From an optimization exercise on the open Yosys and OpenROAD flow, aimed at small area, a short achievable clock period and few clock cycles; shortcuts taken in it are not production practice. RTL that was checked went through simulation tests only; none was proved equivalent to the original. Some runs may be left out. An edit can pass the tests and still lose a function that they never use. The RTL of runs 9 and 10 was laid out without a check of its function. In runs 9 to 11 the design's own scripts or RTL, not TritonCTS, make the clock network. The clock port is modelled as an ideal driver, which makes a skipped or thinned clock tree look cheaper than it is; a real chip needs a root buffer or a tree.

==> flow/design.v <==
module S_Axi_Lite #(
    parameter integer P_S_AXI_DATA_WIDTH = 32,
    parameter integer P_S_AXI_ADDR_WIDTH = 4
)
(
    input  wire                                S_AXI_ACLK,
    input  wire                                S_AXI_ARESETN,
    input  wire [P_S_AXI_ADDR_WIDTH-1 : 0]     S_AXI_AWADDR,
    input  wire [2 : 0]                        S_AXI_AWPROT,
    input  wire                                S_AXI_AWVALID,
    output wire                                S_AXI_AWREADY,
    input  wire [P_S_AXI_DATA_WIDTH-1 : 0]     S_AXI_WDATA,
    input  wire [(P_S_AXI_DATA_WIDTH/8)-1 : 0] S_AXI_WSTRB,
    input  wire                                S_AXI_WVALID,
    output wire                                S_AXI_WREADY,
    output wire [1 : 0]                        S_AXI_BRESP,
    output wire                                S_AXI_BVALID,
    input  wire                                S_AXI_BREADY,
    input  wire [P_S_AXI_ADDR_WIDTH-1 : 0]     S_AXI_ARADDR,
    input  wire [2 : 0]                        S_AXI_ARPROT,
    input  wire                                S_AXI_ARVALID,
    output wire                                S_AXI_ARREADY,
    output wire [P_S_AXI_DATA_WIDTH-1 : 0]     S_AXI_RDATA,
    output wire [1 : 0]                        S_AXI_RRESP,
    output wire                                S_AXI_RVALID,
    input  wire                                S_AXI_RREADY
);
localparam integer DW = P_S_AXI_DATA_WIDTH;
reg       wq_v0, wq_v1;
reg [1:0] wq_a0, wq_a1;
reg [1:0] bcnt;
reg       r_awready, r_wready, r_bvalid;
wire aw_hs = S_AXI_AWVALID & r_awready;
wire w_hs  = S_AXI_WVALID  & r_wready;
wire b_hs  = r_bvalid      & S_AXI_BREADY;
wire       wq_v0_n = wq_v1 | aw_hs | (wq_v0 & ~w_hs);
wire       wq_v1_n = ~w_hs & (wq_v1 | (aw_hs & wq_v0));
wire [1:0] bcnt_n  = bcnt + {1'b0, w_hs} - {1'b0, b_hs};
always @(posedge S_AXI_ACLK) begin
    if (~S_AXI_ARESETN) begin
        wq_v0     <= 1'b0;
        wq_v1     <= 1'b0;
        bcnt      <= 2'd0;
        r_awready <= 1'b1;
        r_wready  <= 1'b0;
        r_bvalid  <= 1'b0;
    end else begin
        wq_v0     <= wq_v0_n;
        wq_v1     <= wq_v1_n;
        bcnt      <= bcnt_n;
        r_awready <= ~wq_v1_n;
        r_wready  <= wq_v0_n & ~bcnt_n[1];
        r_bvalid  <= |bcnt_n;
    end
end
always @(posedge S_AXI_ACLK) begin
    if (r_awready)
        wq_a1 <= S_AXI_AWADDR[1:0];
    if (~wq_v0 | w_hs)
        wq_a0 <= wq_v1 ? wq_a1 : S_AXI_AWADDR[1:0];
end
reg [DW-1:0] r_reg0, r_reg1, r_reg2, r_reg3;
reg [3:0]    rv;
wire [3:0] we = {4{w_hs}} & {wq_a0 == 2'd3, wq_a0 == 2'd2, wq_a0 == 2'd1, wq_a0 == 2'd0};
always @(posedge S_AXI_ACLK) begin
    if (~S_AXI_ARESETN)
        rv <= 4'd0;
    else
        rv <= rv | we;
end
always @(posedge S_AXI_ACLK) begin
    if (we[0]) r_reg0 <= S_AXI_WDATA;
    if (we[1]) r_reg1 <= S_AXI_WDATA;
    if (we[2]) r_reg2 <= S_AXI_WDATA;
    if (we[3]) r_reg3 <= S_AXI_WDATA;
end
reg       rq_v0, rq_v1;
reg [1:0] rq_a0, rq_a1;
reg       r_arready, r_rvalid;
reg [DW-1:0] r_rdata;
wire ar_hs = S_AXI_ARVALID & r_arready;
wire r_adv = ~r_rvalid | S_AXI_RREADY;    
wire r_mv  = rq_v0 & r_adv;
wire rq_v0_n = rq_v1 | ar_hs | (rq_v0 & ~r_mv);
wire rq_v1_n = ~r_mv & (rq_v1 | (ar_hs & rq_v0));
always @(posedge S_AXI_ACLK) begin
    if (~S_AXI_ARESETN) begin
        rq_v0     <= 1'b0;
        rq_v1     <= 1'b0;
        r_arready <= 1'b1;
        r_rvalid  <= 1'b0;
    end else begin
        rq_v0     <= rq_v0_n;
        rq_v1     <= rq_v1_n;
        r_arready <= ~rq_v1_n;
        r_rvalid  <= r_mv | ~r_adv;
    end
end
always @(posedge S_AXI_ACLK) begin
    if (r_arready)
        rq_a1 <= S_AXI_ARADDR[1:0];
    if (~rq_v0 | r_mv)
        rq_a0 <= rq_v1 ? rq_a1 : S_AXI_ARADDR[1:0];
end
wire [3:0] rsel = rv & {rq_a0 == 2'd3, rq_a0 == 2'd2, rq_a0 == 2'd1, rq_a0 == 2'd0};
always @(posedge S_AXI_ACLK) begin
    if (r_adv)
        r_rdata <= ({DW{rsel[0]}} & r_reg0) | ({DW{rsel[1]}} & r_reg1) |
                   ({DW{rsel[2]}} & r_reg2) | ({DW{rsel[3]}} & r_reg3);
end
assign S_AXI_AWREADY = r_awready;
assign S_AXI_WREADY  = r_wready;
assign S_AXI_BVALID  = r_bvalid;
assign S_AXI_BRESP   = 2'b00;
assign S_AXI_ARREADY = r_arready;
assign S_AXI_RVALID  = r_rvalid;
assign S_AXI_RDATA   = r_rdata;
assign S_AXI_RRESP   = 2'b00;
endmodule
==> flow/run.sh <==
#!/bin/bash
# synth_recipe.tcl (not shown) runs the flow's synth.tcl, then flattens the netlist and writes it again
# the make line also repeats each setting of config.mk as NAME=value (left out here)
make -C /OpenROAD-flow-scripts/flow DESIGN_CONFIG=/design/flow/config.mk WORK_HOME=/design/flow/orfs CLKGATE_MAP_FILE= SYNTH_SCRIPT=/design/flow/synth_recipe.tcl finish
==> flow/config.mk <==
export PLATFORM = sky130hd
export DESIGN_NAME = S_Axi_Lite
export DESIGN_NICKNAME = S_Axi_Lite
export VERILOG_FILES = /design/flow/design.v
export SDC_FILE = /design/flow/constraint.sdc
export NUM_CORES = 4
export LEC_CHECK = 0
export CAP_MARGIN = 20
export CORE_MARGIN = 2
export CORE_UTILIZATION = 40
export SLEW_MARGIN = 20
==> flow/constraint.sdc <==
create_clock -name core_clock -period 4.0 [get_ports {S_AXI_ACLK}]
set_input_delay 0.8000 -clock core_clock [delete_from_list [all_inputs] [get_ports {S_AXI_ACLK}]]
set_output_delay 0.8000 -clock core_clock [all_outputs]
set_load 0.01 [all_outputs]
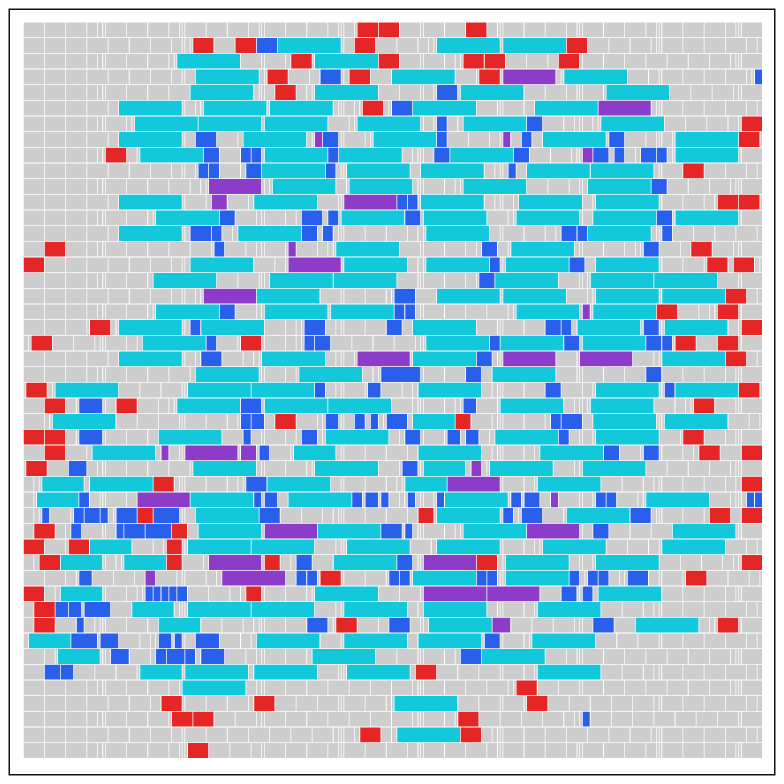
**Above:** run 1 (cells colored by class).
Fill, decap, tap and diode cells in gray.
- flops: cyan (cells 183; share of their area 68%)
- combinational and other logic: blue (cells 171; share of their area 15%)
- clock drivers and dummy loads: purple (cells 31; share of their area 6.9%)
- other buffers and delay cells: red (cells 87; share of their area 11%)

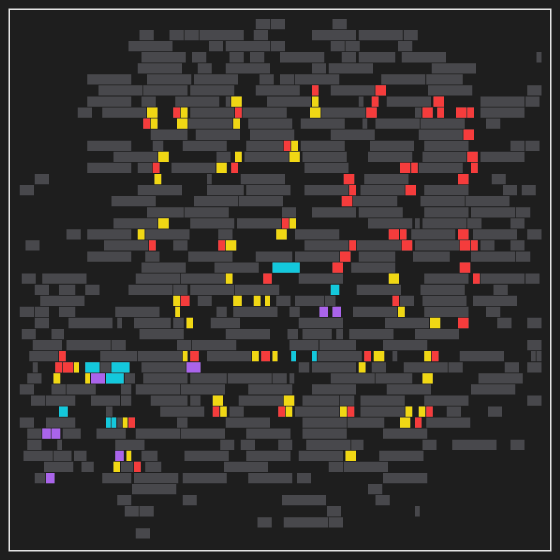
**Above:** run 1 (gate-type map).
- inverting AOI/OAI gates: red (cells 57; most used a21oi_1)
- NOR gates: cyan (cells 10; most used nor2_1)
- AND and OR gates: purple (cells 8; most used and2_1)
- NAND gates: yellow (cells 51; most used nand3_1)
most common cell after layout, fill and taps aside: edfxtp_1
Non-Filler Instances: 692

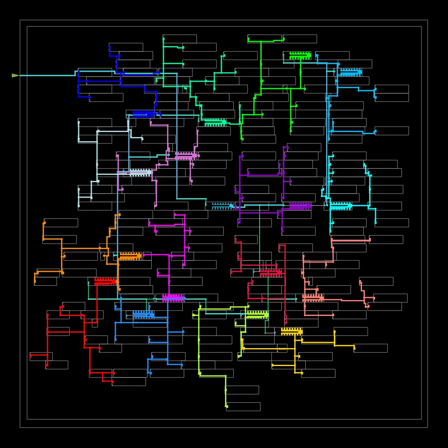
**Above:** run 1 (clock tree branches).
CTS Buf Count: 17
Seq cells: 183
CTS root buffer: clkbuf_16

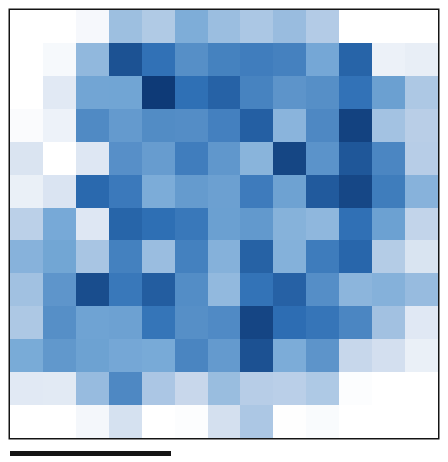
**Above:** run 1 (cell density map).
The bar under the picture is 50 µm long. The die is cut into 13 by 13 equal tiles; white is low, dark blue is high, 0 to 100% covered.
- mean over tiles: 45%
- tiles over 75% full: 12%
- emptiest ninth of the die: bottom right
- fullest tile: 96%
- nearly empty tiles: 11%

==> metrics.md, run 1 <==
| Metric | Value |
|---|---|
| Status | `no timing/DRC/antenna violations` |
| Crit path to | `r_rdata[27]` |
| Hold path startpoint | `rv[3]` |
| First-pass GRT wire length | `20500 µm` |
| Placement Cell Area | `7630 µm²` |
| Sequential-to-total area share from yosys stat | `80.7%` |
| Htree depth | `4` |
| Post-Synth Adder-Cell Area | `0.378%` |
| Fill count | `1337` |
| Final max-slew violation count | `0` |
| Hold Path Cell Cnt | `2` |
| Final instance area | `8180 µm²` |
| Slowest cell on crit path | `and3_1` |
| Synthesized area | `6620 µm²` |
| Syn. warnings | `1` |
| Final core utilization | `49.9%` |
| WP buf/inv | `1` |
| Total GRT Usage | `15.7%` |
| Compound-gate portion of the synthesized area | `9.22%` |
| Pin count of the biggest net entering global routing | `48` |
| Layout overhead on the synthesized area | `23.6%` |
| Simple-Gate Fraction of Synth Area | `6.14%` |
| WP data required | `4290 ps` |
| Clock-cell share | `6.68%` |
| CP Launch Type | `flip-flop` |
| Mapped Cells | `376` |
| Initial antenna violation count | `0` |
| NonClk Buf Share | `10.4%` |
| FF-to-FF path depth | `3` |
| CP max stage delay | `1000 ps` |
| Dpl cells | `661` |
| DIE HEIGHT | `133 µm` |
| Count leader, synth | `edfxtp_1` |
| Number of global-route vias before repair | `3725` |
| Clock Sinks | `183` |
| Layout buffer count excluding clock buffers | `87` |
| Post-CTS resize count | `0` |
| Main synth FF type | `edfxtp_1` |
| IO Count | `98` |
| Via count | `3589` |
| DPL Wire Length | `7330 µm` |
| Clk buf depth | `2` |
| Crit Path Category | `flip-flop to flip-flop` |
| Post-CTS setup buffers | `0` |
| Worst r2r src | `rq_a0[0]` |
| Clk Latency, worst-skew pair | `430 ps` |
| Worst Path Arrival | `2530 ps` |
| Main combinational cell family by area after synthesis | `compound AO/OA/AOI/OAI gates` |
| Comb_multi_in | `166` |
| Multi-input gate share of total cell area | `14.0%` |
| Die W | `133 µm` |
| Post-synth EDFFs | `168` |
| Final period utilization | `56.1%` |
| Vias/cell | `5.19` |
| Tightest Pin Transition | `1130 ps` |
| Worst slack, placed | `1330 ps` |
| Synth area leader | `edfxtp_1` |
| CTS tree | `built` |
| Largest class | `flip-flops and latches` |
| Row Count | `47` |
| Die area | `17600 µm²` |
| Final wirelength | `13200 µm` |
| Worst Hold Path EP | `rv[3]` |
| Inserted Diodes | `0` |
| CP cell instances | `buf_4, and3_1, a221o_1` |
| Top post-synthesis cells by count | `edfxtp_1 (168), nand3_1 (24), a21oi_1 (22), a221o_1 (22), a22oi_1 (20)` |
| TAP cells | `220` |
| Setup crit end kind | `flip-flop` |
| Reg2reg setup slack | `1760 ps` |
| Count of different cell masters after synthesis | `33` |
| First drt pass iteration count | `4` |
| Core area | `16400 µm²` |
| Fmax | `446 MHz` |
| Fin nets | `519` |
| Layout cells sized above 1 | `9.53%` |
| CP delay by family, top | `simple AND/OR/NAND/NOR gates` |
| IO buf count | `79` |
| Flops & latches, synth | `183` |
| DRT iter0 DRCs | `319` |
| Wire length per cell | `19.1 µm` |
| Number of routed nets with antenna violations | `0` |
| Synth async-reset ratio | `0%` |
| Multi-input gate area | `1140 µm²` |
Testbench counts for the RTL of run 1, summed over its fixed seeds: cycles 784.
==> run 1: cell usage in the layout (no fill, tap or decap), types with 3 or more instances in the layout <==
| cell | instances |
|---|---|
| o21a_1 | 4 |
| and2_1 | 4 |
| clkbuf_16 | 17 |
| o22ai_1 | 4 |
| mux2_2 | 4 |
| clkbuf_1 | 4 |
| a21oi_1 | 22 |
| a22oi_1 | 20 |
| clkdlybuf4s50_1 | 79 |
| conb_1 | 4 |
| o21ai_0 | 10 |
| buf_4 | 8 |
| dfxtp_1 | 15 |
| nand3_1 | 24 |
| nand3b_1 | 18 |
| nor2_1 | 4 |
| edfxtp_1 | 168 |
| nand2_1 | 8 |
| inv_1 | 5 |
| clkinv_2 | 3 |
| a221o_1 | 22 |
==> run 1: routing by layer <==
layer	vias to the layer above	global-route usage [%]	wire length (µm)
met3	20	4.90	1040
met5	-	0	0
met1	1767	20.9	5590
met4	0	5.91	225
li1	1668	-	-
met2	134	24.4	6380
**Run 1: cell placement**

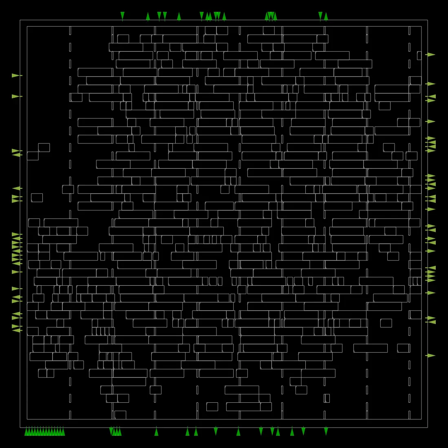

## Run 2: what changed since run 1
--- a/flow/config.mk
+++ b/flow/config.mk
@@ -9,3 +9,4 @@
 export CORE_MARGIN = 2
 export CORE_UTILIZATION = 40
+export SETUP_SLACK_MARGIN = 2.5
 export SLEW_MARGIN = 20
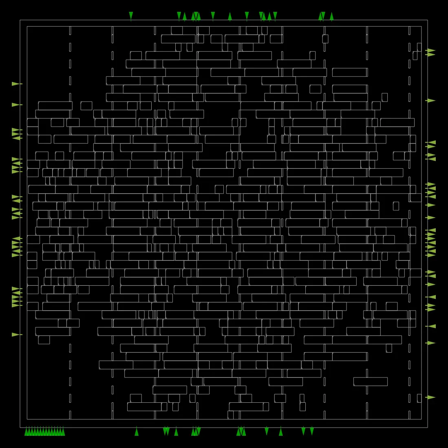
**Above:** run 2 (cell placement).
core area: 16400 µm²
final core utilization: 52.8%
fill count: 1286

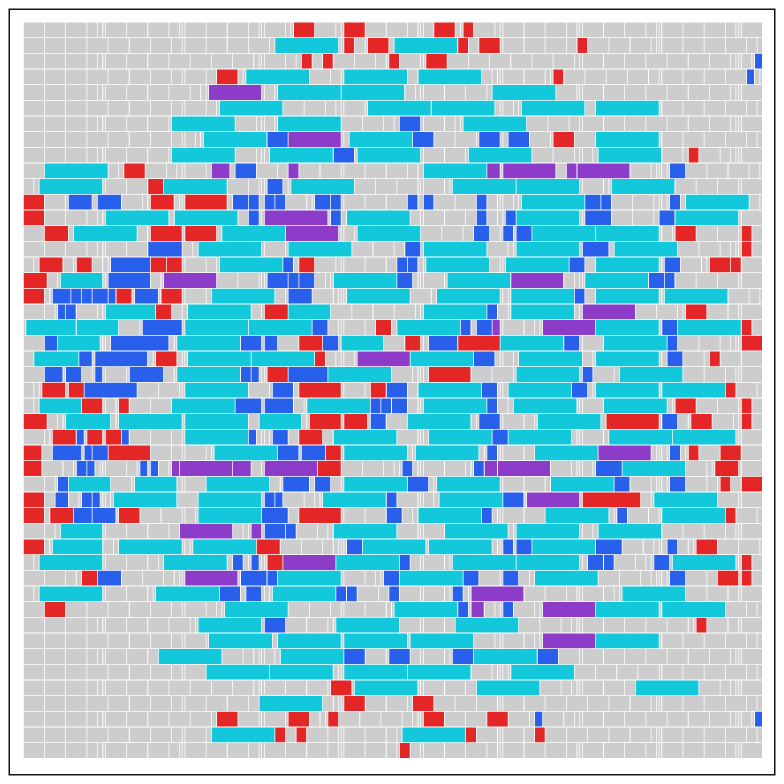
**Above:** run 2 (cells colored by class).
Fill, decap, tap and diode cells in gray.
final instance area: 8660 µm²
Row Count: 47
Seq/total area: 61.9%

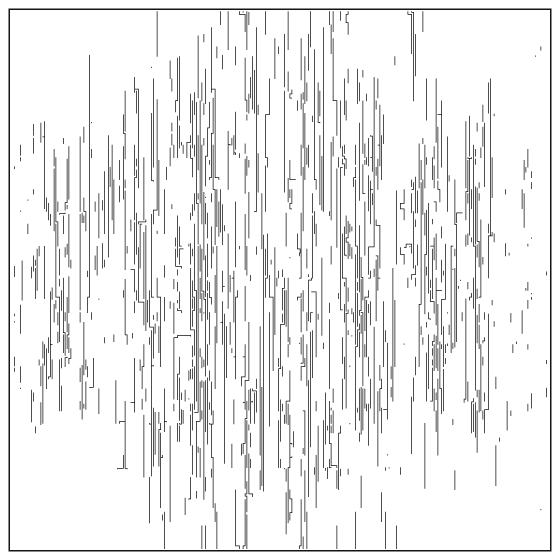
**Above:** run 2 (met2 routing).
- share of all routed wire: 48%
- nets with wire on the layer: 473
grt met2 use: 24.4%
via count: 3727
final wirelength: 13700 µm

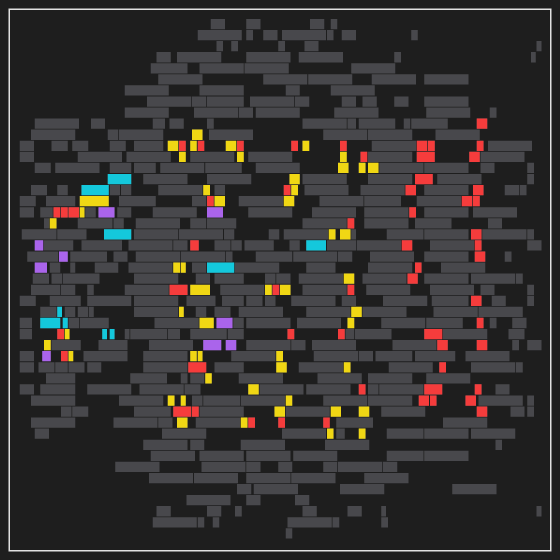
**Above:** run 2 (gate-type map).
Non-Filler Instances: 721
multi-input gate share of total cell area: 15.2%

==> metrics.md, run 2 <==
| Metric | Value |
|---|---|
| Layout overhead on the synthesized area | `30.8%` |
| Crit Path Category | `flip-flop to primary output` |
| Synth async-reset ratio | `0% (unchanged)` |
| Hold Path Cell Cnt | `2 (unchanged)` |
| Status | `no timing/DRC/antenna violations` |
| Total GRT Usage | `15.7% (about the same)` |
| CP max stage delay | `420 ps (-580 ps)` |
| Die area | `17600 µm² (unchanged)` |
| Crit path to | `S_AXI_RDATA[11]` |
| FF-to-FF path depth | `8 (+5)` |
| Most frequent cells in the layout | `edfxtp_1 (168), clkdlybuf4s50_1 (38), buf_2 (31)` |
| IO buf count | `79 (unchanged)` |
| Simple-Gate Fraction of Synth Area | `6.14% (unchanged)` |
| CP cell instances | `buf_2` |
| Min Tclk post-route | `1800 ps` |
| DIE HEIGHT | `133 µm (unchanged)` |
| CP delay by family, top | `flip-flops` |
| Total gr overflow | `0` |
| Max FO, Critical Path | `1` |
| Count of different cell masters after synthesis | `33 (unchanged)` |
| Final max-slew violation count | `0 (unchanged)` |
| CTS root buffer | `clkbuf_16` |
| Setup crit end kind | `primary output` |
| Slowest cell on crit path | `edfxtp_1` |
| Hold WC Path Type | `flip-flop to flip-flop` |
| Layout cells sized above 1 | `28.7% (+19 points)` |
| Pin count of the biggest net entering global routing | `34 (-29%)` |
| DRC | `0` |
| WP data required | `3200 ps (-1090 ps)` |
| DPL Wire Length | `7330 µm (about the same)` |
| Dpl cells | `661 (unchanged)` |
| Clk Latency, worst-skew pair | `430 ps (about the same)` |
| Htree depth | `4 (unchanged)` |
| CP Launch Type | `flip-flop` |
| First drt pass iteration count | `4 (unchanged)` |
| MaxCap Viol Count | `0` |
| Clock Sinks | `183 (unchanged)` |
| First-pass GRT wire length | `20400 µm (-0.41%)` |
| Worst Hold Path EP | `r_rvalid` |
| Synthesized area | `6620 µm² (unchanged)` |
| DRT iter0 DRCs | `281 (-12%)` |
| Reg clk slew, reported paths | `60 ps` |
| Fin Clk Skew | `11.8 ps` |
| WP buf/inv | `1 (unchanged)` |
| Count leader, synth | `edfxtp_1` |
| Xor/xnor share of the synthesized area | `0.265%` |
| Main synth FF type | `edfxtp_1` |
| Flops & latches, synth | `183 (unchanged)` |
| CTS Buf Count | `17 (unchanged)` |
| Syn. warnings | `1 (unchanged)` |
| Top post-synthesis cells by count | `edfxtp_1 (168), nand3_1 (24), a21oi_1 (22), a221o_1 (22), a22oi_1 (20)` |
| Critical path launch point | `r_rdata[11]` |
| Sequential-to-total area share from yosys stat | `80.7% (unchanged)` |
| Proportion of synthesized area in mux cells | `0.680%` |
| Hold path startpoint | `rq_v0` |
| R2R Path End | `r_bvalid` |
| Post-Synth Adder-Cell Area | `0.378% (unchanged)` |
| Fmax | `555 MHz (+25%)` |
| Fin. Hold Viols | `0` |
| Gpl congestion | `0.719` |
| Compound-gate portion of the synthesized area | `9.22% (unchanged)` |
| Fin nets | `547 (+5.4%)` |
| Most common cell after layout, fill and taps aside | `edfxtp_1` |
| Clk buf depth | `2 (unchanged)` |
| Die W | `133 µm (unchanged)` |
| Number of routed nets with antenna violations | `0 (unchanged)` |
| Inserted Diodes | `0 (unchanged)` |
| Main combinational cell family by area after synthesis | `compound AO/OA/AOI/OAI gates` |
| Synth area leader | `edfxtp_1` |
| Worst r2r src | `r_wready` |
| Worst Path Arrival | `1000 ps (-1530 ps)` |
| Post-synth top area share | `76.2%` |
| CTS tree | `built` |
| Wire length per cell | `19.0 µm (-0.62%)` |
| Hold_buf cts | `0` |
| Number of global-route vias before repair | `3701 (-0.64%)` |
| Post-synth EDFFs | `168 (unchanged)` |
| IO Count | `98 (unchanged)` |
| Mapped Cells | `376 (unchanged)` |
| Synthesized area per cell | `17.6 µm²` |
| Vias/cell | `5.17 (-0.33%)` |
| Reg2reg setup slack | `2410 ps (+650 ps)` |
| Placement Cell Area | `7690 µm² (+0.85%)` |
| Final setup fails | `0` |
| Initial antenna violation count | `0 (unchanged)` |
| Final period utilization | `45.1% (-11 points)` |
-- run 2: cell counts after synthesis --
No cell type changed its count.
-- run 2: worst reg2reg max path, stage by stage, from the launching register on --
cell	delay, ps
dfxtp_4	370
buf_6	120
nand2_8	80
ha_4	260
inv_2	40
ha_4	160
xnor2_4	130
xnor2_2	160
o21a_1	170
-- run 2: layout make-up --
class | instances | area, µm²
repair buffers | 113 | 1060
fillers | 1286 | 7740
clock buffers | 23 | 533
well taps | 220 | 275
flip-flops and latches | 183 | 5360
inverters | 5 | 26.3
clock inverters | 9 | 81.3
multi-input cells | 167 | 1320
repair inverters | 1 | 7.51
-- run 2: per-stage QoR --
step | setup WS, ps | hold WS (ps)
finish | 2200 | 519
global placement | 1270 | 501
floorplan | 1790 | 448
CTS | 2180 | 517
detailed placement | 1260 | 502
global route | 2160 | 539
-- run 2: per-layer routing --
layer	vias to the layer above	part of all wire (%)	track usage [%]
met4	0	0.94	5.73
met5	-	0	0
li1	1728	-	-
met3	12	6.6	5.75
met2	117	48	24.4
met1	1870	45	20.4
-- run 2: repair_timing --
action / CTS / global route
gates cloned: 3 / 1
gates resized for setup: 196 / 38
endpoints found under the setup margin: 241 / 163
pin swaps: 7 / 16
buffers inserted: 17 / 7
**Run 2: cell density map**

The bar under the picture is 50 µm long. The die is cut into 13 by 13 equal tiles; white is low, dark blue is high, 0 to 100% covered.
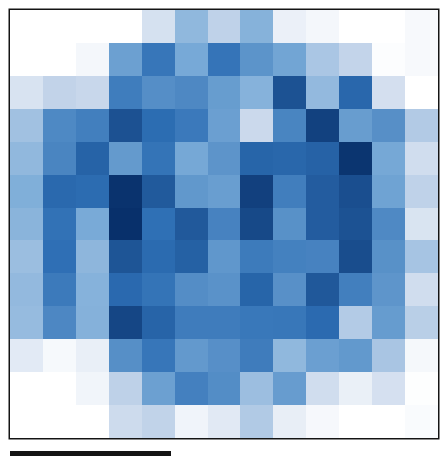

## Run 3: what changed since run 2
--- a/flow/config.mk
+++ b/flow/config.mk
@@ -8,5 +8,6 @@
 export CAP_MARGIN = 20
 export CORE_MARGIN = 2
-export CORE_UTILIZATION = 40
+export CORE_UTILIZATION = 70
+export CTS_BUF_LIST = sky130_fd_sc_hd__clkbuf_4 sky130_fd_sc_hd__clkbuf_8
 export SETUP_SLACK_MARGIN = 2.5
 export SLEW_MARGIN = 20
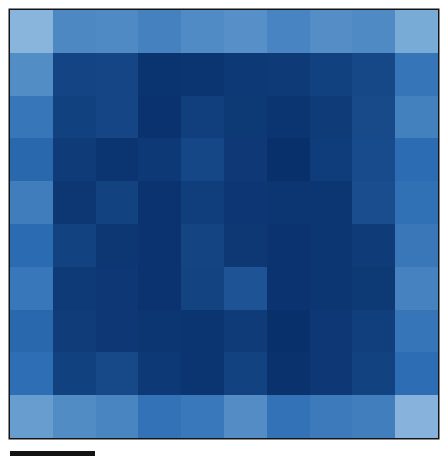
**Above:** run 3 (cell density map).
The bar under the picture is 20 µm long. The die is cut into 10 by 10 equal tiles; white is low, dark blue is high, 0 to 100% covered.
- mean over tiles: 85%
- fullest tile: 100%
- tiles over 75% full: 69%
Initial Util: 72.0%
final core utilization: 96.3%
core area: 9200 µm²

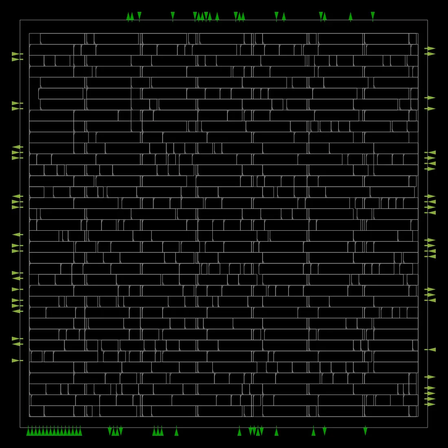
**Above:** run 3 (cell placement).
Non-Filler Instances: 647
Seq/total area: 60.5%
fill count: 168

==> metrics.md, run 3 <==
| Metric | Value |
|---|---|
| Die W | `101 µm (-24%)` |
| WP data required | `3200 ps (about the same)` |
| DPL Wire Length | `7440 µm (+1.5%)` |
| Status | `no timing/DRC/antenna violations` |
| Met2 Routed Length | `11300 µm (+72%)` |
| Grt peak-use layer | `met2` |
| Count of different cell masters after synthesis | `33 (unchanged)` |
| Layout cells sized above 1 | `36.9% (+8.2 points)` |
| Largest class | `flip-flops and latches` |
| Global routing usage on met3 | `8.01% (+2.3 points)` |
| RSZ-0062 raised after global routing | `true` |
| CTS Buf Count | `17 (unchanged)` |
| Fin Clk Skew | `12.3 ps (+0.448 ps)` |
| CP max stage delay | `450 ps (+30 ps)` |
| First drt pass iteration count | `5 (+1)` |
| Count leader, synth | `edfxtp_1` |
| Setup crit end kind | `primary output` |
| Mapped Cells | `376 (unchanged)` |
| Initial antenna violation count | `0 (unchanged)` |
| Met3 routed WL | `3490 µm (+280%)` |
| IO Count | `98 (unchanged)` |
| Max FO, Critical Path | `1 (unchanged)` |
| Post-CTS resize count | `228 (+16%)` |
| CP cell instances | `buf_2` |
| Hold_buf cts | `0 (unchanged)` |
| Crit Path Category | `flip-flop to primary output` |
| Final max-slew violation count | `0 (unchanged)` |
| Sequential-to-total area share from yosys stat | `80.7% (unchanged)` |
| Layout buffer count excluding clock buffers | `145 (+28%)` |
| Wire length per cell | `35.8 µm (+88%)` |
| Min Tclk post-route | `1890 ps (+85.3 ps)` |
| GR met1 Demand/Resource | `46.4% (+26 points)` |
| Post-synth top area share | `76.2% (unchanged)` |
| CP delay by family, top | `flip-flops` |
| Total GRT Usage | `36.9% (+21 points)` |
| Layout overhead on the synthesized area | `33.8%` |
| Total gr overflow | `0 (unchanged)` |
| Via count | `4972 (+33%)` |
| Comb_multi_in | `170 (+1.8%)` |
| Syn. warnings | `1 (unchanged)` |
| Worst Path Arrival | `1090 ps (+90 ps)` |
| Gpl congestion | `0.747 (+3.9%)` |
| WP buf/inv | `1 (unchanged)` |
| Slowest cell on crit path | `edfxtp_1` |
| Synth async-reset ratio | `0% (unchanged)` |
| Post-CTS setup buffers | `32 (+15)` |
| Highest Signal Layer | `met4` |
| Final period utilization | `47.2% (+2.1 points)` |
| Clock-cell share | `4.32% (-2.8 points)` |
| Flops & latches, synth | `183 (unchanged)` |
| Fin nets | `582 (+6.4%)` |
| Hold WC Path Type | `flip-flop to flip-flop` |
| Proportion of synthesized area in mux cells | `0.680% (unchanged)` |
| Clk buf depth | `2 (unchanged)` |
| Post-synth EDFFs | `168 (unchanged)` |
| Reg area | `5360 µm² (unchanged)` |
| Simple-Gate Fraction of Synth Area | `6.14% (unchanged)` |
| DRT iter0 DRCs | `799 (+180%)` |
| Main synth FF type | `edfxtp_1` |
| Final setup fails | `0 (unchanged)` |
| Row Count | `35 (-26%)` |
| Xor/xnor share of the synthesized area | `0.265% (unchanged)` |
| DRC | `0 (unchanged)` |
| First-pass GRT wire length | `26700 µm (+31%)` |
| CP Launch Type | `flip-flop` |
| CTS tree | `built` |
| MaxCap Viol Count | `0 (unchanged)` |
| Main combinational cell family by area after synthesis | `compound AO/OA/AOI/OAI gates` |
| Final wirelength | `23200 µm (+69%)` |
| IO buf count | `79 (unchanged)` |
| Grt met2 use | `62.8% (+38 points)` |
| Clk Latency, worst-skew pair | `470 ps (+40 ps)` |
| Final TNS setup | `0 ps` |
| NonClk Buf Share | `17.2% (+5.0 points)` |
| Seq cells | `183 (unchanged)` |
| Inserted Diodes | `0 (unchanged)` |
| Non-CTS inverters | `6 (unchanged)` |
| Vias/cell | `7.68 (+49%)` |
| Top cells by area, synth | `edfxtp_1 (76%), dfxtp_1 (4.5%), a221o_1 (3.3%), a22oi_1 (2.3%), nand3b_1 (2.0%)` |
| Die area | `10300 µm² (-42%)` |
| Reg clk slew, reported paths | `110 ps (+50 ps)` |
| Number of routed nets with antenna violations | `0 (unchanged)` |
| Synthesized area | `6620 µm² (unchanged)` |
| Multi-input gate area | `1420 µm² (+7.2%)` |
| DIE HEIGHT | `101 µm (-24%)` |
| TAP cells | `111 (-50%)` |
| Clock buffer cells | `18 (-22%)` |
| Pin count of the biggest net entering global routing | `34 (unchanged)` |
| Multi-input gate share of total cell area | `16.0% (+0.74 points)` |
| Fmax | `530 MHz (-4.5%)` |
| Post-Synth Adder-Cell Area | `0.378% (unchanged)` |
| Most frequent cells in the layout | `edfxtp_1 (168), clkdlybuf4s50_1 (38), buf_2 (31)` |
| Fin. Hold Viols | `0 (unchanged)` |
| Most common cell after layout, fill and taps aside | `edfxtp_1` |
| Number of global-route vias before repair | `4478 (+21%)` |
| Synthesized area per cell | `17.6 µm² (unchanged)` |
| Synth area leader | `edfxtp_1` |
| Post-Route M1 WL | `6680 µm (+9.4%)` |
| Compound-gate portion of the synthesized area | `9.22% (unchanged)` |
| Top post-synthesis cells by count | `edfxtp_1 (168), nand3_1 (24), a21oi_1 (22), a221o_1 (22), a22oi_1 (20)` |
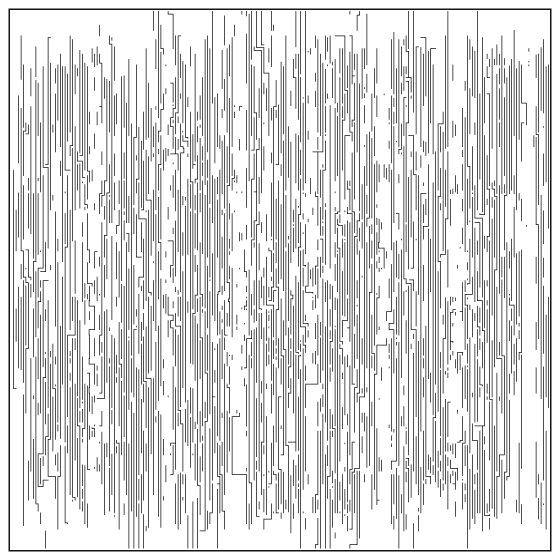
**Above:** run 3 (met2 routing).
- longest straight run: 47.3 µm
- share of all routed wire: 49%

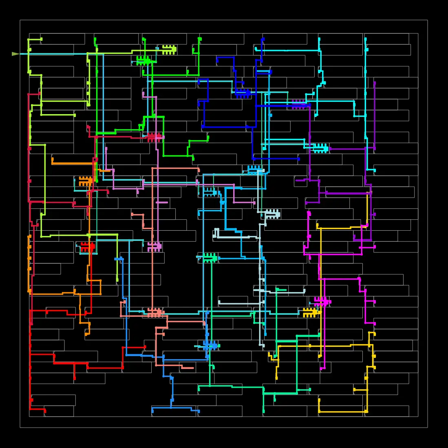
**Above:** run 3 (clock tree branches).
htree depth: 4
CTS root buffer: clkbuf_8
Clock Sinks: 183

[run 3: cell counts after synthesis]
No cell type changed its count.
[run 3: stage by stage]
step | hold slack, ps | util, % | instance area [µm²] | setup WS (ps) | cells
final | 558 | 96.3 | 8850 | 2110 | 647
after global routing | 577 | 96.3 | 8850 | 2060 | 647
after CTS | 514 | 91.6 | 8420 | 2170 | 625
after detailed placement | 504 | 82.1 | 7550 | 1240 | 552
after global placement | 476 | 82.1 | 7550 | 1240 | 552
after floorplan | 448 | - | 6710 | 1790 | 379
[run 3: final timing paths]
kind	from	endpoint	slack, ps	depth (start not counted)
worst max register to register	rq_a0[0]	r_rdata[11]	2310	7
worst max-delay path	r_rdata[26]	S_AXI_RDATA[26]	2110	1
worst min register to register	r_reg3[21]	r_rdata[21]	560	1
worst min-delay path	r_reg3[21]	r_rdata[21]	560	1
**Run 3: gate-type map**

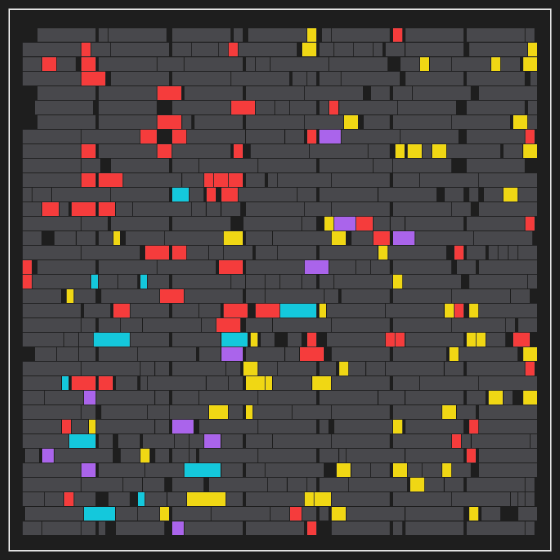

## Run 4: what changed since run 3
--- a/flow/design.v
+++ b/flow/design.v
@@ -27,29 +27,29 @@
 );
 localparam integer DW = P_S_AXI_DATA_WIDTH;
-reg       wq_v0, wq_v1;
+reg       wq_v0;
 reg [1:0] wq_a0, wq_a1;
-reg [1:0] bcnt;
-reg       r_awready, r_wready, r_bvalid;
+reg       r_bvalid, b2;
+reg       r_awready, r_wready;
+wire wq_v1 = ~r_awready;
 wire aw_hs = S_AXI_AWVALID & r_awready;
 wire w_hs  = S_AXI_WVALID  & r_wready;
 wire b_hs  = r_bvalid      & S_AXI_BREADY;
-wire       wq_v0_n = wq_v1 | aw_hs | (wq_v0 & ~w_hs);
-wire       wq_v1_n = ~w_hs & (wq_v1 | (aw_hs & wq_v0));
-wire [1:0] bcnt_n  = bcnt + {1'b0, w_hs} - {1'b0, b_hs};
+wire wq_v0_n = wq_v1 | aw_hs | (wq_v0 & ~w_hs);
+wire wq_v1_n = ~w_hs & (wq_v1 | (aw_hs & wq_v0));
+wire b1_n    = b2 | w_hs | (r_bvalid & ~b_hs);
+wire b2_n    = ~b_hs & (b2 | (r_bvalid & w_hs));
 always @(posedge S_AXI_ACLK) begin
     if (~S_AXI_ARESETN) begin
         wq_v0     <= 1'b0;
-        wq_v1     <= 1'b0;
-        bcnt      <= 2'd0;
         r_awready <= 1'b1;
         r_wready  <= 1'b0;
         r_bvalid  <= 1'b0;
+        b2        <= 1'b0;
     end else begin
         wq_v0     <= wq_v0_n;
-        wq_v1     <= wq_v1_n;
-        bcnt      <= bcnt_n;
         r_awready <= ~wq_v1_n;
-        r_wready  <= wq_v0_n & ~bcnt_n[1];
-        r_bvalid  <= |bcnt_n;
+        r_wready  <= wq_v0_n & ~b2_n;
+        r_bvalid  <= b1_n;
+        b2        <= b2_n;
     end
 end
@@ -75,8 +75,9 @@
     if (we[3]) r_reg3 <= S_AXI_WDATA;
 end
-reg       rq_v0, rq_v1;
+reg       rq_v0;
 reg [1:0] rq_a0, rq_a1;
 reg       r_arready, r_rvalid;
 reg [DW-1:0] r_rdata;
+wire rq_v1 = ~r_arready;
 wire ar_hs = S_AXI_ARVALID & r_arready;
 wire r_adv = ~r_rvalid | S_AXI_RREADY;    
@@ -87,10 +88,8 @@
     if (~S_AXI_ARESETN) begin
         rq_v0     <= 1'b0;
-        rq_v1     <= 1'b0;
         r_arready <= 1'b1;
         r_rvalid  <= 1'b0;
     end else begin
         rq_v0     <= rq_v0_n;
-        rq_v1     <= rq_v1_n;
         r_arready <= ~rq_v1_n;
         r_rvalid  <= r_mv | ~r_adv;
--- a/flow/config.mk
+++ b/flow/config.mk
@@ -8,6 +8,7 @@
 export CAP_MARGIN = 20
 export CORE_MARGIN = 2
-export CORE_UTILIZATION = 70
+export CORE_UTILIZATION = 55
 export CTS_BUF_LIST = sky130_fd_sc_hd__clkbuf_4 sky130_fd_sc_hd__clkbuf_8
-export SETUP_SLACK_MARGIN = 2.5
+export CTS_CLUSTER_SIZE = 30
+export SETUP_SLACK_MARGIN = 2.2
 export SLEW_MARGIN = 20
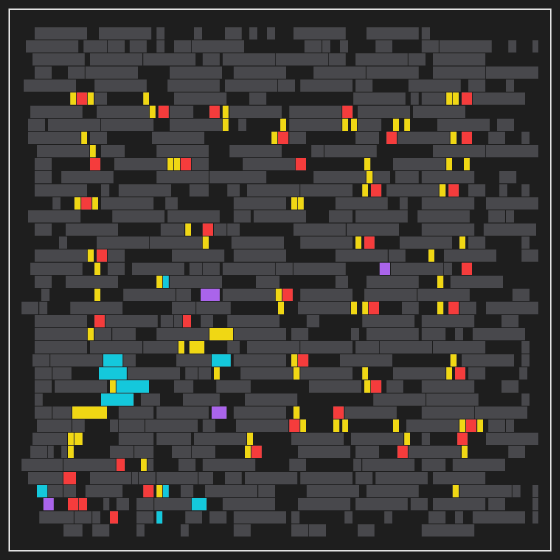
**Above:** run 4 (gate-type map).
- inverting AOI/OAI gates: red (cells 38; most used o22ai_1; where spread over the die)
- AND and OR gates: purple (cells 4)
- NOR gates: cyan (cells 10; most used nor2_1)
- NAND gates: yellow (cells 74; most used nand2_1)

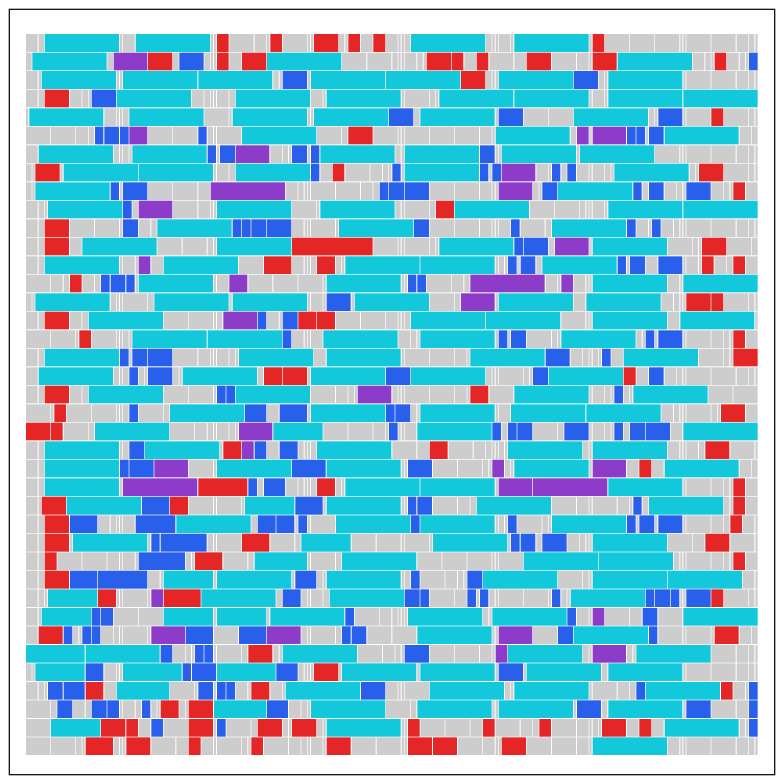
**Above:** run 4 (cells colored by class).
Fill, decap, tap and diode cells in gray.
- combinational and other logic: blue (cells 178; share of their area 15%)
- flops: cyan (cells 180; share of their area 69%)
- clock drivers and dummy loads: purple (cells 32; share of their area 5.5%)
- other buffers and delay cells: red (cells 99; share of their area 11%)

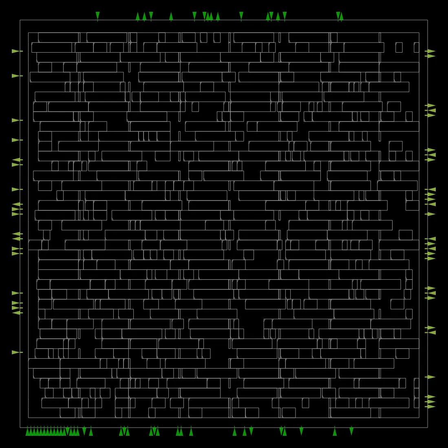
**Above:** run 4 (cell placement).
Non-Filler Instances: 632
Row Count: 39

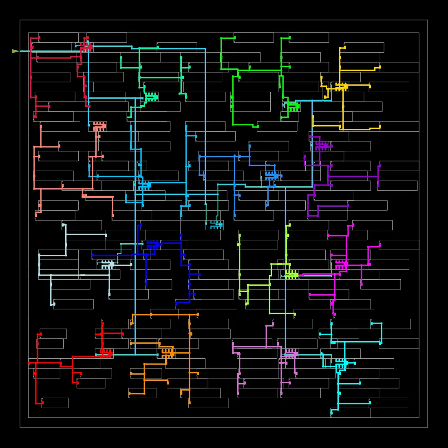
**Above:** run 4 (clock tree branches).
Seq cells: 180
Clock Sinks: 180

==> metrics.md, run 4 <==
| Metric | Value |
|---|---|
| Initial antenna violation count | `0 (unchanged)` |
| Fin nets | `533 (-8.4%)` |
| Met2 Routed Length | `6370 µm (-44%)` |
| IO buf count | `79 (unchanged)` |
| Worst r2r src | `rq_a0[1]` |
| Crit path to | `S_AXI_RDATA[26]` |
| Hold_buf cts | `0 (unchanged)` |
| WP buf/inv | `1 (unchanged)` |
| Post-Route M1 WL | `5040 µm (-25%)` |
| Sequential-to-total area share from yosys stat | `81.3% (+0.58 points)` |
| CP Depth | `1 (unchanged)` |
| Most common cell after layout, fill and taps aside | `edfxtp_1` |
| Final TNS setup | `0 ps (unchanged)` |
| Reg clk slew, reported paths | `80 ps (-30 ps)` |
| IO Count | `98 (unchanged)` |
| Fin Clk Skew | `6.84 ps (-5.44 ps)` |
| CP Launch Type | `flip-flop` |
| Top cells by area, synth | `edfxtp_1 (76%), a221o_1 (5.0%), dfxtp_1 (5.0%), nand2_1 (4.1%), o22ai_1 (3.0%)` |
| Number of routed nets with antenna violations | `0 (unchanged)` |
| Grt peak-use layer | `met2` |
| RSZ-0062 raised after global routing | `true` |
| Crit Path Category | `flip-flop to primary output` |
| DPL Wire Length | `6810 µm (-8.5%)` |
| Final period utilization | `45.7% (-1.5 points)` |
| CTS Buf Count | `17 (unchanged)` |
| Worst Hold Path EP | `rq_a1[0]` |
| Inserted Diodes | `0 (unchanged)` |
| Critical path launch point | `r_rdata[26]` |
| FF-to-FF path depth | `3 (-4)` |
| Setup crit end kind | `primary output` |
| Synth async-reset ratio | `0% (unchanged)` |
| Max FO, Critical Path | `1 (unchanged)` |
| Most frequent cells in the layout | `edfxtp_1 (164), nand2_1 (70), clkdlybuf4s50_1 (41)` |
| GR met1 Demand/Resource | `25.8% (-21 points)` |
| Post-synth top area share | `76.4% (+0.15 points)` |
| Pin count of the biggest net entering global routing | `34 (unchanged)` |
| Count of different cell masters after synthesis | `30 (-9.1%)` |
| Syn. warnings | `1 (unchanged)` |
| WP data required | `3200 ps (about the same)` |
| Placement Cell Area | `7390 µm² (-2.1%)` |
| Dpl cells | `589 (+6.7%)` |
| CTS root buffer | `clkbuf_8` |
| Synthesized area | `6450 µm² (-2.6%)` |
| DRT iter0 DRCs | `273 (-66%)` |
| Core area | `11400 µm² (+24%)` |
| Hold WC Path Type | `flip-flop to flip-flop` |
| Final worst slack | `2170 ps (+60.3 ps)` |
| Total GRT Usage | `20.8% (-16 points)` |
| Die W | `112 µm (+11%)` |
| Synthesized area per cell | `16.9 µm² (-3.8%)` |
| Htree depth | `4 (unchanged)` |
| Final instance area | `7820 µm² (-12%)` |
| Flops & latches, synth | `180 (-1.6%)` |
| Wire length per cell | `19.8 µm (-45%)` |
| Initial Util | `56.5% (-15 points)` |
| Met3 routed WL | `846 µm (-76%)` |
| Clk buf depth | `2 (unchanged)` |
| Final wirelength | `12500 µm (-46%)` |
| Fin. Hold Viols | `0 (unchanged)` |
| CP max stage delay | `420 ps (-30 ps)` |
| Worst Path Arrival | `1030 ps (-60 ps)` |
| Status | `no timing/DRC/antenna violations` |
| Main synth FF type | `edfxtp_1` |
Testbench counts for the RTL of run 4, summed over its fixed seeds: cycles 784.
## run 4: cell count changes after synthesis, sizes merged, moves of 3 or more
cell | before | now
nand3 | 24 | 1
a22oi | 20 | 0
clkbuf | 3 | 7
edfxtp | 168 | 164
o21ai | 10 | 1
nand3b | 18 | 0
a221o | 22 | 32
a21oi | 22 | 3
and2 | 4 | 1
nand2 | 8 | 71
o22ai | 4 | 31
## run 4: what timing repair did
item / 4_1_cts / 5_1_grt
gates cloned: 1 / 1
pin swaps: 1 / 3
setup endpoints to repair: 224 / 52
gates resized for setup: 171 / 4
buffers inserted: 4 / 5
## run 4: cells by family (layout without fill, tap and decap cells)
kind of cell,after synthesis,after routing,share of synthesized area (%)
mux,4,4,0.698
simple gates,87,88,5.57
other cells,1,4,0.0581
flops,180,180,81.3
compound gates,76,76,9.33
buf+inv,33,137,3.03
## run 4: cell type report
class	instances	area, µm²
Sequential cell	180	5260
Fill cell	808	3600
Multi-Input combinational cell	172	1110
Timing Repair Buffer	99	818
Clock buffer	20	263
Tap cell	143	179
Clock inverter	12	160
Inverter	6	27.5
**Run 4: cell density map**

The bar under the picture is 20 µm long. The die is cut into 11 by 11 equal tiles; white is low, dark blue is high, 0 to 100% covered.
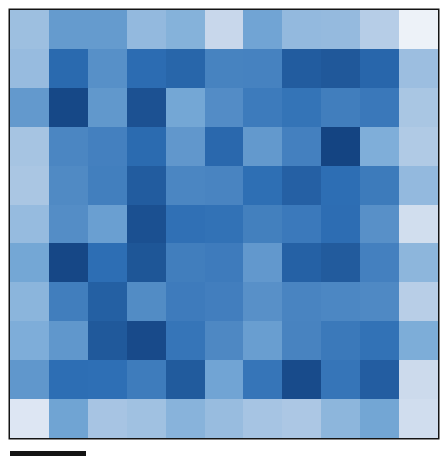

## Run 5: what changed since run 4
--- a/flow/config.mk
+++ b/flow/config.mk
@@ -8,7 +8,6 @@
 export CAP_MARGIN = 20
 export CORE_MARGIN = 2
-export CORE_UTILIZATION = 55
-export CTS_BUF_LIST = sky130_fd_sc_hd__clkbuf_4 sky130_fd_sc_hd__clkbuf_8
-export CTS_CLUSTER_SIZE = 30
+export CORE_UTILIZATION = 40
+export CTS_BUF_LIST = sky130_fd_sc_hd__clkbuf_8
 export SETUP_SLACK_MARGIN = 2.2
 export SLEW_MARGIN = 20
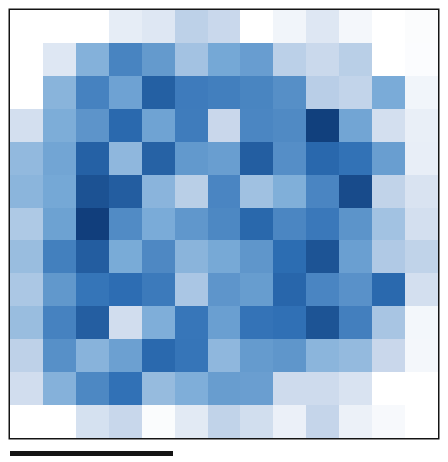
**Above:** run 5 (cell density map).
The bar under the picture is 50 µm long. The die is cut into 13 by 13 equal tiles; white is low, dark blue is high, 0 to 100% covered.
core area: 15800 µm²
Initial Util: 40.8%
final core utilization: 49.4%

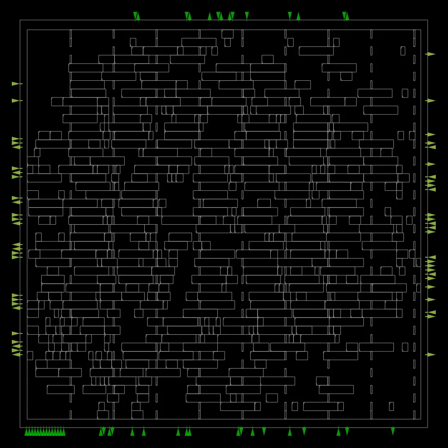
**Above:** run 5 (cell placement).
Seq/total area: 67.2%
fill count: 1356
TAP cells: 216
Non-Filler Instances: 700
Row Count: 46

==> metrics.md, run 5 <==
| Metric | Value |
|---|---|
| DPL Wire Length | `6920 µm (+1.6%)` |
| Setup crit end kind | `primary output` |
| Synthesized area per cell | `16.9 µm² (unchanged)` |
| Compound-gate portion of the synthesized area | `9.33% (unchanged)` |
| CTS Buf Count | `17 (unchanged)` |
| Wire length per cell | `18.1 µm (-8.3%)` |
| Grt peak-use layer | `met2` |
| Count of different cell masters after synthesis | `30 (unchanged)` |
| Syn. warnings | `1 (unchanged)` |
| Most common cell after layout, fill and taps aside | `edfxtp_1` |
| IO Count | `98 (unchanged)` |
| DRT iter0 DRCs | `264 (-3.3%)` |
| Clock Sinks | `180 (unchanged)` |
| Worst Path Arrival | `1040 ps (about the same)` |
| Number of routed nets with antenna violations | `0 (unchanged)` |
| Top cells by area, synth | `edfxtp_1 (76%), a221o_1 (5.0%), dfxtp_1 (5.0%), nand2_1 (4.1%), o22ai_1 (3.0%)` |
| IO buf count | `79 (unchanged)` |
| Crit Path Category | `flip-flop to primary output` |
| Final TNS setup | `0 ps (unchanged)` |
| Pin count of the biggest net entering global routing | `34 (unchanged)` |
| Total GRT Usage | `15.5% (-5.4 points)` |
| Most frequent cells in the layout | `edfxtp_1 (164), nand2_1 (70), clkdlybuf4s50_1 (41)` |
| Reg area | `5260 µm² (about the same)` |
| Proportion of synthesized area in mux cells | `0.698% (unchanged)` |
| Sequential-to-total area share from yosys stat | `81.3% (unchanged)` |
| Critical path launch point | `r_rdata[14]` |
| Max FO, Critical Path | `1 (unchanged)` |
| CP Depth | `1 (unchanged)` |
| Crit path to | `S_AXI_RDATA[14]` |
| Met2 Routed Length | `6170 µm (-3.2%)` |
| Synthesized area | `6450 µm² (unchanged)` |
| Multi-input gate area | `1110 µm² (+0.45%)` |
| CP Launch Type | `flip-flop` |
| Flops & latches, synth | `180 (unchanged)` |
| Post-Synth Adder-Cell Area | `0% (unchanged)` |
| Initial antenna violation count | `0 (unchanged)` |
| WP buf/inv | `1 (unchanged)` |
| RSZ-0062 raised after global routing | `true` |
| CP max stage delay | `420 ps (about the same)` |
| Fin nets | `528 (-0.94%)` |
| Hold_buf cts | `0 (unchanged)` |
| FF-to-FF path depth | `5 (+2)` |
| Post-synth top area share | `76.4% (unchanged)` |
| Worst Hold Path EP | `rq_a1[1]` |
| Status | `no timing/DRC/antenna violations` |
| Simple-Gate Fraction of Synth Area | `5.57% (unchanged)` |
| Post-Route M1 WL | `5590 µm (+11%)` |
| WP data required | `3200 ps (about the same)` |
| Htree depth | `4 (unchanged)` |
| CTS root buffer | `clkbuf_8` |
| Main synth FF type | `edfxtp_1` |
| Main combinational cell family by area after synthesis | `compound AO/OA/AOI/OAI gates` |
| Die W | `131 µm (+17%)` |
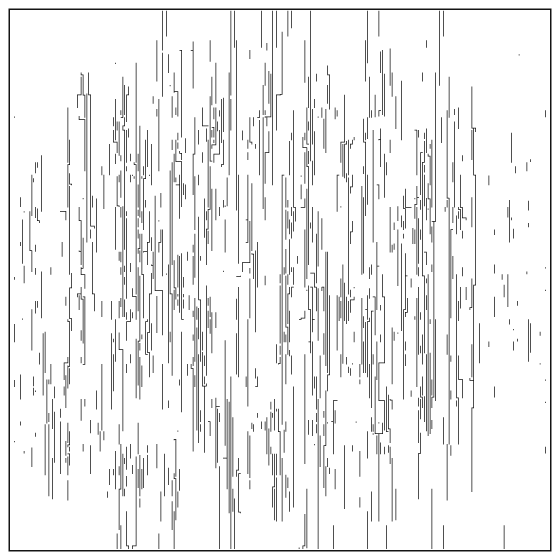
**Above:** run 5 (met2 routing).
- longest straight run: 60.5 µm
- nets with wire on the layer: 444
- share of all routed wire: 49%
- main direction: vertical
- wire length on this layer: 6170 µm
final wirelength: 12700 µm
grt met2 use: 24.6%
via count: 3568

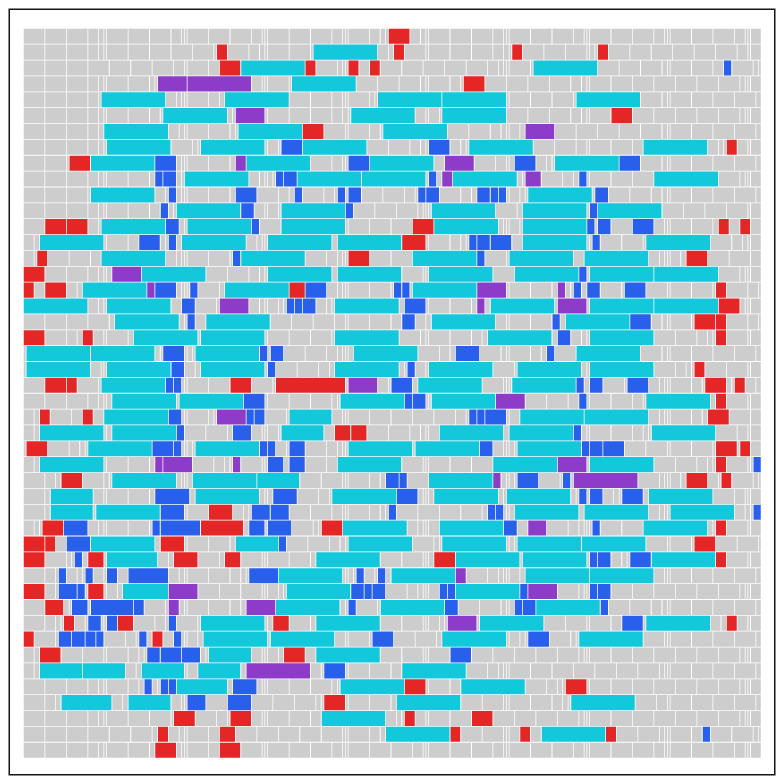
**Above:** run 5 (cells colored by class).
Fill, decap, tap and diode cells in gray.
- clock drivers and dummy loads: purple (cells 32; share of their area 5.1%)
- combinational and other logic: blue (cells 178; share of their area 15%)
- other buffers and delay cells: red (cells 94; share of their area 10%)
- flops: cyan (cells 180; share of their area 70%)
final instance area: 7820 µm²

==> run 5: cell counts after synthesis <==
No cell type changed its count.
==> run 5: what timing repair did <==
item | 4_1_cts | 5_1_grt
resized for setup | 168 | 4
setup endpoints to repair | 233 | 48
setup buffers | 4 | 1
gates cloned | 1 | 1
==> run 5: layout make-up <==
type	count	area share [%]
Sequential cell	180	67.2
Multi-Input combinational cell	172	14.2
Timing Repair Buffer	94	9.84
Tap cell	216	3.46
Clock buffer	17	2.99
Clock inverter	15	1.90
Inverter	6	0.352
==> run 5: metrics by stage <==
step / cells / worst slack [ps] / instance area, µm² / hold slack, ps
floorplan: 384 / 1790 / 6510 / 429
global placement: 661 / 1450 / 7480 / 443
detailed placement: 661 / 1440 / 7480 / 452
CTS: 698 / 2150 / 7800 / 472
global route: 700 / 2100 / 7820 / 494
finish: 700 / 2160 / 7820 / 467
**Run 5: gate-type map**

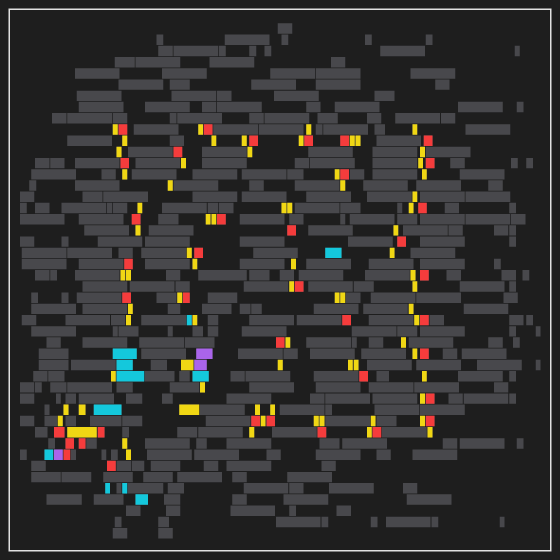

## Run 6: what changed since run 5
==> flow/flow/run.sh (new file) <==
#!/bin/bash
# Own layout flow: the standard ORFS flow (standard.sh, standard synthesis
# unchanged) with minimum-size port buffers and a clock tree without dummy loads.
set -euo pipefail
W=$PWD
export BUFFER_PORTS_ARGS="-buffer_cell sky130_fd_sc_hd__buf_1"
export CTS_ARGS="-sink_clustering_enable -repair_clock_nets -dont_use_dummy_load -buf_list sky130_fd_sc_hd__clkbuf_8"
bash standard.sh > "$W/standard.log" 2>&1
==> flow/standard.sh (new file) <==
#!/bin/bash
# synth_recipe.tcl (not shown) runs the flow's synth.tcl, then flattens the netlist and writes it again
# the make line also repeats each setting of config.mk as NAME=value (left out here)
make -C /OpenROAD-flow-scripts/flow DESIGN_CONFIG=/design/flow/config.mk WORK_HOME=/design/flow/orfs CLKGATE_MAP_FILE= SYNTH_SCRIPT=/design/flow/synth_recipe.tcl "${@:-finish}"
--- a/flow/config.mk
+++ b/flow/config.mk
@@ -9,5 +9,4 @@
 export CORE_MARGIN = 2
 export CORE_UTILIZATION = 40
-export CTS_BUF_LIST = sky130_fd_sc_hd__clkbuf_8
 export SETUP_SLACK_MARGIN = 2.2
 export SLEW_MARGIN = 20
removed: flow/run.sh
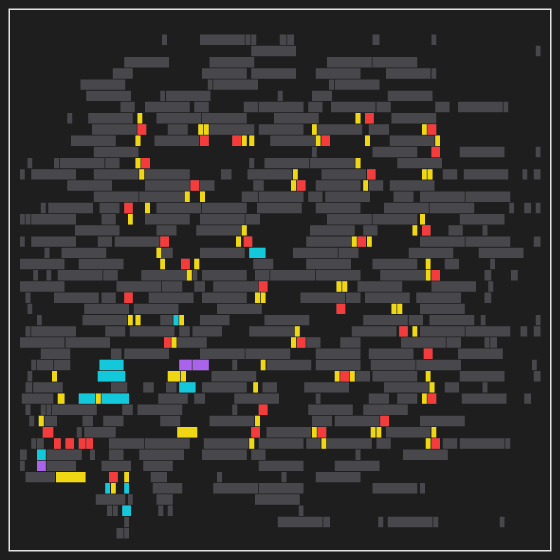
**Above:** run 6 (gate-type map).
multi-input gate share of total cell area: 15.2%
Non-Filler Instances: 679

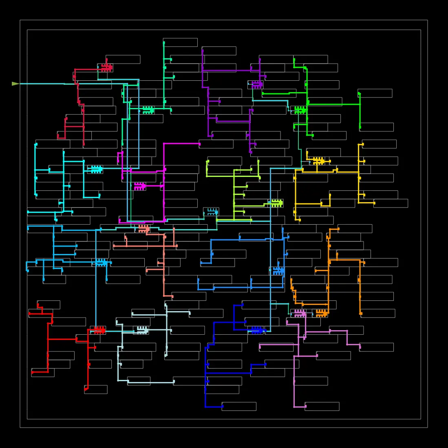
**Above:** run 6 (clock tree branches).

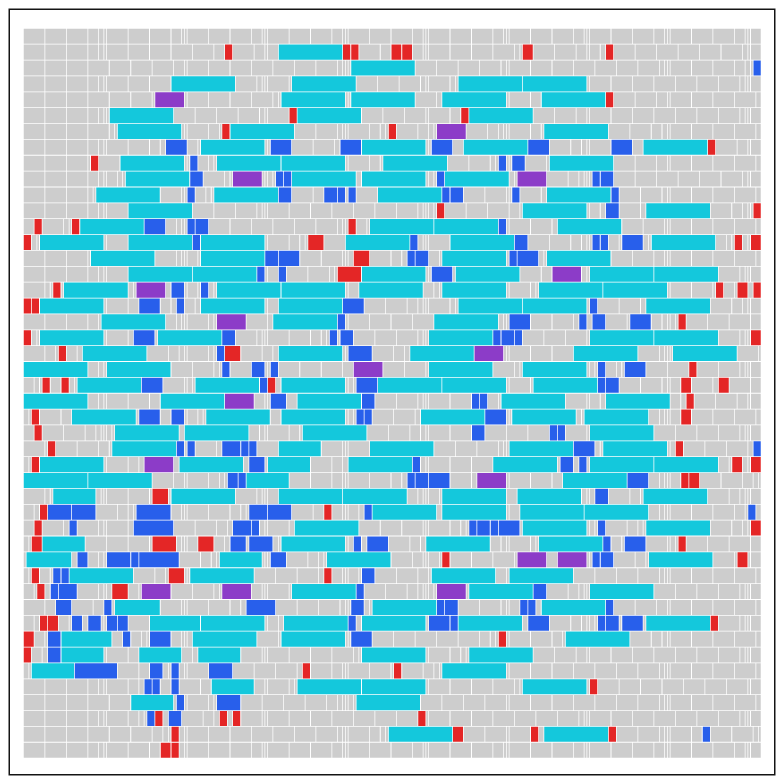
**Above:** run 6 (cells colored by class).
Fill, decap, tap and diode cells in gray.
- flops: cyan (cells 180; share of their area 75%)
- combinational and other logic: blue (cells 178; share of their area 16%)
- other buffers and delay cells: red (cells 88; share of their area 5.6%)
- clock drivers: purple (cells 17; share of their area 3.3%)
Seq/total area: 72.1%
final core utilization: 46.0%
final instance area: 7290 µm²

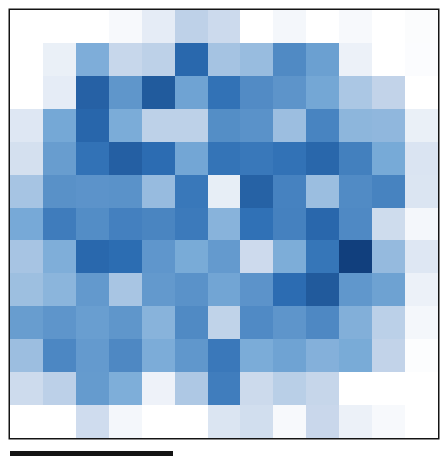
**Above:** run 6 (cell density map).
The bar under the picture is 50 µm long. The die is cut into 13 by 13 equal tiles; white is low, dark blue is high, 0 to 100% covered.
- nearly empty tiles: 12%
- tiles over 75% full: 8.3%
- mean over tiles: 41%
- fullest tile: 94%

==> metrics.md, run 6 <==
| Metric | Value |
|---|---|
| Final worst slack | `2200 ps (+36.7 ps)` |
| Count of different cell masters after synthesis | `30 (unchanged)` |
| Initial antenna violation count | `0 (unchanged)` |
| Post-synth top area share | `76.4% (unchanged)` |
| WP data required | `3200 ps (about the same)` |
| Final TNS setup | `0 ps (unchanged)` |
| Post-Route M1 WL | `5670 µm (+1.3%)` |
| Setup crit end kind | `primary output` |
| CP Launch Type | `flip-flop` |
| Fin nets | `522 (-1.1%)` |
| DPL Wire Length | `6980 µm (+0.91%)` |
| IO buf count | `79 (unchanged)` |
| Status | `no timing/DRC/antenna violations` |
| Sequential-to-total area share from yosys stat | `81.3% (unchanged)` |
| Placement Cell Area | `6980 µm² (-6.7%)` |
| Multi-input gate area | `1110 µm² (-0.23%)` |
| Crit path to | `S_AXI_RDATA[31]` |
| Met2 Routed Length | `6140 µm (-0.47%)` |
| FF-to-FF path depth | `2 (-3)` |
| Flops & latches, synth | `180 (unchanged)` |
| Final wirelength | `12700 µm (+0.19%)` |
| Crit Path Category | `flip-flop to primary output` |
| Hold_buf cts | `0 (unchanged)` |
| Most common cell after layout, fill and taps aside | `edfxtp_1` |
| Total GRT Usage | `15.7% (+0.20 points)` |
| Max FO, Critical Path | `1 (unchanged)` |
| Pin count of the biggest net entering global routing | `34 (unchanged)` |
| Post-Synth Adder-Cell Area | `0% (unchanged)` |
| Synthesized area per cell | `16.9 µm² (unchanged)` |
| Initial Util | `40.8% (unchanged)` |
| Post-CTS resize count | `14 (-92%)` |
| Top cells by area, synth | `edfxtp_1 (76%), a221o_1 (5.0%), dfxtp_1 (5.0%), nand2_1 (4.1%), o22ai_1 (3.0%)` |
| Dpl cells | `660 (-0.15%)` |
| Synthesized area | `6450 µm² (unchanged)` |
| Critical path launch point | `r_rdata[31]` |
| Clock Sinks | `180 (unchanged)` |
| Row Count | `46 (unchanged)` |
| Compound-gate portion of the synthesized area | `9.33% (unchanged)` |
| Via count | `3433 (-3.8%)` |
| Main combinational cell family by area after synthesis | `compound AO/OA/AOI/OAI gates` |
| Grt peak-use layer | `met2` |
| CP max stage delay | `410 ps (about the same)` |
| RSZ-0062 raised after global routing | `true` |
| WP buf/inv | `1 (unchanged)` |
| Worst slack, placed | `1490 ps (+47.3 ps)` |
| CTS Buf Count | `17 (unchanged)` |
| CP Depth | `1 (unchanged)` |
run 6: cell count changes in the layout (fill, tap and decap cells not counted), moves of 2 or more:
cell | before | now
clkbuf_2 | 0 | 15
bufinv_16 | 3 | 0
clkinv_1 | 3 | 0
buf_6 | 4 | 2
clkdlybuf4s50_1 | 41 | 0
clkinv_2 | 3 | 0
buf_1 | 0 | 60
buf_2 | 37 | 4
buf_4 | 9 | 7
inv_1 | 6 | 3
run 6: area by class of cell:
class                      count  area share, %
clock buffer                  17           3.21
tap                          216           3.71
inverter                       6          0.309
multi-input combinational    172           15.2
timing repair buffer          88           5.43
sequential                   180           72.1
run 6: cell families (layout without fill, tap and decap cells):
| logic type | count (synthesis) | in the layout |
|---|---|---|
| AOI/OAI and AO/OA | 76 | 76 |
| buffers and inverters | 33 | 111 |
| DFF | 180 | 180 |
| muxes | 4 | 4 |
| other | 1 | 4 |
| and+or+nand+nor | 87 | 88 |
**Run 6: met2 routing**

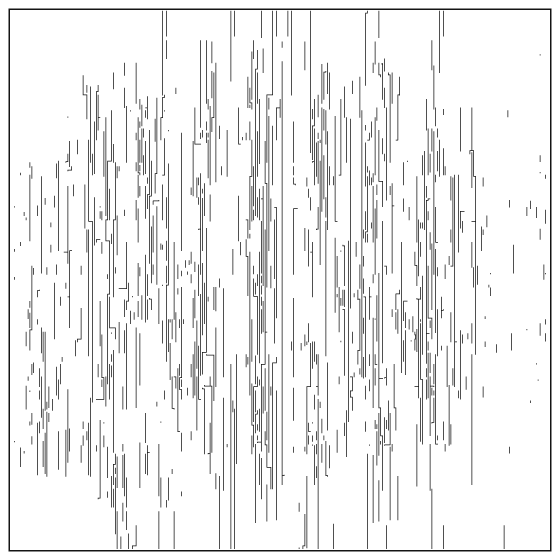

## Run 7: what changed since run 6
--- a/flow/design.v
+++ b/flow/design.v
@@ -103,8 +103,10 @@
 end
 wire [3:0] rsel = rv & {rq_a0 == 2'd3, rq_a0 == 2'd2, rq_a0 == 2'd1, rq_a0 == 2'd0};
+wire [3:0] rld  = rsel & {4{r_adv}};
+wire       rhld = ~r_adv;
 always @(posedge S_AXI_ACLK) begin
-    if (r_adv)
-        r_rdata <= ({DW{rsel[0]}} & r_reg0) | ({DW{rsel[1]}} & r_reg1) |
-                   ({DW{rsel[2]}} & r_reg2) | ({DW{rsel[3]}} & r_reg3);
+    r_rdata <= ({DW{rld[0]}} & r_reg0) | ({DW{rld[1]}} & r_reg1) |
+               ({DW{rld[2]}} & r_reg2) | ({DW{rld[3]}} & r_reg3) |
+               ({DW{rhld}}   & r_rdata);
 end
 assign S_AXI_AWREADY = r_awready;
==> flow/flow/run.sh (replaced) <==
#!/bin/bash
# Own layout flow: the standard synthesis (standard.sh synth, unchanged),
# then the gates between the registers re-mapped for area (remap.sh; registers
# untouched, equivalence checked), then the standard layout steps with
# minimum-size port buffers and a clock tree of clkbuf_8 without dummy loads.
set -euo pipefail
W=$PWD
F=$W/flow
R=$W/orfs/results/sky130hd/S_Axi_Lite/base
mkdir -p "$W/remap"
bash standard.sh synth > "$W/synth.log" 2>&1
cp "$R/1_2_yosys.v" "$W/remap/std_synth.v"
bash "$F/remap.sh" "$W/remap/std_synth.v" "$W/remap/remapped.v" "$W/remap" > "$W/remap.log" 2>&1
cp "$W/remap/remapped.v" "$R/1_2_yosys.v"
rm -f "$R/1_synth.odb" "$R/1_synth.sdc"
export BUFFER_PORTS_ARGS="-buffer_cell sky130_fd_sc_hd__buf_1"
export CTS_ARGS="-sink_clustering_enable -repair_clock_nets -dont_use_dummy_load -root_buf sky130_fd_sc_hd__clkbuf_16 -buf_list sky130_fd_sc_hd__clkbuf_8"
bash standard.sh > "$W/layout.log" 2>&1
==> flow/flow/amap.abc (new file) <==
strash
dch
amap
topo
==> flow/flow/map_a.abc (new file) <==
strash
dch
map -a
topo
==> flow/flow/remap.sh (new file) <==
#!/bin/bash
set -uo pipefail
STD=$1; OUT=$2; D=$3
F=$(cd "$(dirname "$0")" && pwd)
LIB=$FLOW_HOME/platforms/sky130hd/lib/sky130_fd_sc_hd__tt_025C_1v80.lib
DU=$(grep -o 'sky130_fd_sc_hd__lpflow_[a-z0-9_]*\|sky130_fd_sc_hd__probe[a-z0-9_]*' "$LIB" | sort -u | sed 's/^/-dont_use /' | tr '\n' ' ')
best=""; best_area=""
cp "$STD" "$OUT"
for sc in map_a amap; do
  cat > "$D/remap_$sc.ys" <<EOY
read_liberty -ignore_miss_func $LIB
blackbox =sky130_fd_sc_hd__*df* =sky130_fd_sc_hd__*dl* =sky130_fd_sc_hd__*sdf*
read_verilog $STD
hierarchy -top S_Axi_Lite
flatten
opt_clean
abc -liberty $LIB $DU -script $F/$sc.abc
opt_clean -purge
rename -hide w:*.*
opt_clean -purge
hilomap -singleton -hicell sky130_fd_sc_hd__conb_1 HI -locell sky130_fd_sc_hd__conb_1 LO
opt_clean -purge
tee -o $D/remap_$sc.stat stat -liberty $LIB
write_verilog -noattr -nohex -nodec $D/remap_$sc.v
EOY
  yosys -l "$D/remap_$sc.log" -s "$D/remap_$sc.ys" > /dev/null 2>&1 || continue
  cat > "$D/equiv_$sc.ys" <<EOY
read_liberty -ignore_miss_func $LIB
read_verilog $STD
rename S_Axi_Lite gold
read_verilog $D/remap_$sc.v
rename S_Axi_Lite gate
hierarchy -check
flatten gold gate
rename -hide w:_*
opt_clean
equiv_make gold gate equiv
hierarchy -top equiv
equiv_simple -seq 2
equiv_induct
equiv_status -assert
EOY
  yosys -l "$D/equiv_$sc.log" -s "$D/equiv_$sc.ys" > /dev/null 2>&1 || { echo "remap $sc: not proven equivalent, skipped"; continue; }
  # every register instance of the standard netlist must still be there
  a=$(grep -o '^ *sky130_fd_sc_hd__e\?df[a-z0-9_]* [^ ]*' "$STD" | sort | md5sum)
  b=$(grep -o '^ *sky130_fd_sc_hd__e\?df[a-z0-9_]* [^ ]*' "$D/remap_$sc.v" | sort | md5sum)
  [[ "$a" == "$b" ]] || { echo "remap $sc: registers differ, skipped"; continue; }
  area=$(grep -o "Chip area for module '\\\\S_Axi_Lite': [0-9.]*" "$D/remap_$sc.stat" | awk '{print $NF}')
  echo "remap $sc: area $area"
  if [[ -z "$best" ]] || awk "BEGIN{exit !($area < $best_area)}"; then best=$sc; best_area=$area; fi
done
if [[ -n "$best" ]]; then cp "$D/remap_$best.v" "$OUT"; echo "using remap $best"; else echo "using the standard netlist"; fi
--- a/flow/config.mk
+++ b/flow/config.mk
@@ -8,5 +8,5 @@
 export CAP_MARGIN = 20
 export CORE_MARGIN = 2
-export CORE_UTILIZATION = 40
-export SETUP_SLACK_MARGIN = 2.2
+export CORE_UTILIZATION = 60
+export SETUP_SLACK_MARGIN = 2.45
 export SLEW_MARGIN = 20
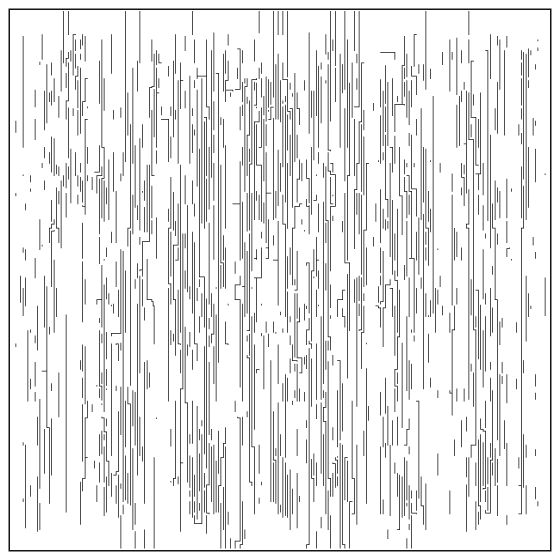
**Above:** run 7 (met2 routing).
- wire length on this layer: 7060 µm
- share of all routed wire: 51%
- longest straight run: 55.8 µm
- main direction: vertical

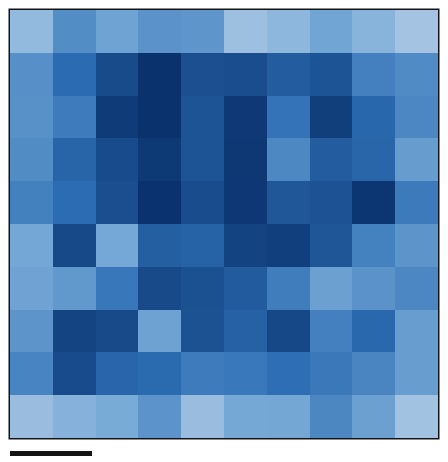
**Above:** run 7 (cell density map).
The bar under the picture is 20 µm long. The die is cut into 10 by 10 equal tiles; white is low, dark blue is high, 0 to 100% covered.
- densest ninth of the die: middle
- fullest tile: 99%
- mean over tiles: 72%
- tiles over 75% full: 47%

==> metrics.md, run 7 <==
| Metric | Value |
|---|---|
| Status | `no timing/DRC/antenna violations` |
| Non-CTS inverters | `13 (+7)` |
| Setup crit end kind | `primary output` |
| Final wirelength | `13800 µm (+8.3%)` |
| Post-CTS setup buffers | `32` |
| Final setup fails | `0` |
| CP max stage delay | `350 ps (-60 ps)` |
| WP buf/inv | `1 (unchanged)` |
| Clock-cell share | `3.09% (-0.12 points)` |
| CP Launch Type | `flip-flop` |
| Multi-input gate area | `1270 µm² (+15%)` |
| Met2 Routed Length | `7060 µm (+15%)` |
| Total GRT Usage | `25.1% (+9.4 points)` |
| Via count | `3887 (+13%)` |
| RSZ-0062 raised after global routing | `true` |
| Final worst slack | `2370 ps (+168 ps)` |
| Initial antenna violation count | `0 (unchanged)` |
| Hold_buf cts | `0 (unchanged)` |
| Max FO, Critical Path | `2 (+1)` |
| Largest class | `flip-flops and latches` |
| Synthesized area per cell | `17.0 µm² (+0.55%)` |
| Seq/total area | `62.8% (-9.3 points)` |
| NonClk Buf Share | `15.0% (+9.6 points)` |
| Synthesized area | `6030 µm² (-6.6%)` |
| Fin nets | `574 (+10%)` |
| Crit Path Category | `flip-flop to primary output` |
| Dpl cells | `577 (-13%)` |
| Worst slack, placed | `1430 ps (-58.5 ps)` |
| Post-CTS resize count | `147 (+133)` |
| Final TNS setup | `0 ps (unchanged)` |
| Comb_multi_in | `168 (-2.3%)` |
| Pin count of the biggest net entering global routing | `45 (+32%)` |
| Final instance area | `7930 µm² (+8.8%)` |
| Seq cells | `180 (unchanged)` |
| Initial Util | `61.6% (+21 points)` |
| WP data required | `3200 ps (about the same)` |
| Clock Sinks | `180 (unchanged)` |
| CTS Buf Count | `17 (unchanged)` |
| Layout buffer count excluding clock buffers | `137 (+56%)` |
| First drt pass iteration count | `5` |
| Final max-slew violation count | `0` |
| Layout cells sized above 1 | `35.3%` |
| DPL Wire Length | `6620 µm (-5.2%)` |
| IO buf count | `79 (unchanged)` |
| Clock buffer cells | `17 (unchanged)` |
Testbench counts for the RTL of run 7, summed over its fixed seeds: cycles 784.
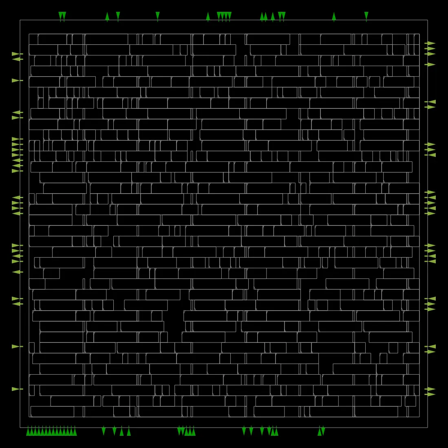
**Above:** run 7 (cell placement).
fill count: 482
final core utilization: 81.1%

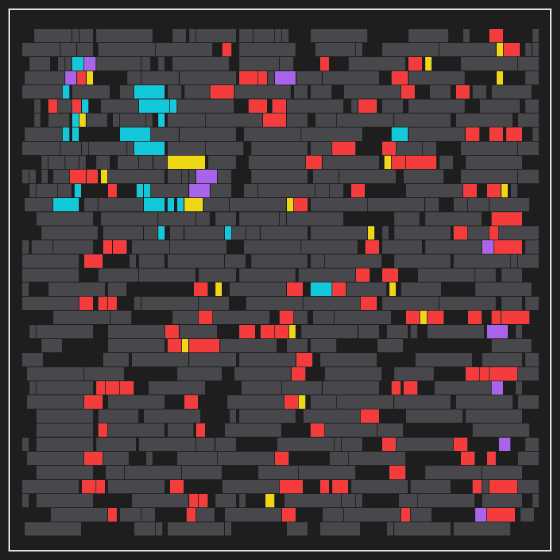
**Above:** run 7 (gate-type map).
- NAND gates: yellow (cells 19; most used nand2_1)
- NOR gates: cyan (cells 23; most used nor2_1; where top left)
- inverting AOI/OAI gates: red (cells 102; most used a22oi_1; where spread over the die)
- AND and OR gates: purple (cells 10; where spread over the die)
Non-Filler Instances: 648
multi-input gate share of total cell area: 16.1%

run 7: worst max-delay path by stage:
stage | from | endpoint | slack [ps] | cells after the start
6_report | r_wready | S_AXI_WREADY | 2370 | 1
2_1_floorplan | S_AXI_RREADY | r_rdata[0] | 1450 | 4
4_1_cts | r_wready | S_AXI_WREADY | 2360 | 1
5_1_grt | rq_a0[1] | r_rdata[23] | 2330 | 6
3_3_place_gp | S_AXI_RREADY | r_rdata[15] | 1440 | 6
3_5_place_dp | S_AXI_RREADY | r_rdata[15] | 1430 | 6
run 7: per-stage QoR:
step                      hold slack, ps  util, %
after floorplan                      427        -
after global placement               432     68.3
after detailed placement             444     68.3
after CTS                            461     78.5
after global routing                 498     81.1
final                                466     81.1
run 7: worst reg2reg max path: stages (launching register included):
cell and delay (ps):
dfxtp_4 360, buf_4 140, nor2b_4 250, buf_6 150
nor2_4 50, bufbuf_16 270, a22oi_2 170, o21ai_1 80
**Run 7: cells colored by class**

Fill, decap, tap and diode cells in gray.
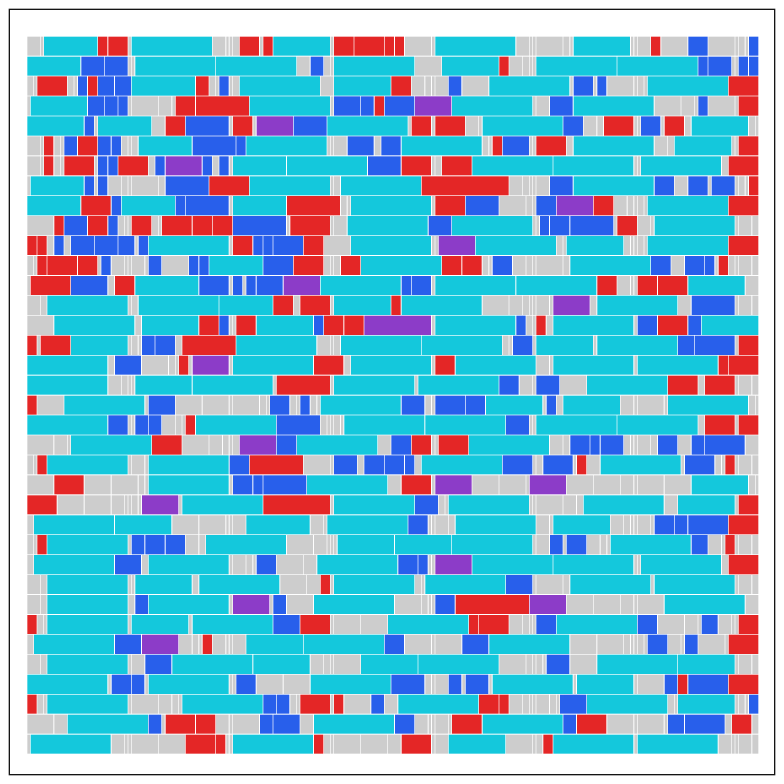

## Run 8: what changed since run 7
--- a/flow/flow/run.sh
+++ b/flow/flow/run.sh
@@ -15,4 +15,4 @@
 rm -f "$R/1_synth.odb" "$R/1_synth.sdc"
 export BUFFER_PORTS_ARGS="-buffer_cell sky130_fd_sc_hd__buf_1"
-export CTS_ARGS="-sink_clustering_enable -repair_clock_nets -dont_use_dummy_load -root_buf sky130_fd_sc_hd__clkbuf_16 -buf_list sky130_fd_sc_hd__clkbuf_8"
+export CTS_ARGS="-sink_clustering_enable -repair_clock_nets -dont_use_dummy_load -sink_clustering_size 30 -buf_list sky130_fd_sc_hd__clkbuf_8"
 bash standard.sh > "$W/layout.log" 2>&1
--- a/flow/config.mk
+++ b/flow/config.mk
@@ -9,4 +9,4 @@
 export CORE_MARGIN = 2
 export CORE_UTILIZATION = 60
-export SETUP_SLACK_MARGIN = 2.45
+export SETUP_SLACK_MARGIN = 2.2
 export SLEW_MARGIN = 20
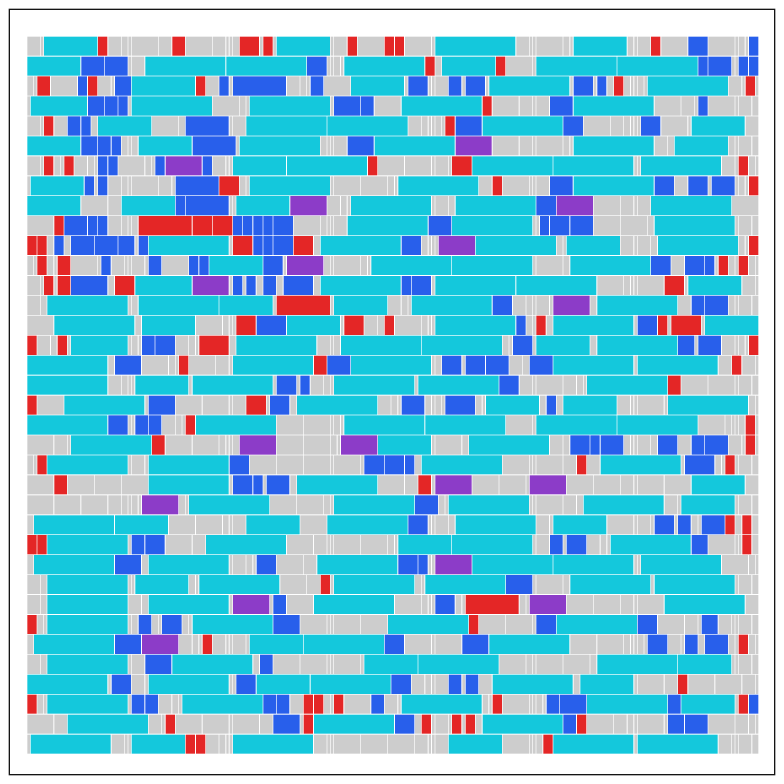
**Above:** run 8 (cells colored by class).
Fill, decap, tap and diode cells in gray.
- other buffers and delay cells: red (cells 96; share of their area 7.0%)
- clock drivers: purple (cells 17; share of their area 3.4%)
- flops: cyan (cells 180; share of their area 72%)
- combinational and other logic: blue (cells 179; share of their area 18%)

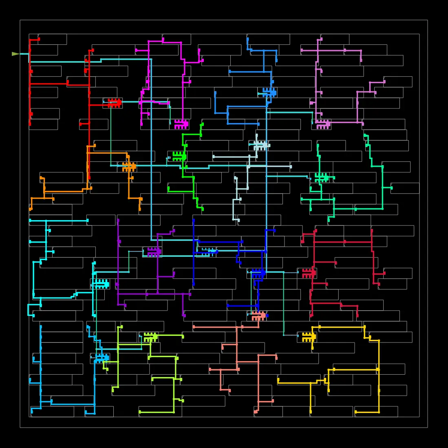
**Above:** run 8 (clock tree branches).

==> metrics.md, run 8 <==
| Metric | Value |
|---|---|
| Initial Util | `61.6% (unchanged)` |
| Layout cells sized above 1 | `12.9% (-22 points)` |
| Post-CTS setup buffers | `9 (-72%)` |
| Layout overhead on the synthesized area | `16.8%` |
| Non-Filler Instances | `605 (-6.6%)` |
| Final max-slew violation count | `0 (unchanged)` |
| Final TNS setup | `0 ps (unchanged)` |
| DRT iter0 DRCs | `227` |
| RSZ-0062 raised after global routing | `false` |
| Initial antenna violation count | `0 (unchanged)` |
| Pin count of the biggest net entering global routing | `45 (unchanged)` |
| Multi-input gate area | `1180 µm² (-7.7%)` |
| Fin Hold WS | `457 ps (-8.82 ps)` |
| Post-Route M1 WL | `4940 µm` |
| Synthesized area per cell | `17.0 µm² (unchanged)` |
| WP buf/inv | `1 (unchanged)` |
| Setup crit end kind | `primary output` |
| First drt pass iteration count | `5 (unchanged)` |
| Post-CTS resize count | `7 (-95%)` |
| Final wirelength | `11900 µm (-14%)` |
| CTS root buffer | `clkbuf_8` |
| Reg area | `4930 µm²` |
| Via count | `3602 (-7.3%)` |
| CP Launch Type | `flip-flop` |
| CP max stage delay | `390 ps (+40 ps)` |
| Synthesized area | `6030 µm² (unchanged)` |
| Crit Path Category | `flip-flop to primary output` |
| Met2 Routed Length | `5850 µm (-17%)` |
| Clock Sinks | `180 (unchanged)` |
| Total GRT Usage | `23.3% (-1.7 points)` |
| Final setup fails | `0 (unchanged)` |
| Dpl cells | `577 (unchanged)` |
| DPL Wire Length | `6620 µm (unchanged)` |
| CTS Buf Count | `17 (unchanged)` |
| Final instance area | `7040 µm² (-11%)` |
| WP data required | `3200 ps (about the same)` |
| Fin nets | `531 (-7.5%)` |
| Status | `no timing/DRC/antenna violations` |
| Most common cell after layout, fill and taps aside | `edfxtp_1` |
| Max FO, Critical Path | `3 (+1)` |
| Worst slack, placed | `1430 ps (unchanged)` |
| Mapped Cells | `354` |
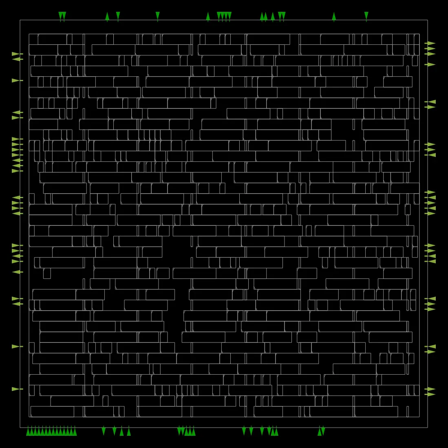
**Above:** run 8 (cell placement).
Seq/total area: 70.1%
fill count: 645
TAP cells: 133
Row Count: 36

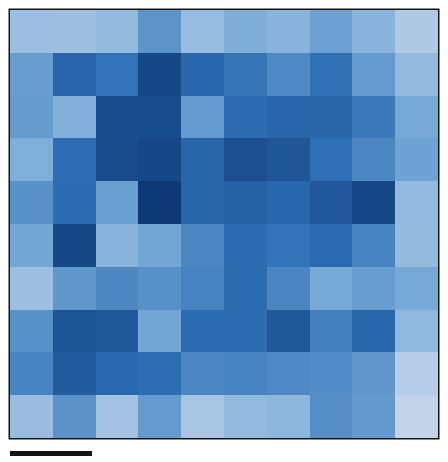
**Above:** run 8 (cell density map).
The bar under the picture is 20 µm long. The die is cut into 10 by 10 equal tiles; white is low, dark blue is high, 0 to 100% covered.
- tiles over 75% full: 34%
- fullest tile: 97%
- mean over tiles: 63%
- densest ninth of the die: middle
core area: 9770 µm²
final core utilization: 72.0%

[run 8: layout make-up]
| type | instances | share of cell area, % |
|---|---|---|
| sequential | 180 | 70.1 |
| multi-input combinational | 168 | 16.7 |
| timing repair buffer | 96 | 6.83 |
| clock buffer | 17 | 3.32 |
| tap | 133 | 2.36 |
| inverter | 11 | 0.693 |
[run 8: how the worst max path moves through the flow]
stage | startpoint | endpoint | slack [ps] | cells after the start
finish | r_rvalid | S_AXI_RVALID | 2240 | 1
global route | r_rvalid | S_AXI_RVALID | 2200 | 1
CTS | r_rvalid | S_AXI_RVALID | 2140 | 1
detailed placement | S_AXI_RREADY | r_rdata[15] | 1430 | 6
global placement | S_AXI_RREADY | r_rdata[15] | 1440 | 6
floorplan | S_AXI_RREADY | r_rdata[0] | 1450 | 4
[run 8: worst min-delay path: stages (launching register included)]
cell and delay (ps):
edfxtp_1 330, a21oi_1 50, o21ai_0 50
**Run 8: met2 routing**

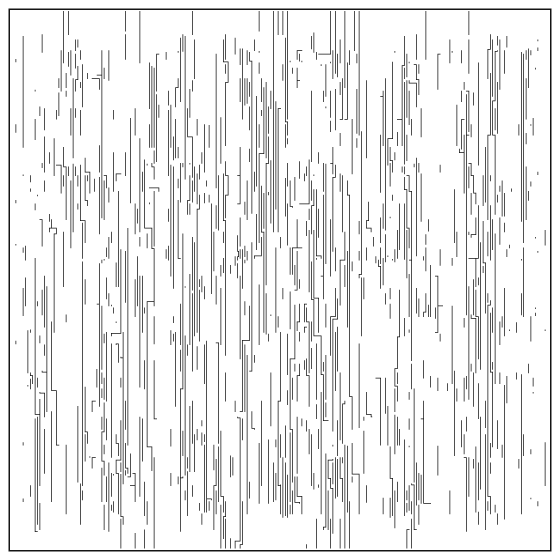

## Run 9: what changed since run 8
--- a/flow/design.v
+++ b/flow/design.v
@@ -28,5 +28,6 @@
 localparam integer DW = P_S_AXI_DATA_WIDTH;
 reg       wq_v0;
-reg [1:0] wq_a0, wq_a1;
+reg [3:0] wq_h0;
+reg [1:0] wq_a1;
 reg       r_bvalid, b2;
 reg       r_awready, r_wready;
@@ -58,9 +59,9 @@
         wq_a1 <= S_AXI_AWADDR[1:0];
     if (~wq_v0 | w_hs)
-        wq_a0 <= wq_v1 ? wq_a1 : S_AXI_AWADDR[1:0];
+        wq_h0 <= 4'b0001 << (wq_v1 ? wq_a1 : S_AXI_AWADDR[1:0]);
 end
 reg [DW-1:0] r_reg0, r_reg1, r_reg2, r_reg3;
 reg [3:0]    rv;
-wire [3:0] we = {4{w_hs}} & {wq_a0 == 2'd3, wq_a0 == 2'd2, wq_a0 == 2'd1, wq_a0 == 2'd0};
+wire [3:0] we = {4{w_hs}} & wq_h0;
 always @(posedge S_AXI_ACLK) begin
     if (~S_AXI_ARESETN)
--- a/flow/flow/run.sh
+++ b/flow/flow/run.sh
@@ -3,5 +3,7 @@
 # then the gates between the registers re-mapped for area (remap.sh; registers
 # untouched, equivalence checked), then the standard layout steps with
-# minimum-size port buffers and a clock tree of clkbuf_8 without dummy loads.
+# minimum-size port buffers and a two-level clock tree: the clock port drives
+# four clkbuf_16, which drive eight clkbuf_16, each feeding one placement
+# cluster of registers (mytree.tcl).
 set -euo pipefail
 W=$PWD
@@ -15,4 +17,4 @@
 rm -f "$R/1_synth.odb" "$R/1_synth.sdc"
 export BUFFER_PORTS_ARGS="-buffer_cell sky130_fd_sc_hd__buf_1"
-export CTS_ARGS="-sink_clustering_enable -repair_clock_nets -dont_use_dummy_load -sink_clustering_size 30 -buf_list sky130_fd_sc_hd__clkbuf_8"
+export PRE_CTS_TCL="$F/pre_cts.tcl"
 bash standard.sh > "$W/layout.log" 2>&1
==> flow/flow/mytree.tcl (new file) <==
# Clock tree built directly: the clock port drives NROOT clock buffers; each
# of them drives some of the NLEAF leaf buffers; each leaf buffer drives the
# clock pins of one cluster of registers (k-means on placement). Every
# register is two buffers from the port, so the tree is balanced.

# k-means on points {id x y}; returns the cluster index of each point and the
# centres. Deterministic start: points spread along the x order.
proc my_kmeans {pts k} {
  set n [llength $pts]
  set sorted [lsort -real -index 1 $pts]
  set cents {}
  for {set j 0} {$j < $k} {incr j} {
    set p [lindex $sorted [expr {int(($j + 0.5) * $n / $k)}]]
    lappend cents [list [lindex $p 1] [lindex $p 2]]
  }
  for {set iter 0} {$iter < 100} {incr iter} {
    set assign {}
    foreach p $pts {
      set best 0; set bd 1e30
      for {set j 0} {$j < $k} {incr j} {
        set c [lindex $cents $j]
        set d [expr {hypot([lindex $p 1]-[lindex $c 0], [lindex $p 2]-[lindex $c 1])}]
        if {$d < $bd} { set bd $d; set best $j }
      }
      lappend assign $best
    }
    set newc {}
    for {set j 0} {$j < $k} {incr j} {
      set sx 0.0; set sy 0.0; set m 0
      foreach p $pts a $assign {
        if {$a == $j} { set sx [expr {$sx+[lindex $p 1]}]; set sy [expr {$sy+[lindex $p 2]}]; incr m }
      }
      if {$m > 0} { lappend newc [list [expr {$sx/$m}] [expr {$sy/$m}]] } else { lappend newc [lindex $cents $j] }
    }
    if {$newc eq $cents} { break }
    set cents $newc
  }
  return [list $assign $cents]
}

proc my_make_buf {blk master name in_net xy} {
  set inst [odb::dbInst_create $blk $master $name]
  set net [odb::dbNet_create $blk "${name}_net"]
  $net setSigType CLOCK
  [$inst findITerm X] connect $net
  [$inst findITerm A] connect $in_net
  $inst setLocation [expr {int([lindex $xy 0])}] [expr {int([lindex $xy 1])}]
  $inst setPlacementStatus PLACED
  return $net
}

proc my_clock_tree {nroot nleaf rootcell leafcell} {
  set blk [ord::get_db_block]
  set clk_net [$blk findNet S_AXI_ACLK]
  set sinks {}
  foreach it [$clk_net getITerms] {
    set bb [[$it getInst] getBBox]
    lappend sinks [list $it [expr {([$bb xMin]+[$bb xMax])/2.0}] [expr {([$bb yMin]+[$bb yMax])/2.0}]]
  }
  lassign [my_kmeans $sinks $nleaf] sink_assign leaf_cents
  set leaves {}
  for {set j 0} {$j < $nleaf} {incr j} { lappend leaves [list $j {*}[lindex $leaf_cents $j]] }
  lassign [my_kmeans $leaves $nroot] leaf_assign root_cents
  # a root buffer sits between the port and its leaves' centre
  set rmaster [[ord::get_db] findMaster $rootcell]
  set lmaster [[ord::get_db] findMaster $leafcell]
  set root_nets {}
  for {set r 0} {$r < $nroot} {incr r} {
    lappend root_nets [my_make_buf $blk $rmaster "clkbuf_root_$r" $clk_net [lindex $root_cents $r]]
  }
  set leaf_nets {}
  for {set j 0} {$j < $nleaf} {incr j} {
    lappend leaf_nets [my_make_buf $blk $lmaster "clkbuf_leaf_$j" [lindex $root_nets [lindex $leaf_assign $j]] [lindex $leaf_cents $j]]
  }
  foreach s $sinks a $sink_assign {
    set it [lindex $s 0]
    $it disconnect
    $it connect [lindex $leaf_nets $a]
  }
  set_propagated_clock [all_clocks]
  puts "my_clock_tree: [llength $sinks] sinks, $nroot root and $nleaf leaf buffers"
}
==> flow/flow/pre_cts.tcl (new file) <==
# Sourced by ORFS's cts.tcl before clock tree synthesis (PRE_CTS_TCL).
# Builds the clock tree here (mytree.tcl) and turns the step's own
# clock_tree_synthesis call into a no-op; the rest of the CTS step
# (legalization, timing repair) runs as usual.
source [file join [file dirname [info script]] mytree.tcl]
my_clock_tree 4 8 sky130_fd_sc_hd__clkbuf_16 sky130_fd_sc_hd__clkbuf_16
proc clock_tree_synthesis {args} {
  puts "clock tree built by flow/mytree.tcl; clock_tree_synthesis skipped"
}
--- a/flow/config.mk
+++ b/flow/config.mk
@@ -9,4 +9,4 @@
 export CORE_MARGIN = 2
 export CORE_UTILIZATION = 60
-export SETUP_SLACK_MARGIN = 2.2
+export SETUP_SLACK_MARGIN = 2.5
 export SLEW_MARGIN = 20
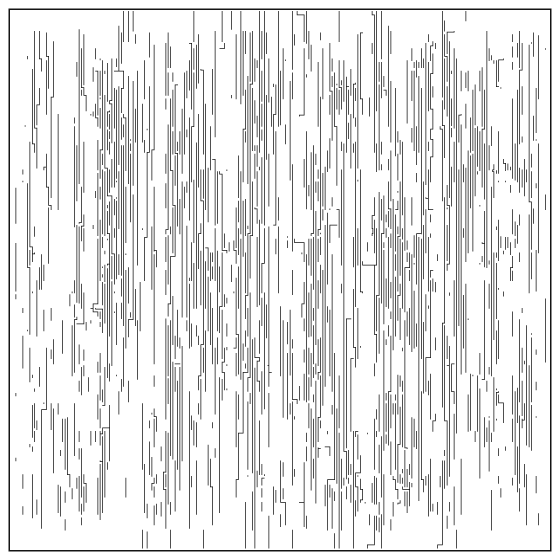
**Above:** run 9 (met2 routing).
- nets with wire on the layer: 557
- wire length on this layer: 8060 µm
- main direction: vertical
- longest straight run: 73.4 µm
- share of all routed wire: 51%

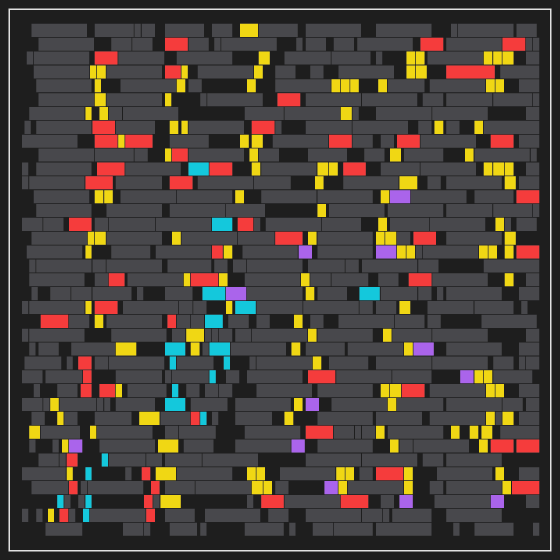
**Above:** run 9 (gate-type map).
- inverting AOI/OAI gates: red (cells 54; most used a22oi_2; where spread over the die)
- NAND gates: yellow (cells 126; most used nand3_1; where spread over the die)
- NOR gates: cyan (cells 19; most used nor2_1)
- AND and OR gates: purple (cells 12; most used and3_2)

==> metrics.md, run 9 <==
| Metric | Value |
|---|---|
| Status | `no timing/DRC/antenna violations` |
| Most common cell after layout, fill and taps aside | `edfxtp_1` |
| CP Launch Type | `primary input` |
| Final worst slack | `2270 ps` |
| DPL Wire Length | `6940 µm (+4.9%)` |
| Reg area | `5040 µm² (+2.2%)` |
| Pin count of the biggest net entering global routing | `34 (-24%)` |
| Final wirelength | `15800 µm (+33%)` |
| Total GRT Usage | `26.6% (+3.3 points)` |
| Inserted Diodes | `0` |
| Layout overhead on the synthesized area | `35.5%` |
| MaxCap Viol Count | `0` |
| Max FO, Critical Path | `6 (+3)` |
| Via count | `4392 (+22%)` |
| Fmax | `577 MHz` |
| Number of routed nets with antenna violations | `0` |
| Fin. Hold Viols | `0` |
| DIE HEIGHT | `106 µm` |
| Mapped Cells | `413 (+17%)` |
| Setup crit end kind | `flip-flop` |
| Fin nets | `636 (+20%)` |
| IO Count | `98` |
| Placement Cell Area | `6890 µm²` |
| Critical path launch point | `S_AXI_RREADY` |
| Synthesized area | `6240 µm² (+3.6%)` |
| Row Count | `37 (+2.8%)` |
| Final period utilization | `43.3%` |
| Final max-slew violation count | `0 (unchanged)` |
| Clk Latency, worst-skew pair | `300 ps` |
| Dpl cells | `635 (+10%)` |
| RSZ-0062 raised after global routing | `true` |
| Die area | `11200 µm²` |
| Crit Path Category | `primary input to flip-flop` |
| Worst slack, placed | `1190 ps (-237 ps)` |
| Hold_buf cts | `0` |
| Total gr overflow | `0` |
| Hold WC Path Type | `flip-flop to flip-flop` |
| Number of global-route vias before repair | `4370` |
| Final instance area | `8460 µm² (+20%)` |
| Worst r2r src | `rq_a0[0]` |
| Vias/cell | `6.16` |
| Fill count | `529 (-18%)` |
| Fin Clk Skew | `33.6 ps` |
| Initial antenna violation count | `0 (unchanged)` |
| Slowest cell on crit path | `a221oi_4` |
| First-pass GRT wire length | `22700 µm` |
| WP data required | `4150 ps (+950 ps)` |
| Multi-input gate area | `1570 µm² (+33%)` |
| Final TNS setup | `0 ps (unchanged)` |
| Layout cells sized above 1 | `40.0% (+27 points)` |
| Non-Filler Instances | `713 (+18%)` |
| Die W | `106 µm` |
| Most frequent cell on the critical path | `nor2_4` |
| DRC | `0` |
| First drt pass iteration count | `5 (unchanged)` |
| DRT iter0 DRCs | `354 (+56%)` |
| CP max stage delay | `290 ps (-100 ps)` |
| Syn. warnings | `1` |
| FF-to-FF path depth | `6` |
| Synthesized area per cell | `15.1 µm² (-11%)` |
| Final setup fails | `0 (unchanged)` |
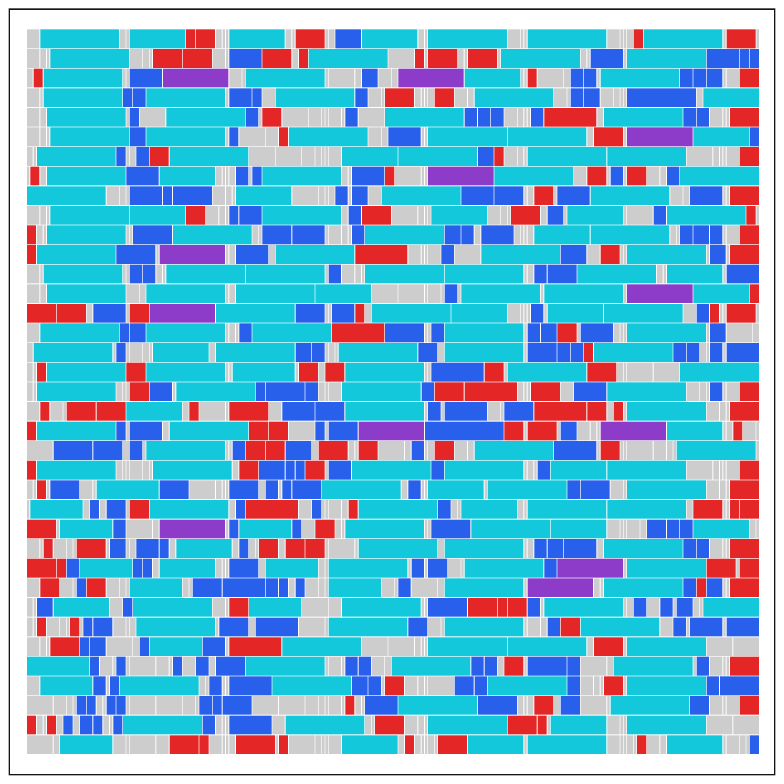
**Above:** run 9 (cells colored by class).
Fill, decap, tap and diode cells in gray.
- flops: cyan (cells 182; share of their area 61%)
- combinational and other logic: blue (cells 243; share of their area 22%)
- other buffers and delay cells: red (cells 140; share of their area 14%)
- clock drivers: purple (cells 12; share of their area 3.6%)

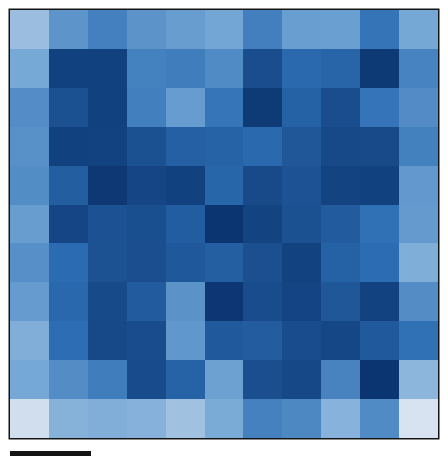
**Above:** run 9 (cell density map).
The bar under the picture is 20 µm long. The die is cut into 11 by 11 equal tiles; white is low, dark blue is high, 0 to 100% covered.
Initial Util: 61.0%
core area: 10200 µm²
final core utilization: 82.7%

[run 9: cell type report]
cell class,instances,share of cell area [%]
Sequential cell,182,59.6
Buffer,12,3.55
Tap cell,136,2.01
Inverter,22,2.00
Timing Repair Buffer,140,13.6
Multi-Input combinational cell,217,18.5
Timing Repair inverter,4,0.754
[run 9: per-stage QoR]
step	hold WS, ps	util (%)
final	467	82.7
after global routing	491	82.7
after CTS	471	80.2
after detailed placement	458	67.3
after global placement	447	67.3
after floorplan	425	-
[run 9: routing by layer]
metal,GRT usage (%),share of wire [%],up-vias
met1,34.4,37,2147
li1,-,-,1946
met3,2.51,7.8,50
met5,0,0,-
met2,47.9,51,249
met4,8.55,4.1,0
[run 9: worst paths after layout]
| kind | endpoint | slack [ps] |
|---|---|---|
| setup / recovery | r_rdata[28] | 2270 |
| hold / removal | r_rdata[21] | 470 |
| setup reg to reg | r_rdata[28] | 2390 |
| hold reg to reg | r_rdata[21] | 470 |
[run 9: timing repair]
item	4_1_cts	5_1_grt
pin swaps	28	22
cloned	8	1
gates resized for setup	158	34
buffers inserted	45	12
endpoints found under the setup margin	73	69
[run 9: worst max-delay path, delay by kind of cell]
kind	cells	cell delay, ps
buf+inv	2	250
simple gates	4	540
compound gates	1	290
**Run 9: cell placement**

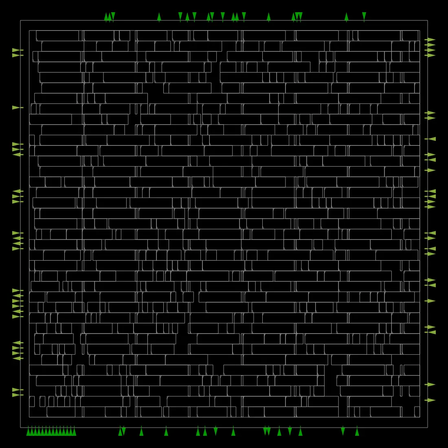

## Run 10: what changed since run 9
--- a/flow/config.mk
+++ b/flow/config.mk
@@ -9,4 +9,4 @@
 export CORE_MARGIN = 2
 export CORE_UTILIZATION = 60
-export SETUP_SLACK_MARGIN = 2.5
+export SETUP_SLACK_MARGIN = 2.35
 export SLEW_MARGIN = 20
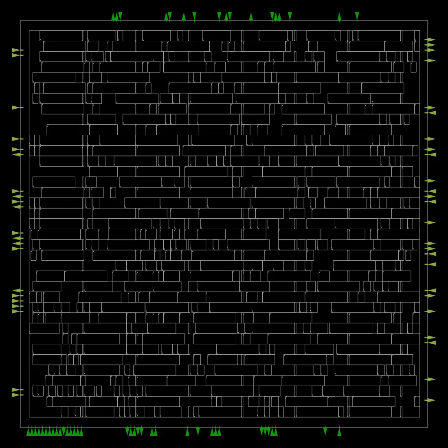
**Above:** run 10 (cell placement).
Row Count: 37
fill count: 687
final core utilization: 73.9%
Non-Filler Instances: 672

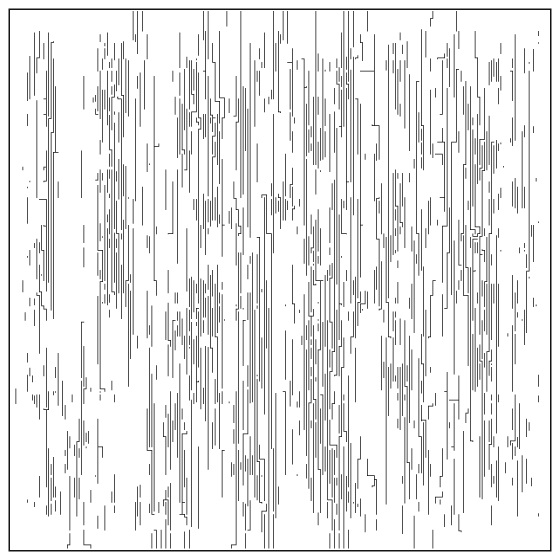
**Above:** run 10 (met2 routing).
final wirelength: 13600 µm
grt met2 use: 42.0%
via count: 4022

==> metrics.md, run 10 <==
| Metric | Value |
|---|---|
| Status | `no timing/DRC/antenna violations` |
| Core area | `10200 µm² (unchanged)` |
| Hold_buf cts | `0 (unchanged)` |
| RSZ-0062 raised after global routing | `true` |
| Clk Latency, worst-skew pair | `310 ps (about the same)` |
| Tightest Pin Transition | `586 ps` |
| Dpl cells | `636 (+0.16%)` |
| Worst slack, placed | `1220 ps (+31.5 ps)` |
| Fmax | `608 MHz (+5.4%)` |
| First-pass GRT wire length | `20300 µm (-11%)` |
| GR met1 Demand/Resource | `31.3% (-3.1 points)` |
| Setup crit end kind | `flip-flop` |
| Die W | `106 µm (unchanged)` |
| Non-CTS inverters | `23 (-12%)` |
| DIE HEIGHT | `106 µm (unchanged)` |
| CP Depth | `7 (unchanged)` |
| Worst Path Arrival | `1810 ps` |
| Number of global-route vias before repair | `3907 (-11%)` |
| Highest Signal Layer | `met4` |
| Pin count of the biggest net entering global routing | `34 (unchanged)` |
| Hold Path Cell Cnt | `2` |
| Comb_multi_in | `217 (unchanged)` |
| First drt pass iteration count | `4 (-1)` |
| Worst Hold Path EP | `r_rdata[1]` |
| Total GRT Usage | `23.5% (-3.1 points)` |
| Final setup fails | `0 (unchanged)` |
| Fin Clk Skew | `46.9 ps (+13.3 ps)` |
| Number of routed nets with antenna violations | `0 (unchanged)` |
| Reg clk slew, reported paths | `90 ps` |
| CP Launch Type | `primary input` |
| Vias/cell | `5.99 (-2.8%)` |
| Final period utilization | `41.1% (-2.2 points)` |
| Most frequent cell on the critical path | `nor2_4` |
| Final worst slack | `2360 ps (+89.3 ps)` |
| Layout overhead on the synthesized area | `21.2%` |
| Multi-input gate area | `1350 µm² (-14%)` |
| Initial Util | `61.0% (unchanged)` |
| Final TNS setup | `0 ps (unchanged)` |
| Syn. warnings | `1 (unchanged)` |
| FF-to-FF path depth | `4 (-2)` |
| Global routing usage on met3 | `2.45% (-0.061 points)` |
| Post-Route M1 WL | `5550 µm (-5.7%)` |
| WP data required | `4170 ps (+20 ps)` |
| Mapped Cells | `413 (unchanged)` |
| Final max-slew violation count | `0 (unchanged)` |
| CP delay by family, top | `simple AND/OR/NAND/NOR gates` |
| Layout cells sized above 1 | `17.5% (-22 points)` |
| DRC | `0 (unchanged)` |
| Fin. Hold Viols | `0 (unchanged)` |
| MaxCap Viol Count | `0 (unchanged)` |
| DRT iter0 DRCs | `267 (-25%)` |
| Hold WC Path Type | `flip-flop to flip-flop` |
| Synthesized area per cell | `15.1 µm² (unchanged)` |
| Slowest cell on crit path | `a221oi_2` |
| Multi-input gate share of total cell area | `17.8% (-0.72 points)` |
| Total gr overflow | `0 (unchanged)` |
| Fin nets | `595 (-6.4%)` |
| IO Count | `98 (unchanged)` |
| CP max stage delay | `240 ps (-50 ps)` |
| Met3 routed WL | `816 µm (-34%)` |
| R2R Path End | `r_rdata[9]` |
| Reg area | `5000 µm² (-0.84%)` |
| CP cell instances | `buf_8, nor2_4, buf_6, nor2_4, and3_4, a221oi_2, nand3_1` |
| Slew headroom | `60.9%` |
| Most common cell after layout, fill and taps aside | `edfxtp_1` |
| Max FO, Critical Path | `6 (unchanged)` |
| Reg2reg setup slack | `2430 ps (+40 ps)` |
| Initial antenna violation count | `0 (unchanged)` |
| Met2 Routed Length | `6950 µm (-14%)` |
| Inserted Diodes | `0 (unchanged)` |
| IO buf count | `79` |
| Grt peak-use layer | `met2` |
| Die area | `11200 µm² (unchanged)` |
| Largest class | `flip-flops and latches` |
| Seq cells | `182 (unchanged)` |
| Worst r2r src | `rq_a0[0]` |
| Synthesized area | `6240 µm² (unchanged)` |
| DPL Wire Length | `7040 µm (+1.4%)` |
| Hold path startpoint | `r_reg1[1]` |
| TAP cells | `136 (unchanged)` |
| Min Tclk post-route | `1640 ps` |
| WP buf/inv | `2 (unchanged)` |
| Crit Path Category | `primary input to flip-flop` |
| Fin Hold WS | `467 ps (-0.790 ps)` |
| Placement Cell Area | `6840 µm² (-0.69%)` |
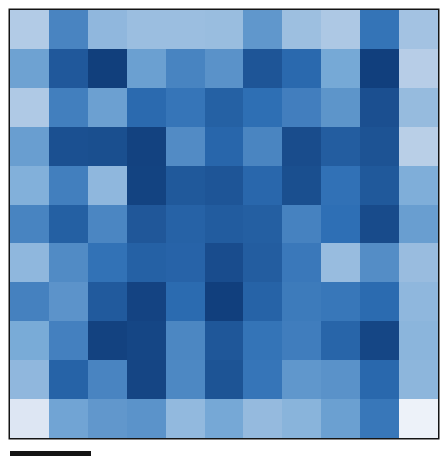
**Above:** run 10 (cell density map).
The bar under the picture is 20 µm long. The die is cut into 11 by 11 equal tiles; white is low, dark blue is high, 0 to 100% covered.
- tiles over 75% full: 38%
- fullest tile: 94%
- densest ninth of the die: middle
- mean over tiles: 66%

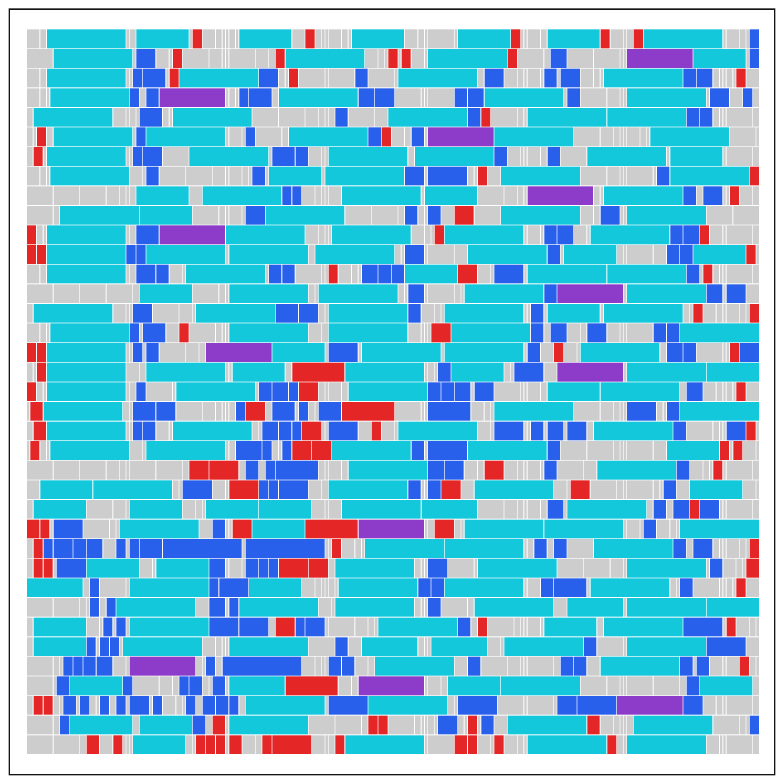
**Above:** run 10 (cells colored by class).
Fill, decap, tap and diode cells in gray.
Seq/total area: 66.1%
final instance area: 7560 µm²

## run 10: cell count changes in the layout (fill, tap and decap cells not counted), moves of 23 or more
cell	before	now
dfxtp_1	11	41
buf_1	41	69
buf_4	49	16
buf_6	41	3
dfxtp_2	34	6
a22oi_2	24	1
a22oi_1	0	23
## run 10: worst max path at each step
stage,startpoint,endpoint
floorplan,S_AXI_RREADY,r_rdata[14]
global placement,S_AXI_RREADY,r_rdata[19]
detailed placement,S_AXI_RREADY,r_rdata[24]
CTS,S_AXI_RREADY,r_rdata[19]
global route,S_AXI_RREADY,r_rdata[7]
finish,S_AXI_RREADY,r_rdata[19]
## run 10: timing repair
item / CTS / global route
gates resized for setup: 26 / 23
setup buffers: 10 / 8
gates cloned: 5 / 1
endpoints found under the setup margin: 79 / 156
pin swaps: 6 / 4
## run 10: worst register-to-register path, cell delays in order, from the launching register on
cell      delay (ps)
edfxtp_1         500
nor2_4           400
buf_4            360
nand3_1          130
nand4_1          100
**Run 10: gate-type map**

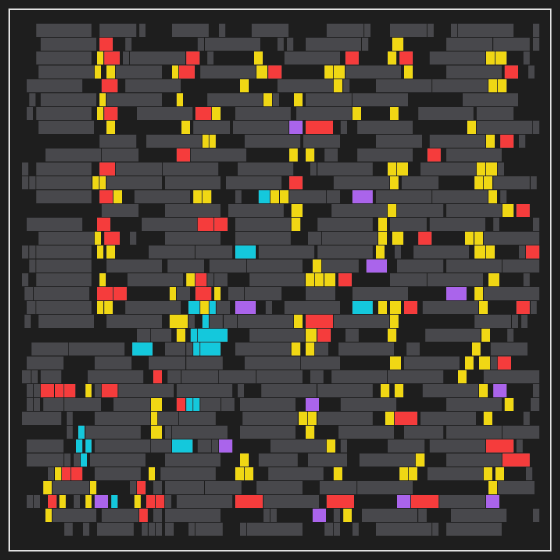

## Run 11: what changed since run 10
--- a/flow/design.v
+++ b/flow/design.v
@@ -28,6 +28,5 @@
 localparam integer DW = P_S_AXI_DATA_WIDTH;
 reg       wq_v0;
-reg [3:0] wq_h0;
-reg [1:0] wq_a1;
+reg [1:0] wq_a0, wq_a1;
 reg       r_bvalid, b2;
 reg       r_awready, r_wready;
@@ -59,9 +58,9 @@
         wq_a1 <= S_AXI_AWADDR[1:0];
     if (~wq_v0 | w_hs)
-        wq_h0 <= 4'b0001 << (wq_v1 ? wq_a1 : S_AXI_AWADDR[1:0]);
+        wq_a0 <= wq_v1 ? wq_a1 : S_AXI_AWADDR[1:0];
 end
 reg [DW-1:0] r_reg0, r_reg1, r_reg2, r_reg3;
 reg [3:0]    rv;
-wire [3:0] we = {4{w_hs}} & wq_h0;
+wire [3:0] we = {4{w_hs}} & {wq_a0 == 2'd3, wq_a0 == 2'd2, wq_a0 == 2'd1, wq_a0 == 2'd0};
 always @(posedge S_AXI_ACLK) begin
     if (~S_AXI_ARESETN)
--- a/flow/flow/remap.sh
+++ b/flow/flow/remap.sh
@@ -7,5 +7,9 @@
 best=""; best_area=""
 cp "$STD" "$OUT"
-for sc in map_a amap; do
+n=0
+while IFS= read -r line; do
+  [[ -z "$line" ]] && continue
+  n=$((n+1)); sc=s$n
+  echo "$line" | tr ';' '\n' | sed 's/^ *//' > "$D/$sc.abc"; echo topo >> "$D/$sc.abc"
   cat > "$D/remap_$sc.ys" <<EOY
 read_liberty -ignore_miss_func $LIB
@@ -15,5 +19,5 @@
 flatten
 opt_clean
-abc -liberty $LIB $DU -script $F/$sc.abc
+abc -liberty $LIB $DU -script $D/$sc.abc
 opt_clean -purge
 rename -hide w:*.*
@@ -24,5 +28,5 @@
 write_verilog -noattr -nohex -nodec $D/remap_$sc.v
 EOY
-  yosys -l "$D/remap_$sc.log" -s "$D/remap_$sc.ys" > /dev/null 2>&1 || continue
+  yosys -l "$D/remap_$sc.log" -s "$D/remap_$sc.ys" < /dev/null > /dev/null 2>&1 || continue
   cat > "$D/equiv_$sc.ys" <<EOY
 read_liberty -ignore_miss_func $LIB
@@ -32,6 +36,12 @@
 rename S_Axi_Lite gate
 hierarchy -check
+cd gold
+rename -hide w:* i:* %d o:* %d
+rename -hide c:* t:sky130_fd_sc_hd__*df* %d
+cd gate
+rename -hide w:* i:* %d o:* %d
+rename -hide c:* t:sky130_fd_sc_hd__*df* %d
+cd
 flatten gold gate
-rename -hide w:_*
 opt_clean
 equiv_make gold gate equiv
@@ -41,5 +51,5 @@
 equiv_status -assert
 EOY
-  yosys -l "$D/equiv_$sc.log" -s "$D/equiv_$sc.ys" > /dev/null 2>&1 || { echo "remap $sc: not proven equivalent, skipped"; continue; }
+  yosys -l "$D/equiv_$sc.log" -s "$D/equiv_$sc.ys" < /dev/null > /dev/null 2>&1 || { echo "remap $sc: not proven equivalent, skipped"; continue; }
   # every register instance of the standard netlist must still be there
   a=$(grep -o '^ *sky130_fd_sc_hd__e\?df[a-z0-9_]* [^ ]*' "$STD" | sort | md5sum)
@@ -49,4 +59,4 @@
   echo "remap $sc: area $area"
   if [[ -z "$best" ]] || awk "BEGIN{exit !($area < $best_area)}"; then best=$sc; best_area=$area; fi
-done
+done < "$F/scripts.abc"
 if [[ -n "$best" ]]; then cp "$D/remap_$best.v" "$OUT"; echo "using remap $best"; else echo "using the standard netlist"; fi
==> flow/flow/scripts.abc (new file) <==
strash; dch; map -a
strash; dch; amap
strash; dc2; dch; map -a
strash; balance; rewrite; refactor; balance; rewrite -z; rewrite -z; balance; dch; map -a
strash; dch -f; map -a
strash; dch; map -a; strash; dch; amap
strash; dc2; dc2; dch -f; amap
strash; dch -f; amap
strash; dc2; dch -f; map -a
strash; balance; rewrite; refactor; balance; rewrite -z; rewrite -z; balance; dch -f; amap
strash; dc2; dch; amap
strash; dch; amap; strash; dch -f; map -a
removed: flow/flow/amap.abc
removed: flow/flow/map_a.abc
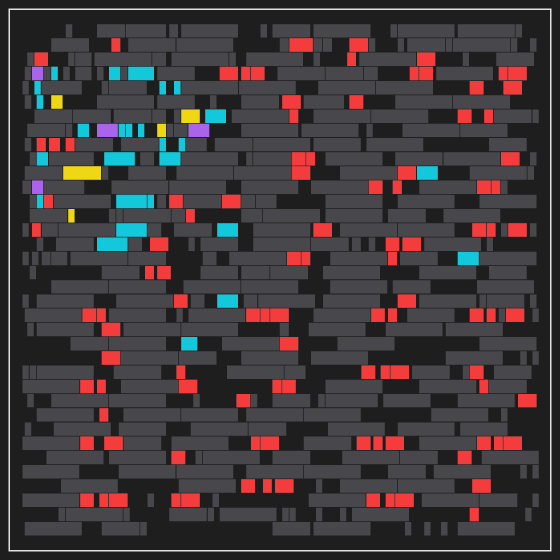
**Above:** run 11 (gate-type map).
Non-Filler Instances: 589
multi-input gate share of total cell area: 15.4%

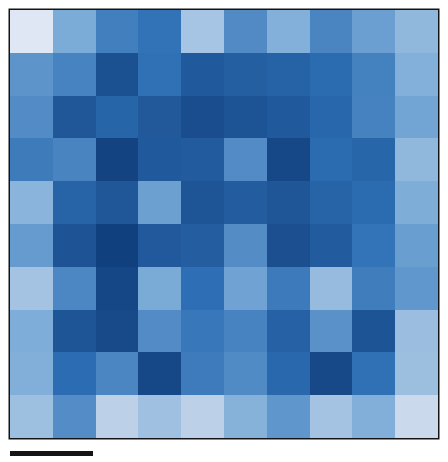
**Above:** run 11 (cell density map).
The bar under the picture is 20 µm long. The die is cut into 10 by 10 equal tiles; white is low, dark blue is high, 0 to 100% covered.
- tiles over 75% full: 41%
- mean over tiles: 66%
- fullest tile: 94%
core area: 9680 µm²
Initial Util: 61.0%
final core utilization: 74.5%

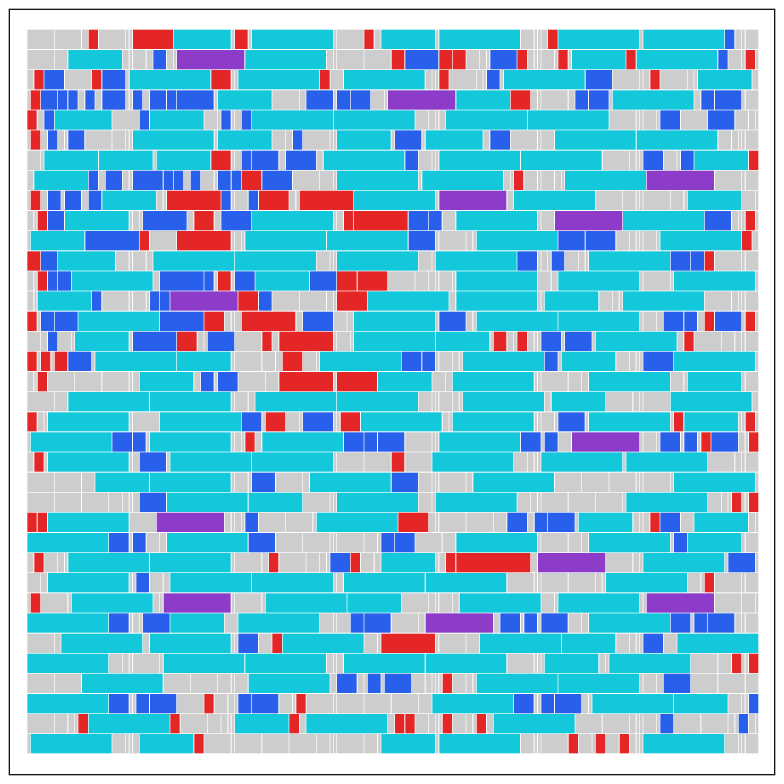
**Above:** run 11 (cells colored by class).
Fill, decap, tap and diode cells in gray.
Seq/total area: 68.4%
Row Count: 36

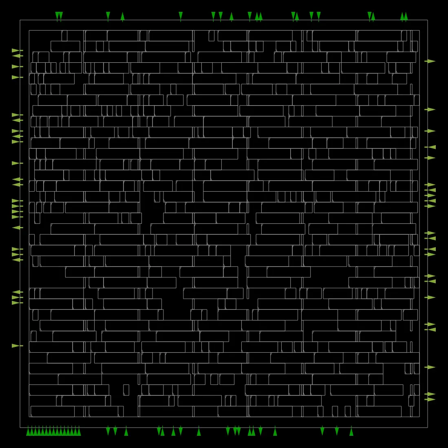
**Above:** run 11 (cell placement).
fill count: 605

==> metrics.md, run 11 <==
| Metric | Value |
|---|---|
| Status | `no timing/DRC/antenna violations` |
| Syn. warnings | `1 (unchanged)` |
| Fin nets | `515 (-13%)` |
| Total GRT Usage | `22.2% (-1.3 points)` |
| Total gr overflow | `0 (unchanged)` |
| CP Depth | `6 (-1)` |
| IO Count | `98 (unchanged)` |
| Final wirelength | `12000 µm (-11%)` |
| Reg2reg setup slack | `2410 ps (-20 ps)` |
| Synthesized area | `5910 µm² (-5.3%)` |
| Crit path to | `r_rdata[24]` |
| Final setup fails | `0 (unchanged)` |
| Pin count of the biggest net entering global routing | `41 (+21%)` |
| First drt pass iteration count | `6 (+2)` |
| Max FO, Critical Path | `7 (+1)` |
| Tightest Pin Transition | `672 ps (+86.1 ps)` |
| First-pass GRT wire length | `17700 µm (-13%)` |
| Worst slack, placed | `1440 ps (+218 ps)` |
| Synthesized area per cell | `17.9 µm² (+18%)` |
| Worst Path Arrival | `1820 ps (about the same)` |
| Fmax | `599 MHz (-1.5%)` |
| Die area | `10700 µm² (-5.1%)` |
| Layout overhead on the synthesized area | `22.1%` |
| CP max stage delay | `300 ps (+60 ps)` |
| Hold Path Cell Cnt | `2 (unchanged)` |
| Worst Hold Path EP | `r_rdata[21]` |
| Slew headroom | `55.0% (-5.9 points)` |
| Met3 routed WL | `926 µm (+13%)` |
| WP data required | `4150 ps (-20 ps)` |
| Mapped Cells | `331 (-20%)` |
| CP delay by family, top | `compound AO/OA/AOI/OAI gates` |
| Fin Clk Skew | `37.3 ps (-9.67 ps)` |
| Grt met2 use | `39.8% (-2.3 points)` |
| DIE HEIGHT | `103 µm (-2.6%)` |
| Hold_buf cts | `0 (unchanged)` |
| Slowest cell on crit path | `a222oi_1` |
| Reg clk slew, reported paths | `110 ps (+20 ps)` |
| Most common cell after layout, fill and taps aside | `edfxtp_1` |
| Clk Latency, worst-skew pair | `310 ps (about the same)` |
| Final period utilization | `41.7% (+0.64 points)` |
| R2R Path End | `r_rdata[15]` |
Testbench counts for the RTL of run 11, summed over its fixed seeds: cycles 784.
## run 11: area by class of cell
type / count / area (µm²) / area share [%]
multi-input cells: 147 / 1110 / 15.4
repair buffers: 105 / 657 / 9.10
plain buffers: 12 / 300 / 4.16
flip-flops and latches: 180 / 4930 / 68.4
inverters: 12 / 45.0 / 0.624
well taps: 133 / 166 / 2.31
## run 11: through the flow
stage / instance area, µm² / std cells / util [%] / hold slack, ps
detailed placement: 6560 / 553 / 67.7 / 452
floorplan: 6010 / 334 / - / 432
finish: 7220 / 589 / 74.5 / 461
CTS: 7170 / 588 / 74.1 / 455
global placement: 6560 / 553 / 67.7 / 442
global route: 7220 / 589 / 74.5 / 487
## run 11: what timing repair did
item	CTS	global route
gates cloned	6	0
setup endpoints to repair	166	42
gates resized for setup	46	22
buffers inserted	17	1
pin swaps	24	7

what the ideal ports hide:
Ports are ideal in the flow. The routed layouts listed here were re-timed in OpenROAD. Step 1, drivers: a clkbuf_16 drives S_AXI_ACLK and a buf_2 each remaining input, both assumed. Step 2 moves the port delays by t, midway between the first and last clock arrival at a register: inputs arrive t later, outputs are due t later. That takes back most of the time a late clock gives input paths. a / b / c = no drivers / after step 1 / after step 2; a / b = the first two.
| run | t (ns) | slack for setup (ns) | worst setup path at the end | slew at the worst register clock pin (ns) |
|---|---|---|---|---|
| run 1 | 0.460 | 1.755 / 1.755 / 1.336 | input to register | 0.06 / 0.06 |
| run 2 | 0.462 | 2.197 / 2.159 / 1.931 | input to register | 0.07 / 0.07 |
| run 3 | 0.497 | 2.112 / 2.079 / 1.829 | input to register | 0.11 / 0.11 |
| run 4 | 0.483 | 2.172 / 2.138 / 1.812 | input to register | 0.08 / 0.08 |
| run 5 | 0.480 | 2.164 / 2.129 / 1.817 | input to register | 0.09 / 0.09 |
| run 6 | 0.468 | 2.201 / 2.165 / 1.817 | input to register | 0.08 / 0.08 |
| run 7 | 0.395 | 2.370 / 2.331 / 2.017 | input to register | 0.08 / 0.08 |
| run 8 | 0.457 | 2.236 / 2.200 / 1.864 | input to register | 0.08 / 0.08 |
| run 9 | 0.364 | 2.266 / 2.314 / 1.950 | input to register | 0.10 / 0.10 |
| run 10 | 0.367 | 2.356 / 2.293 / 2.031 | input to register | 0.10 / 0.10 |
| run 11 | 0.368 | 2.330 / 2.298 / 2.005 | input to register | 0.11 / 0.11 |
After both steps setup and hold are still met in every run listed. For run 1, which loses most, drivers alone change the setup slack by 0.000 ns; drivers and shift together by -0.419 ns.
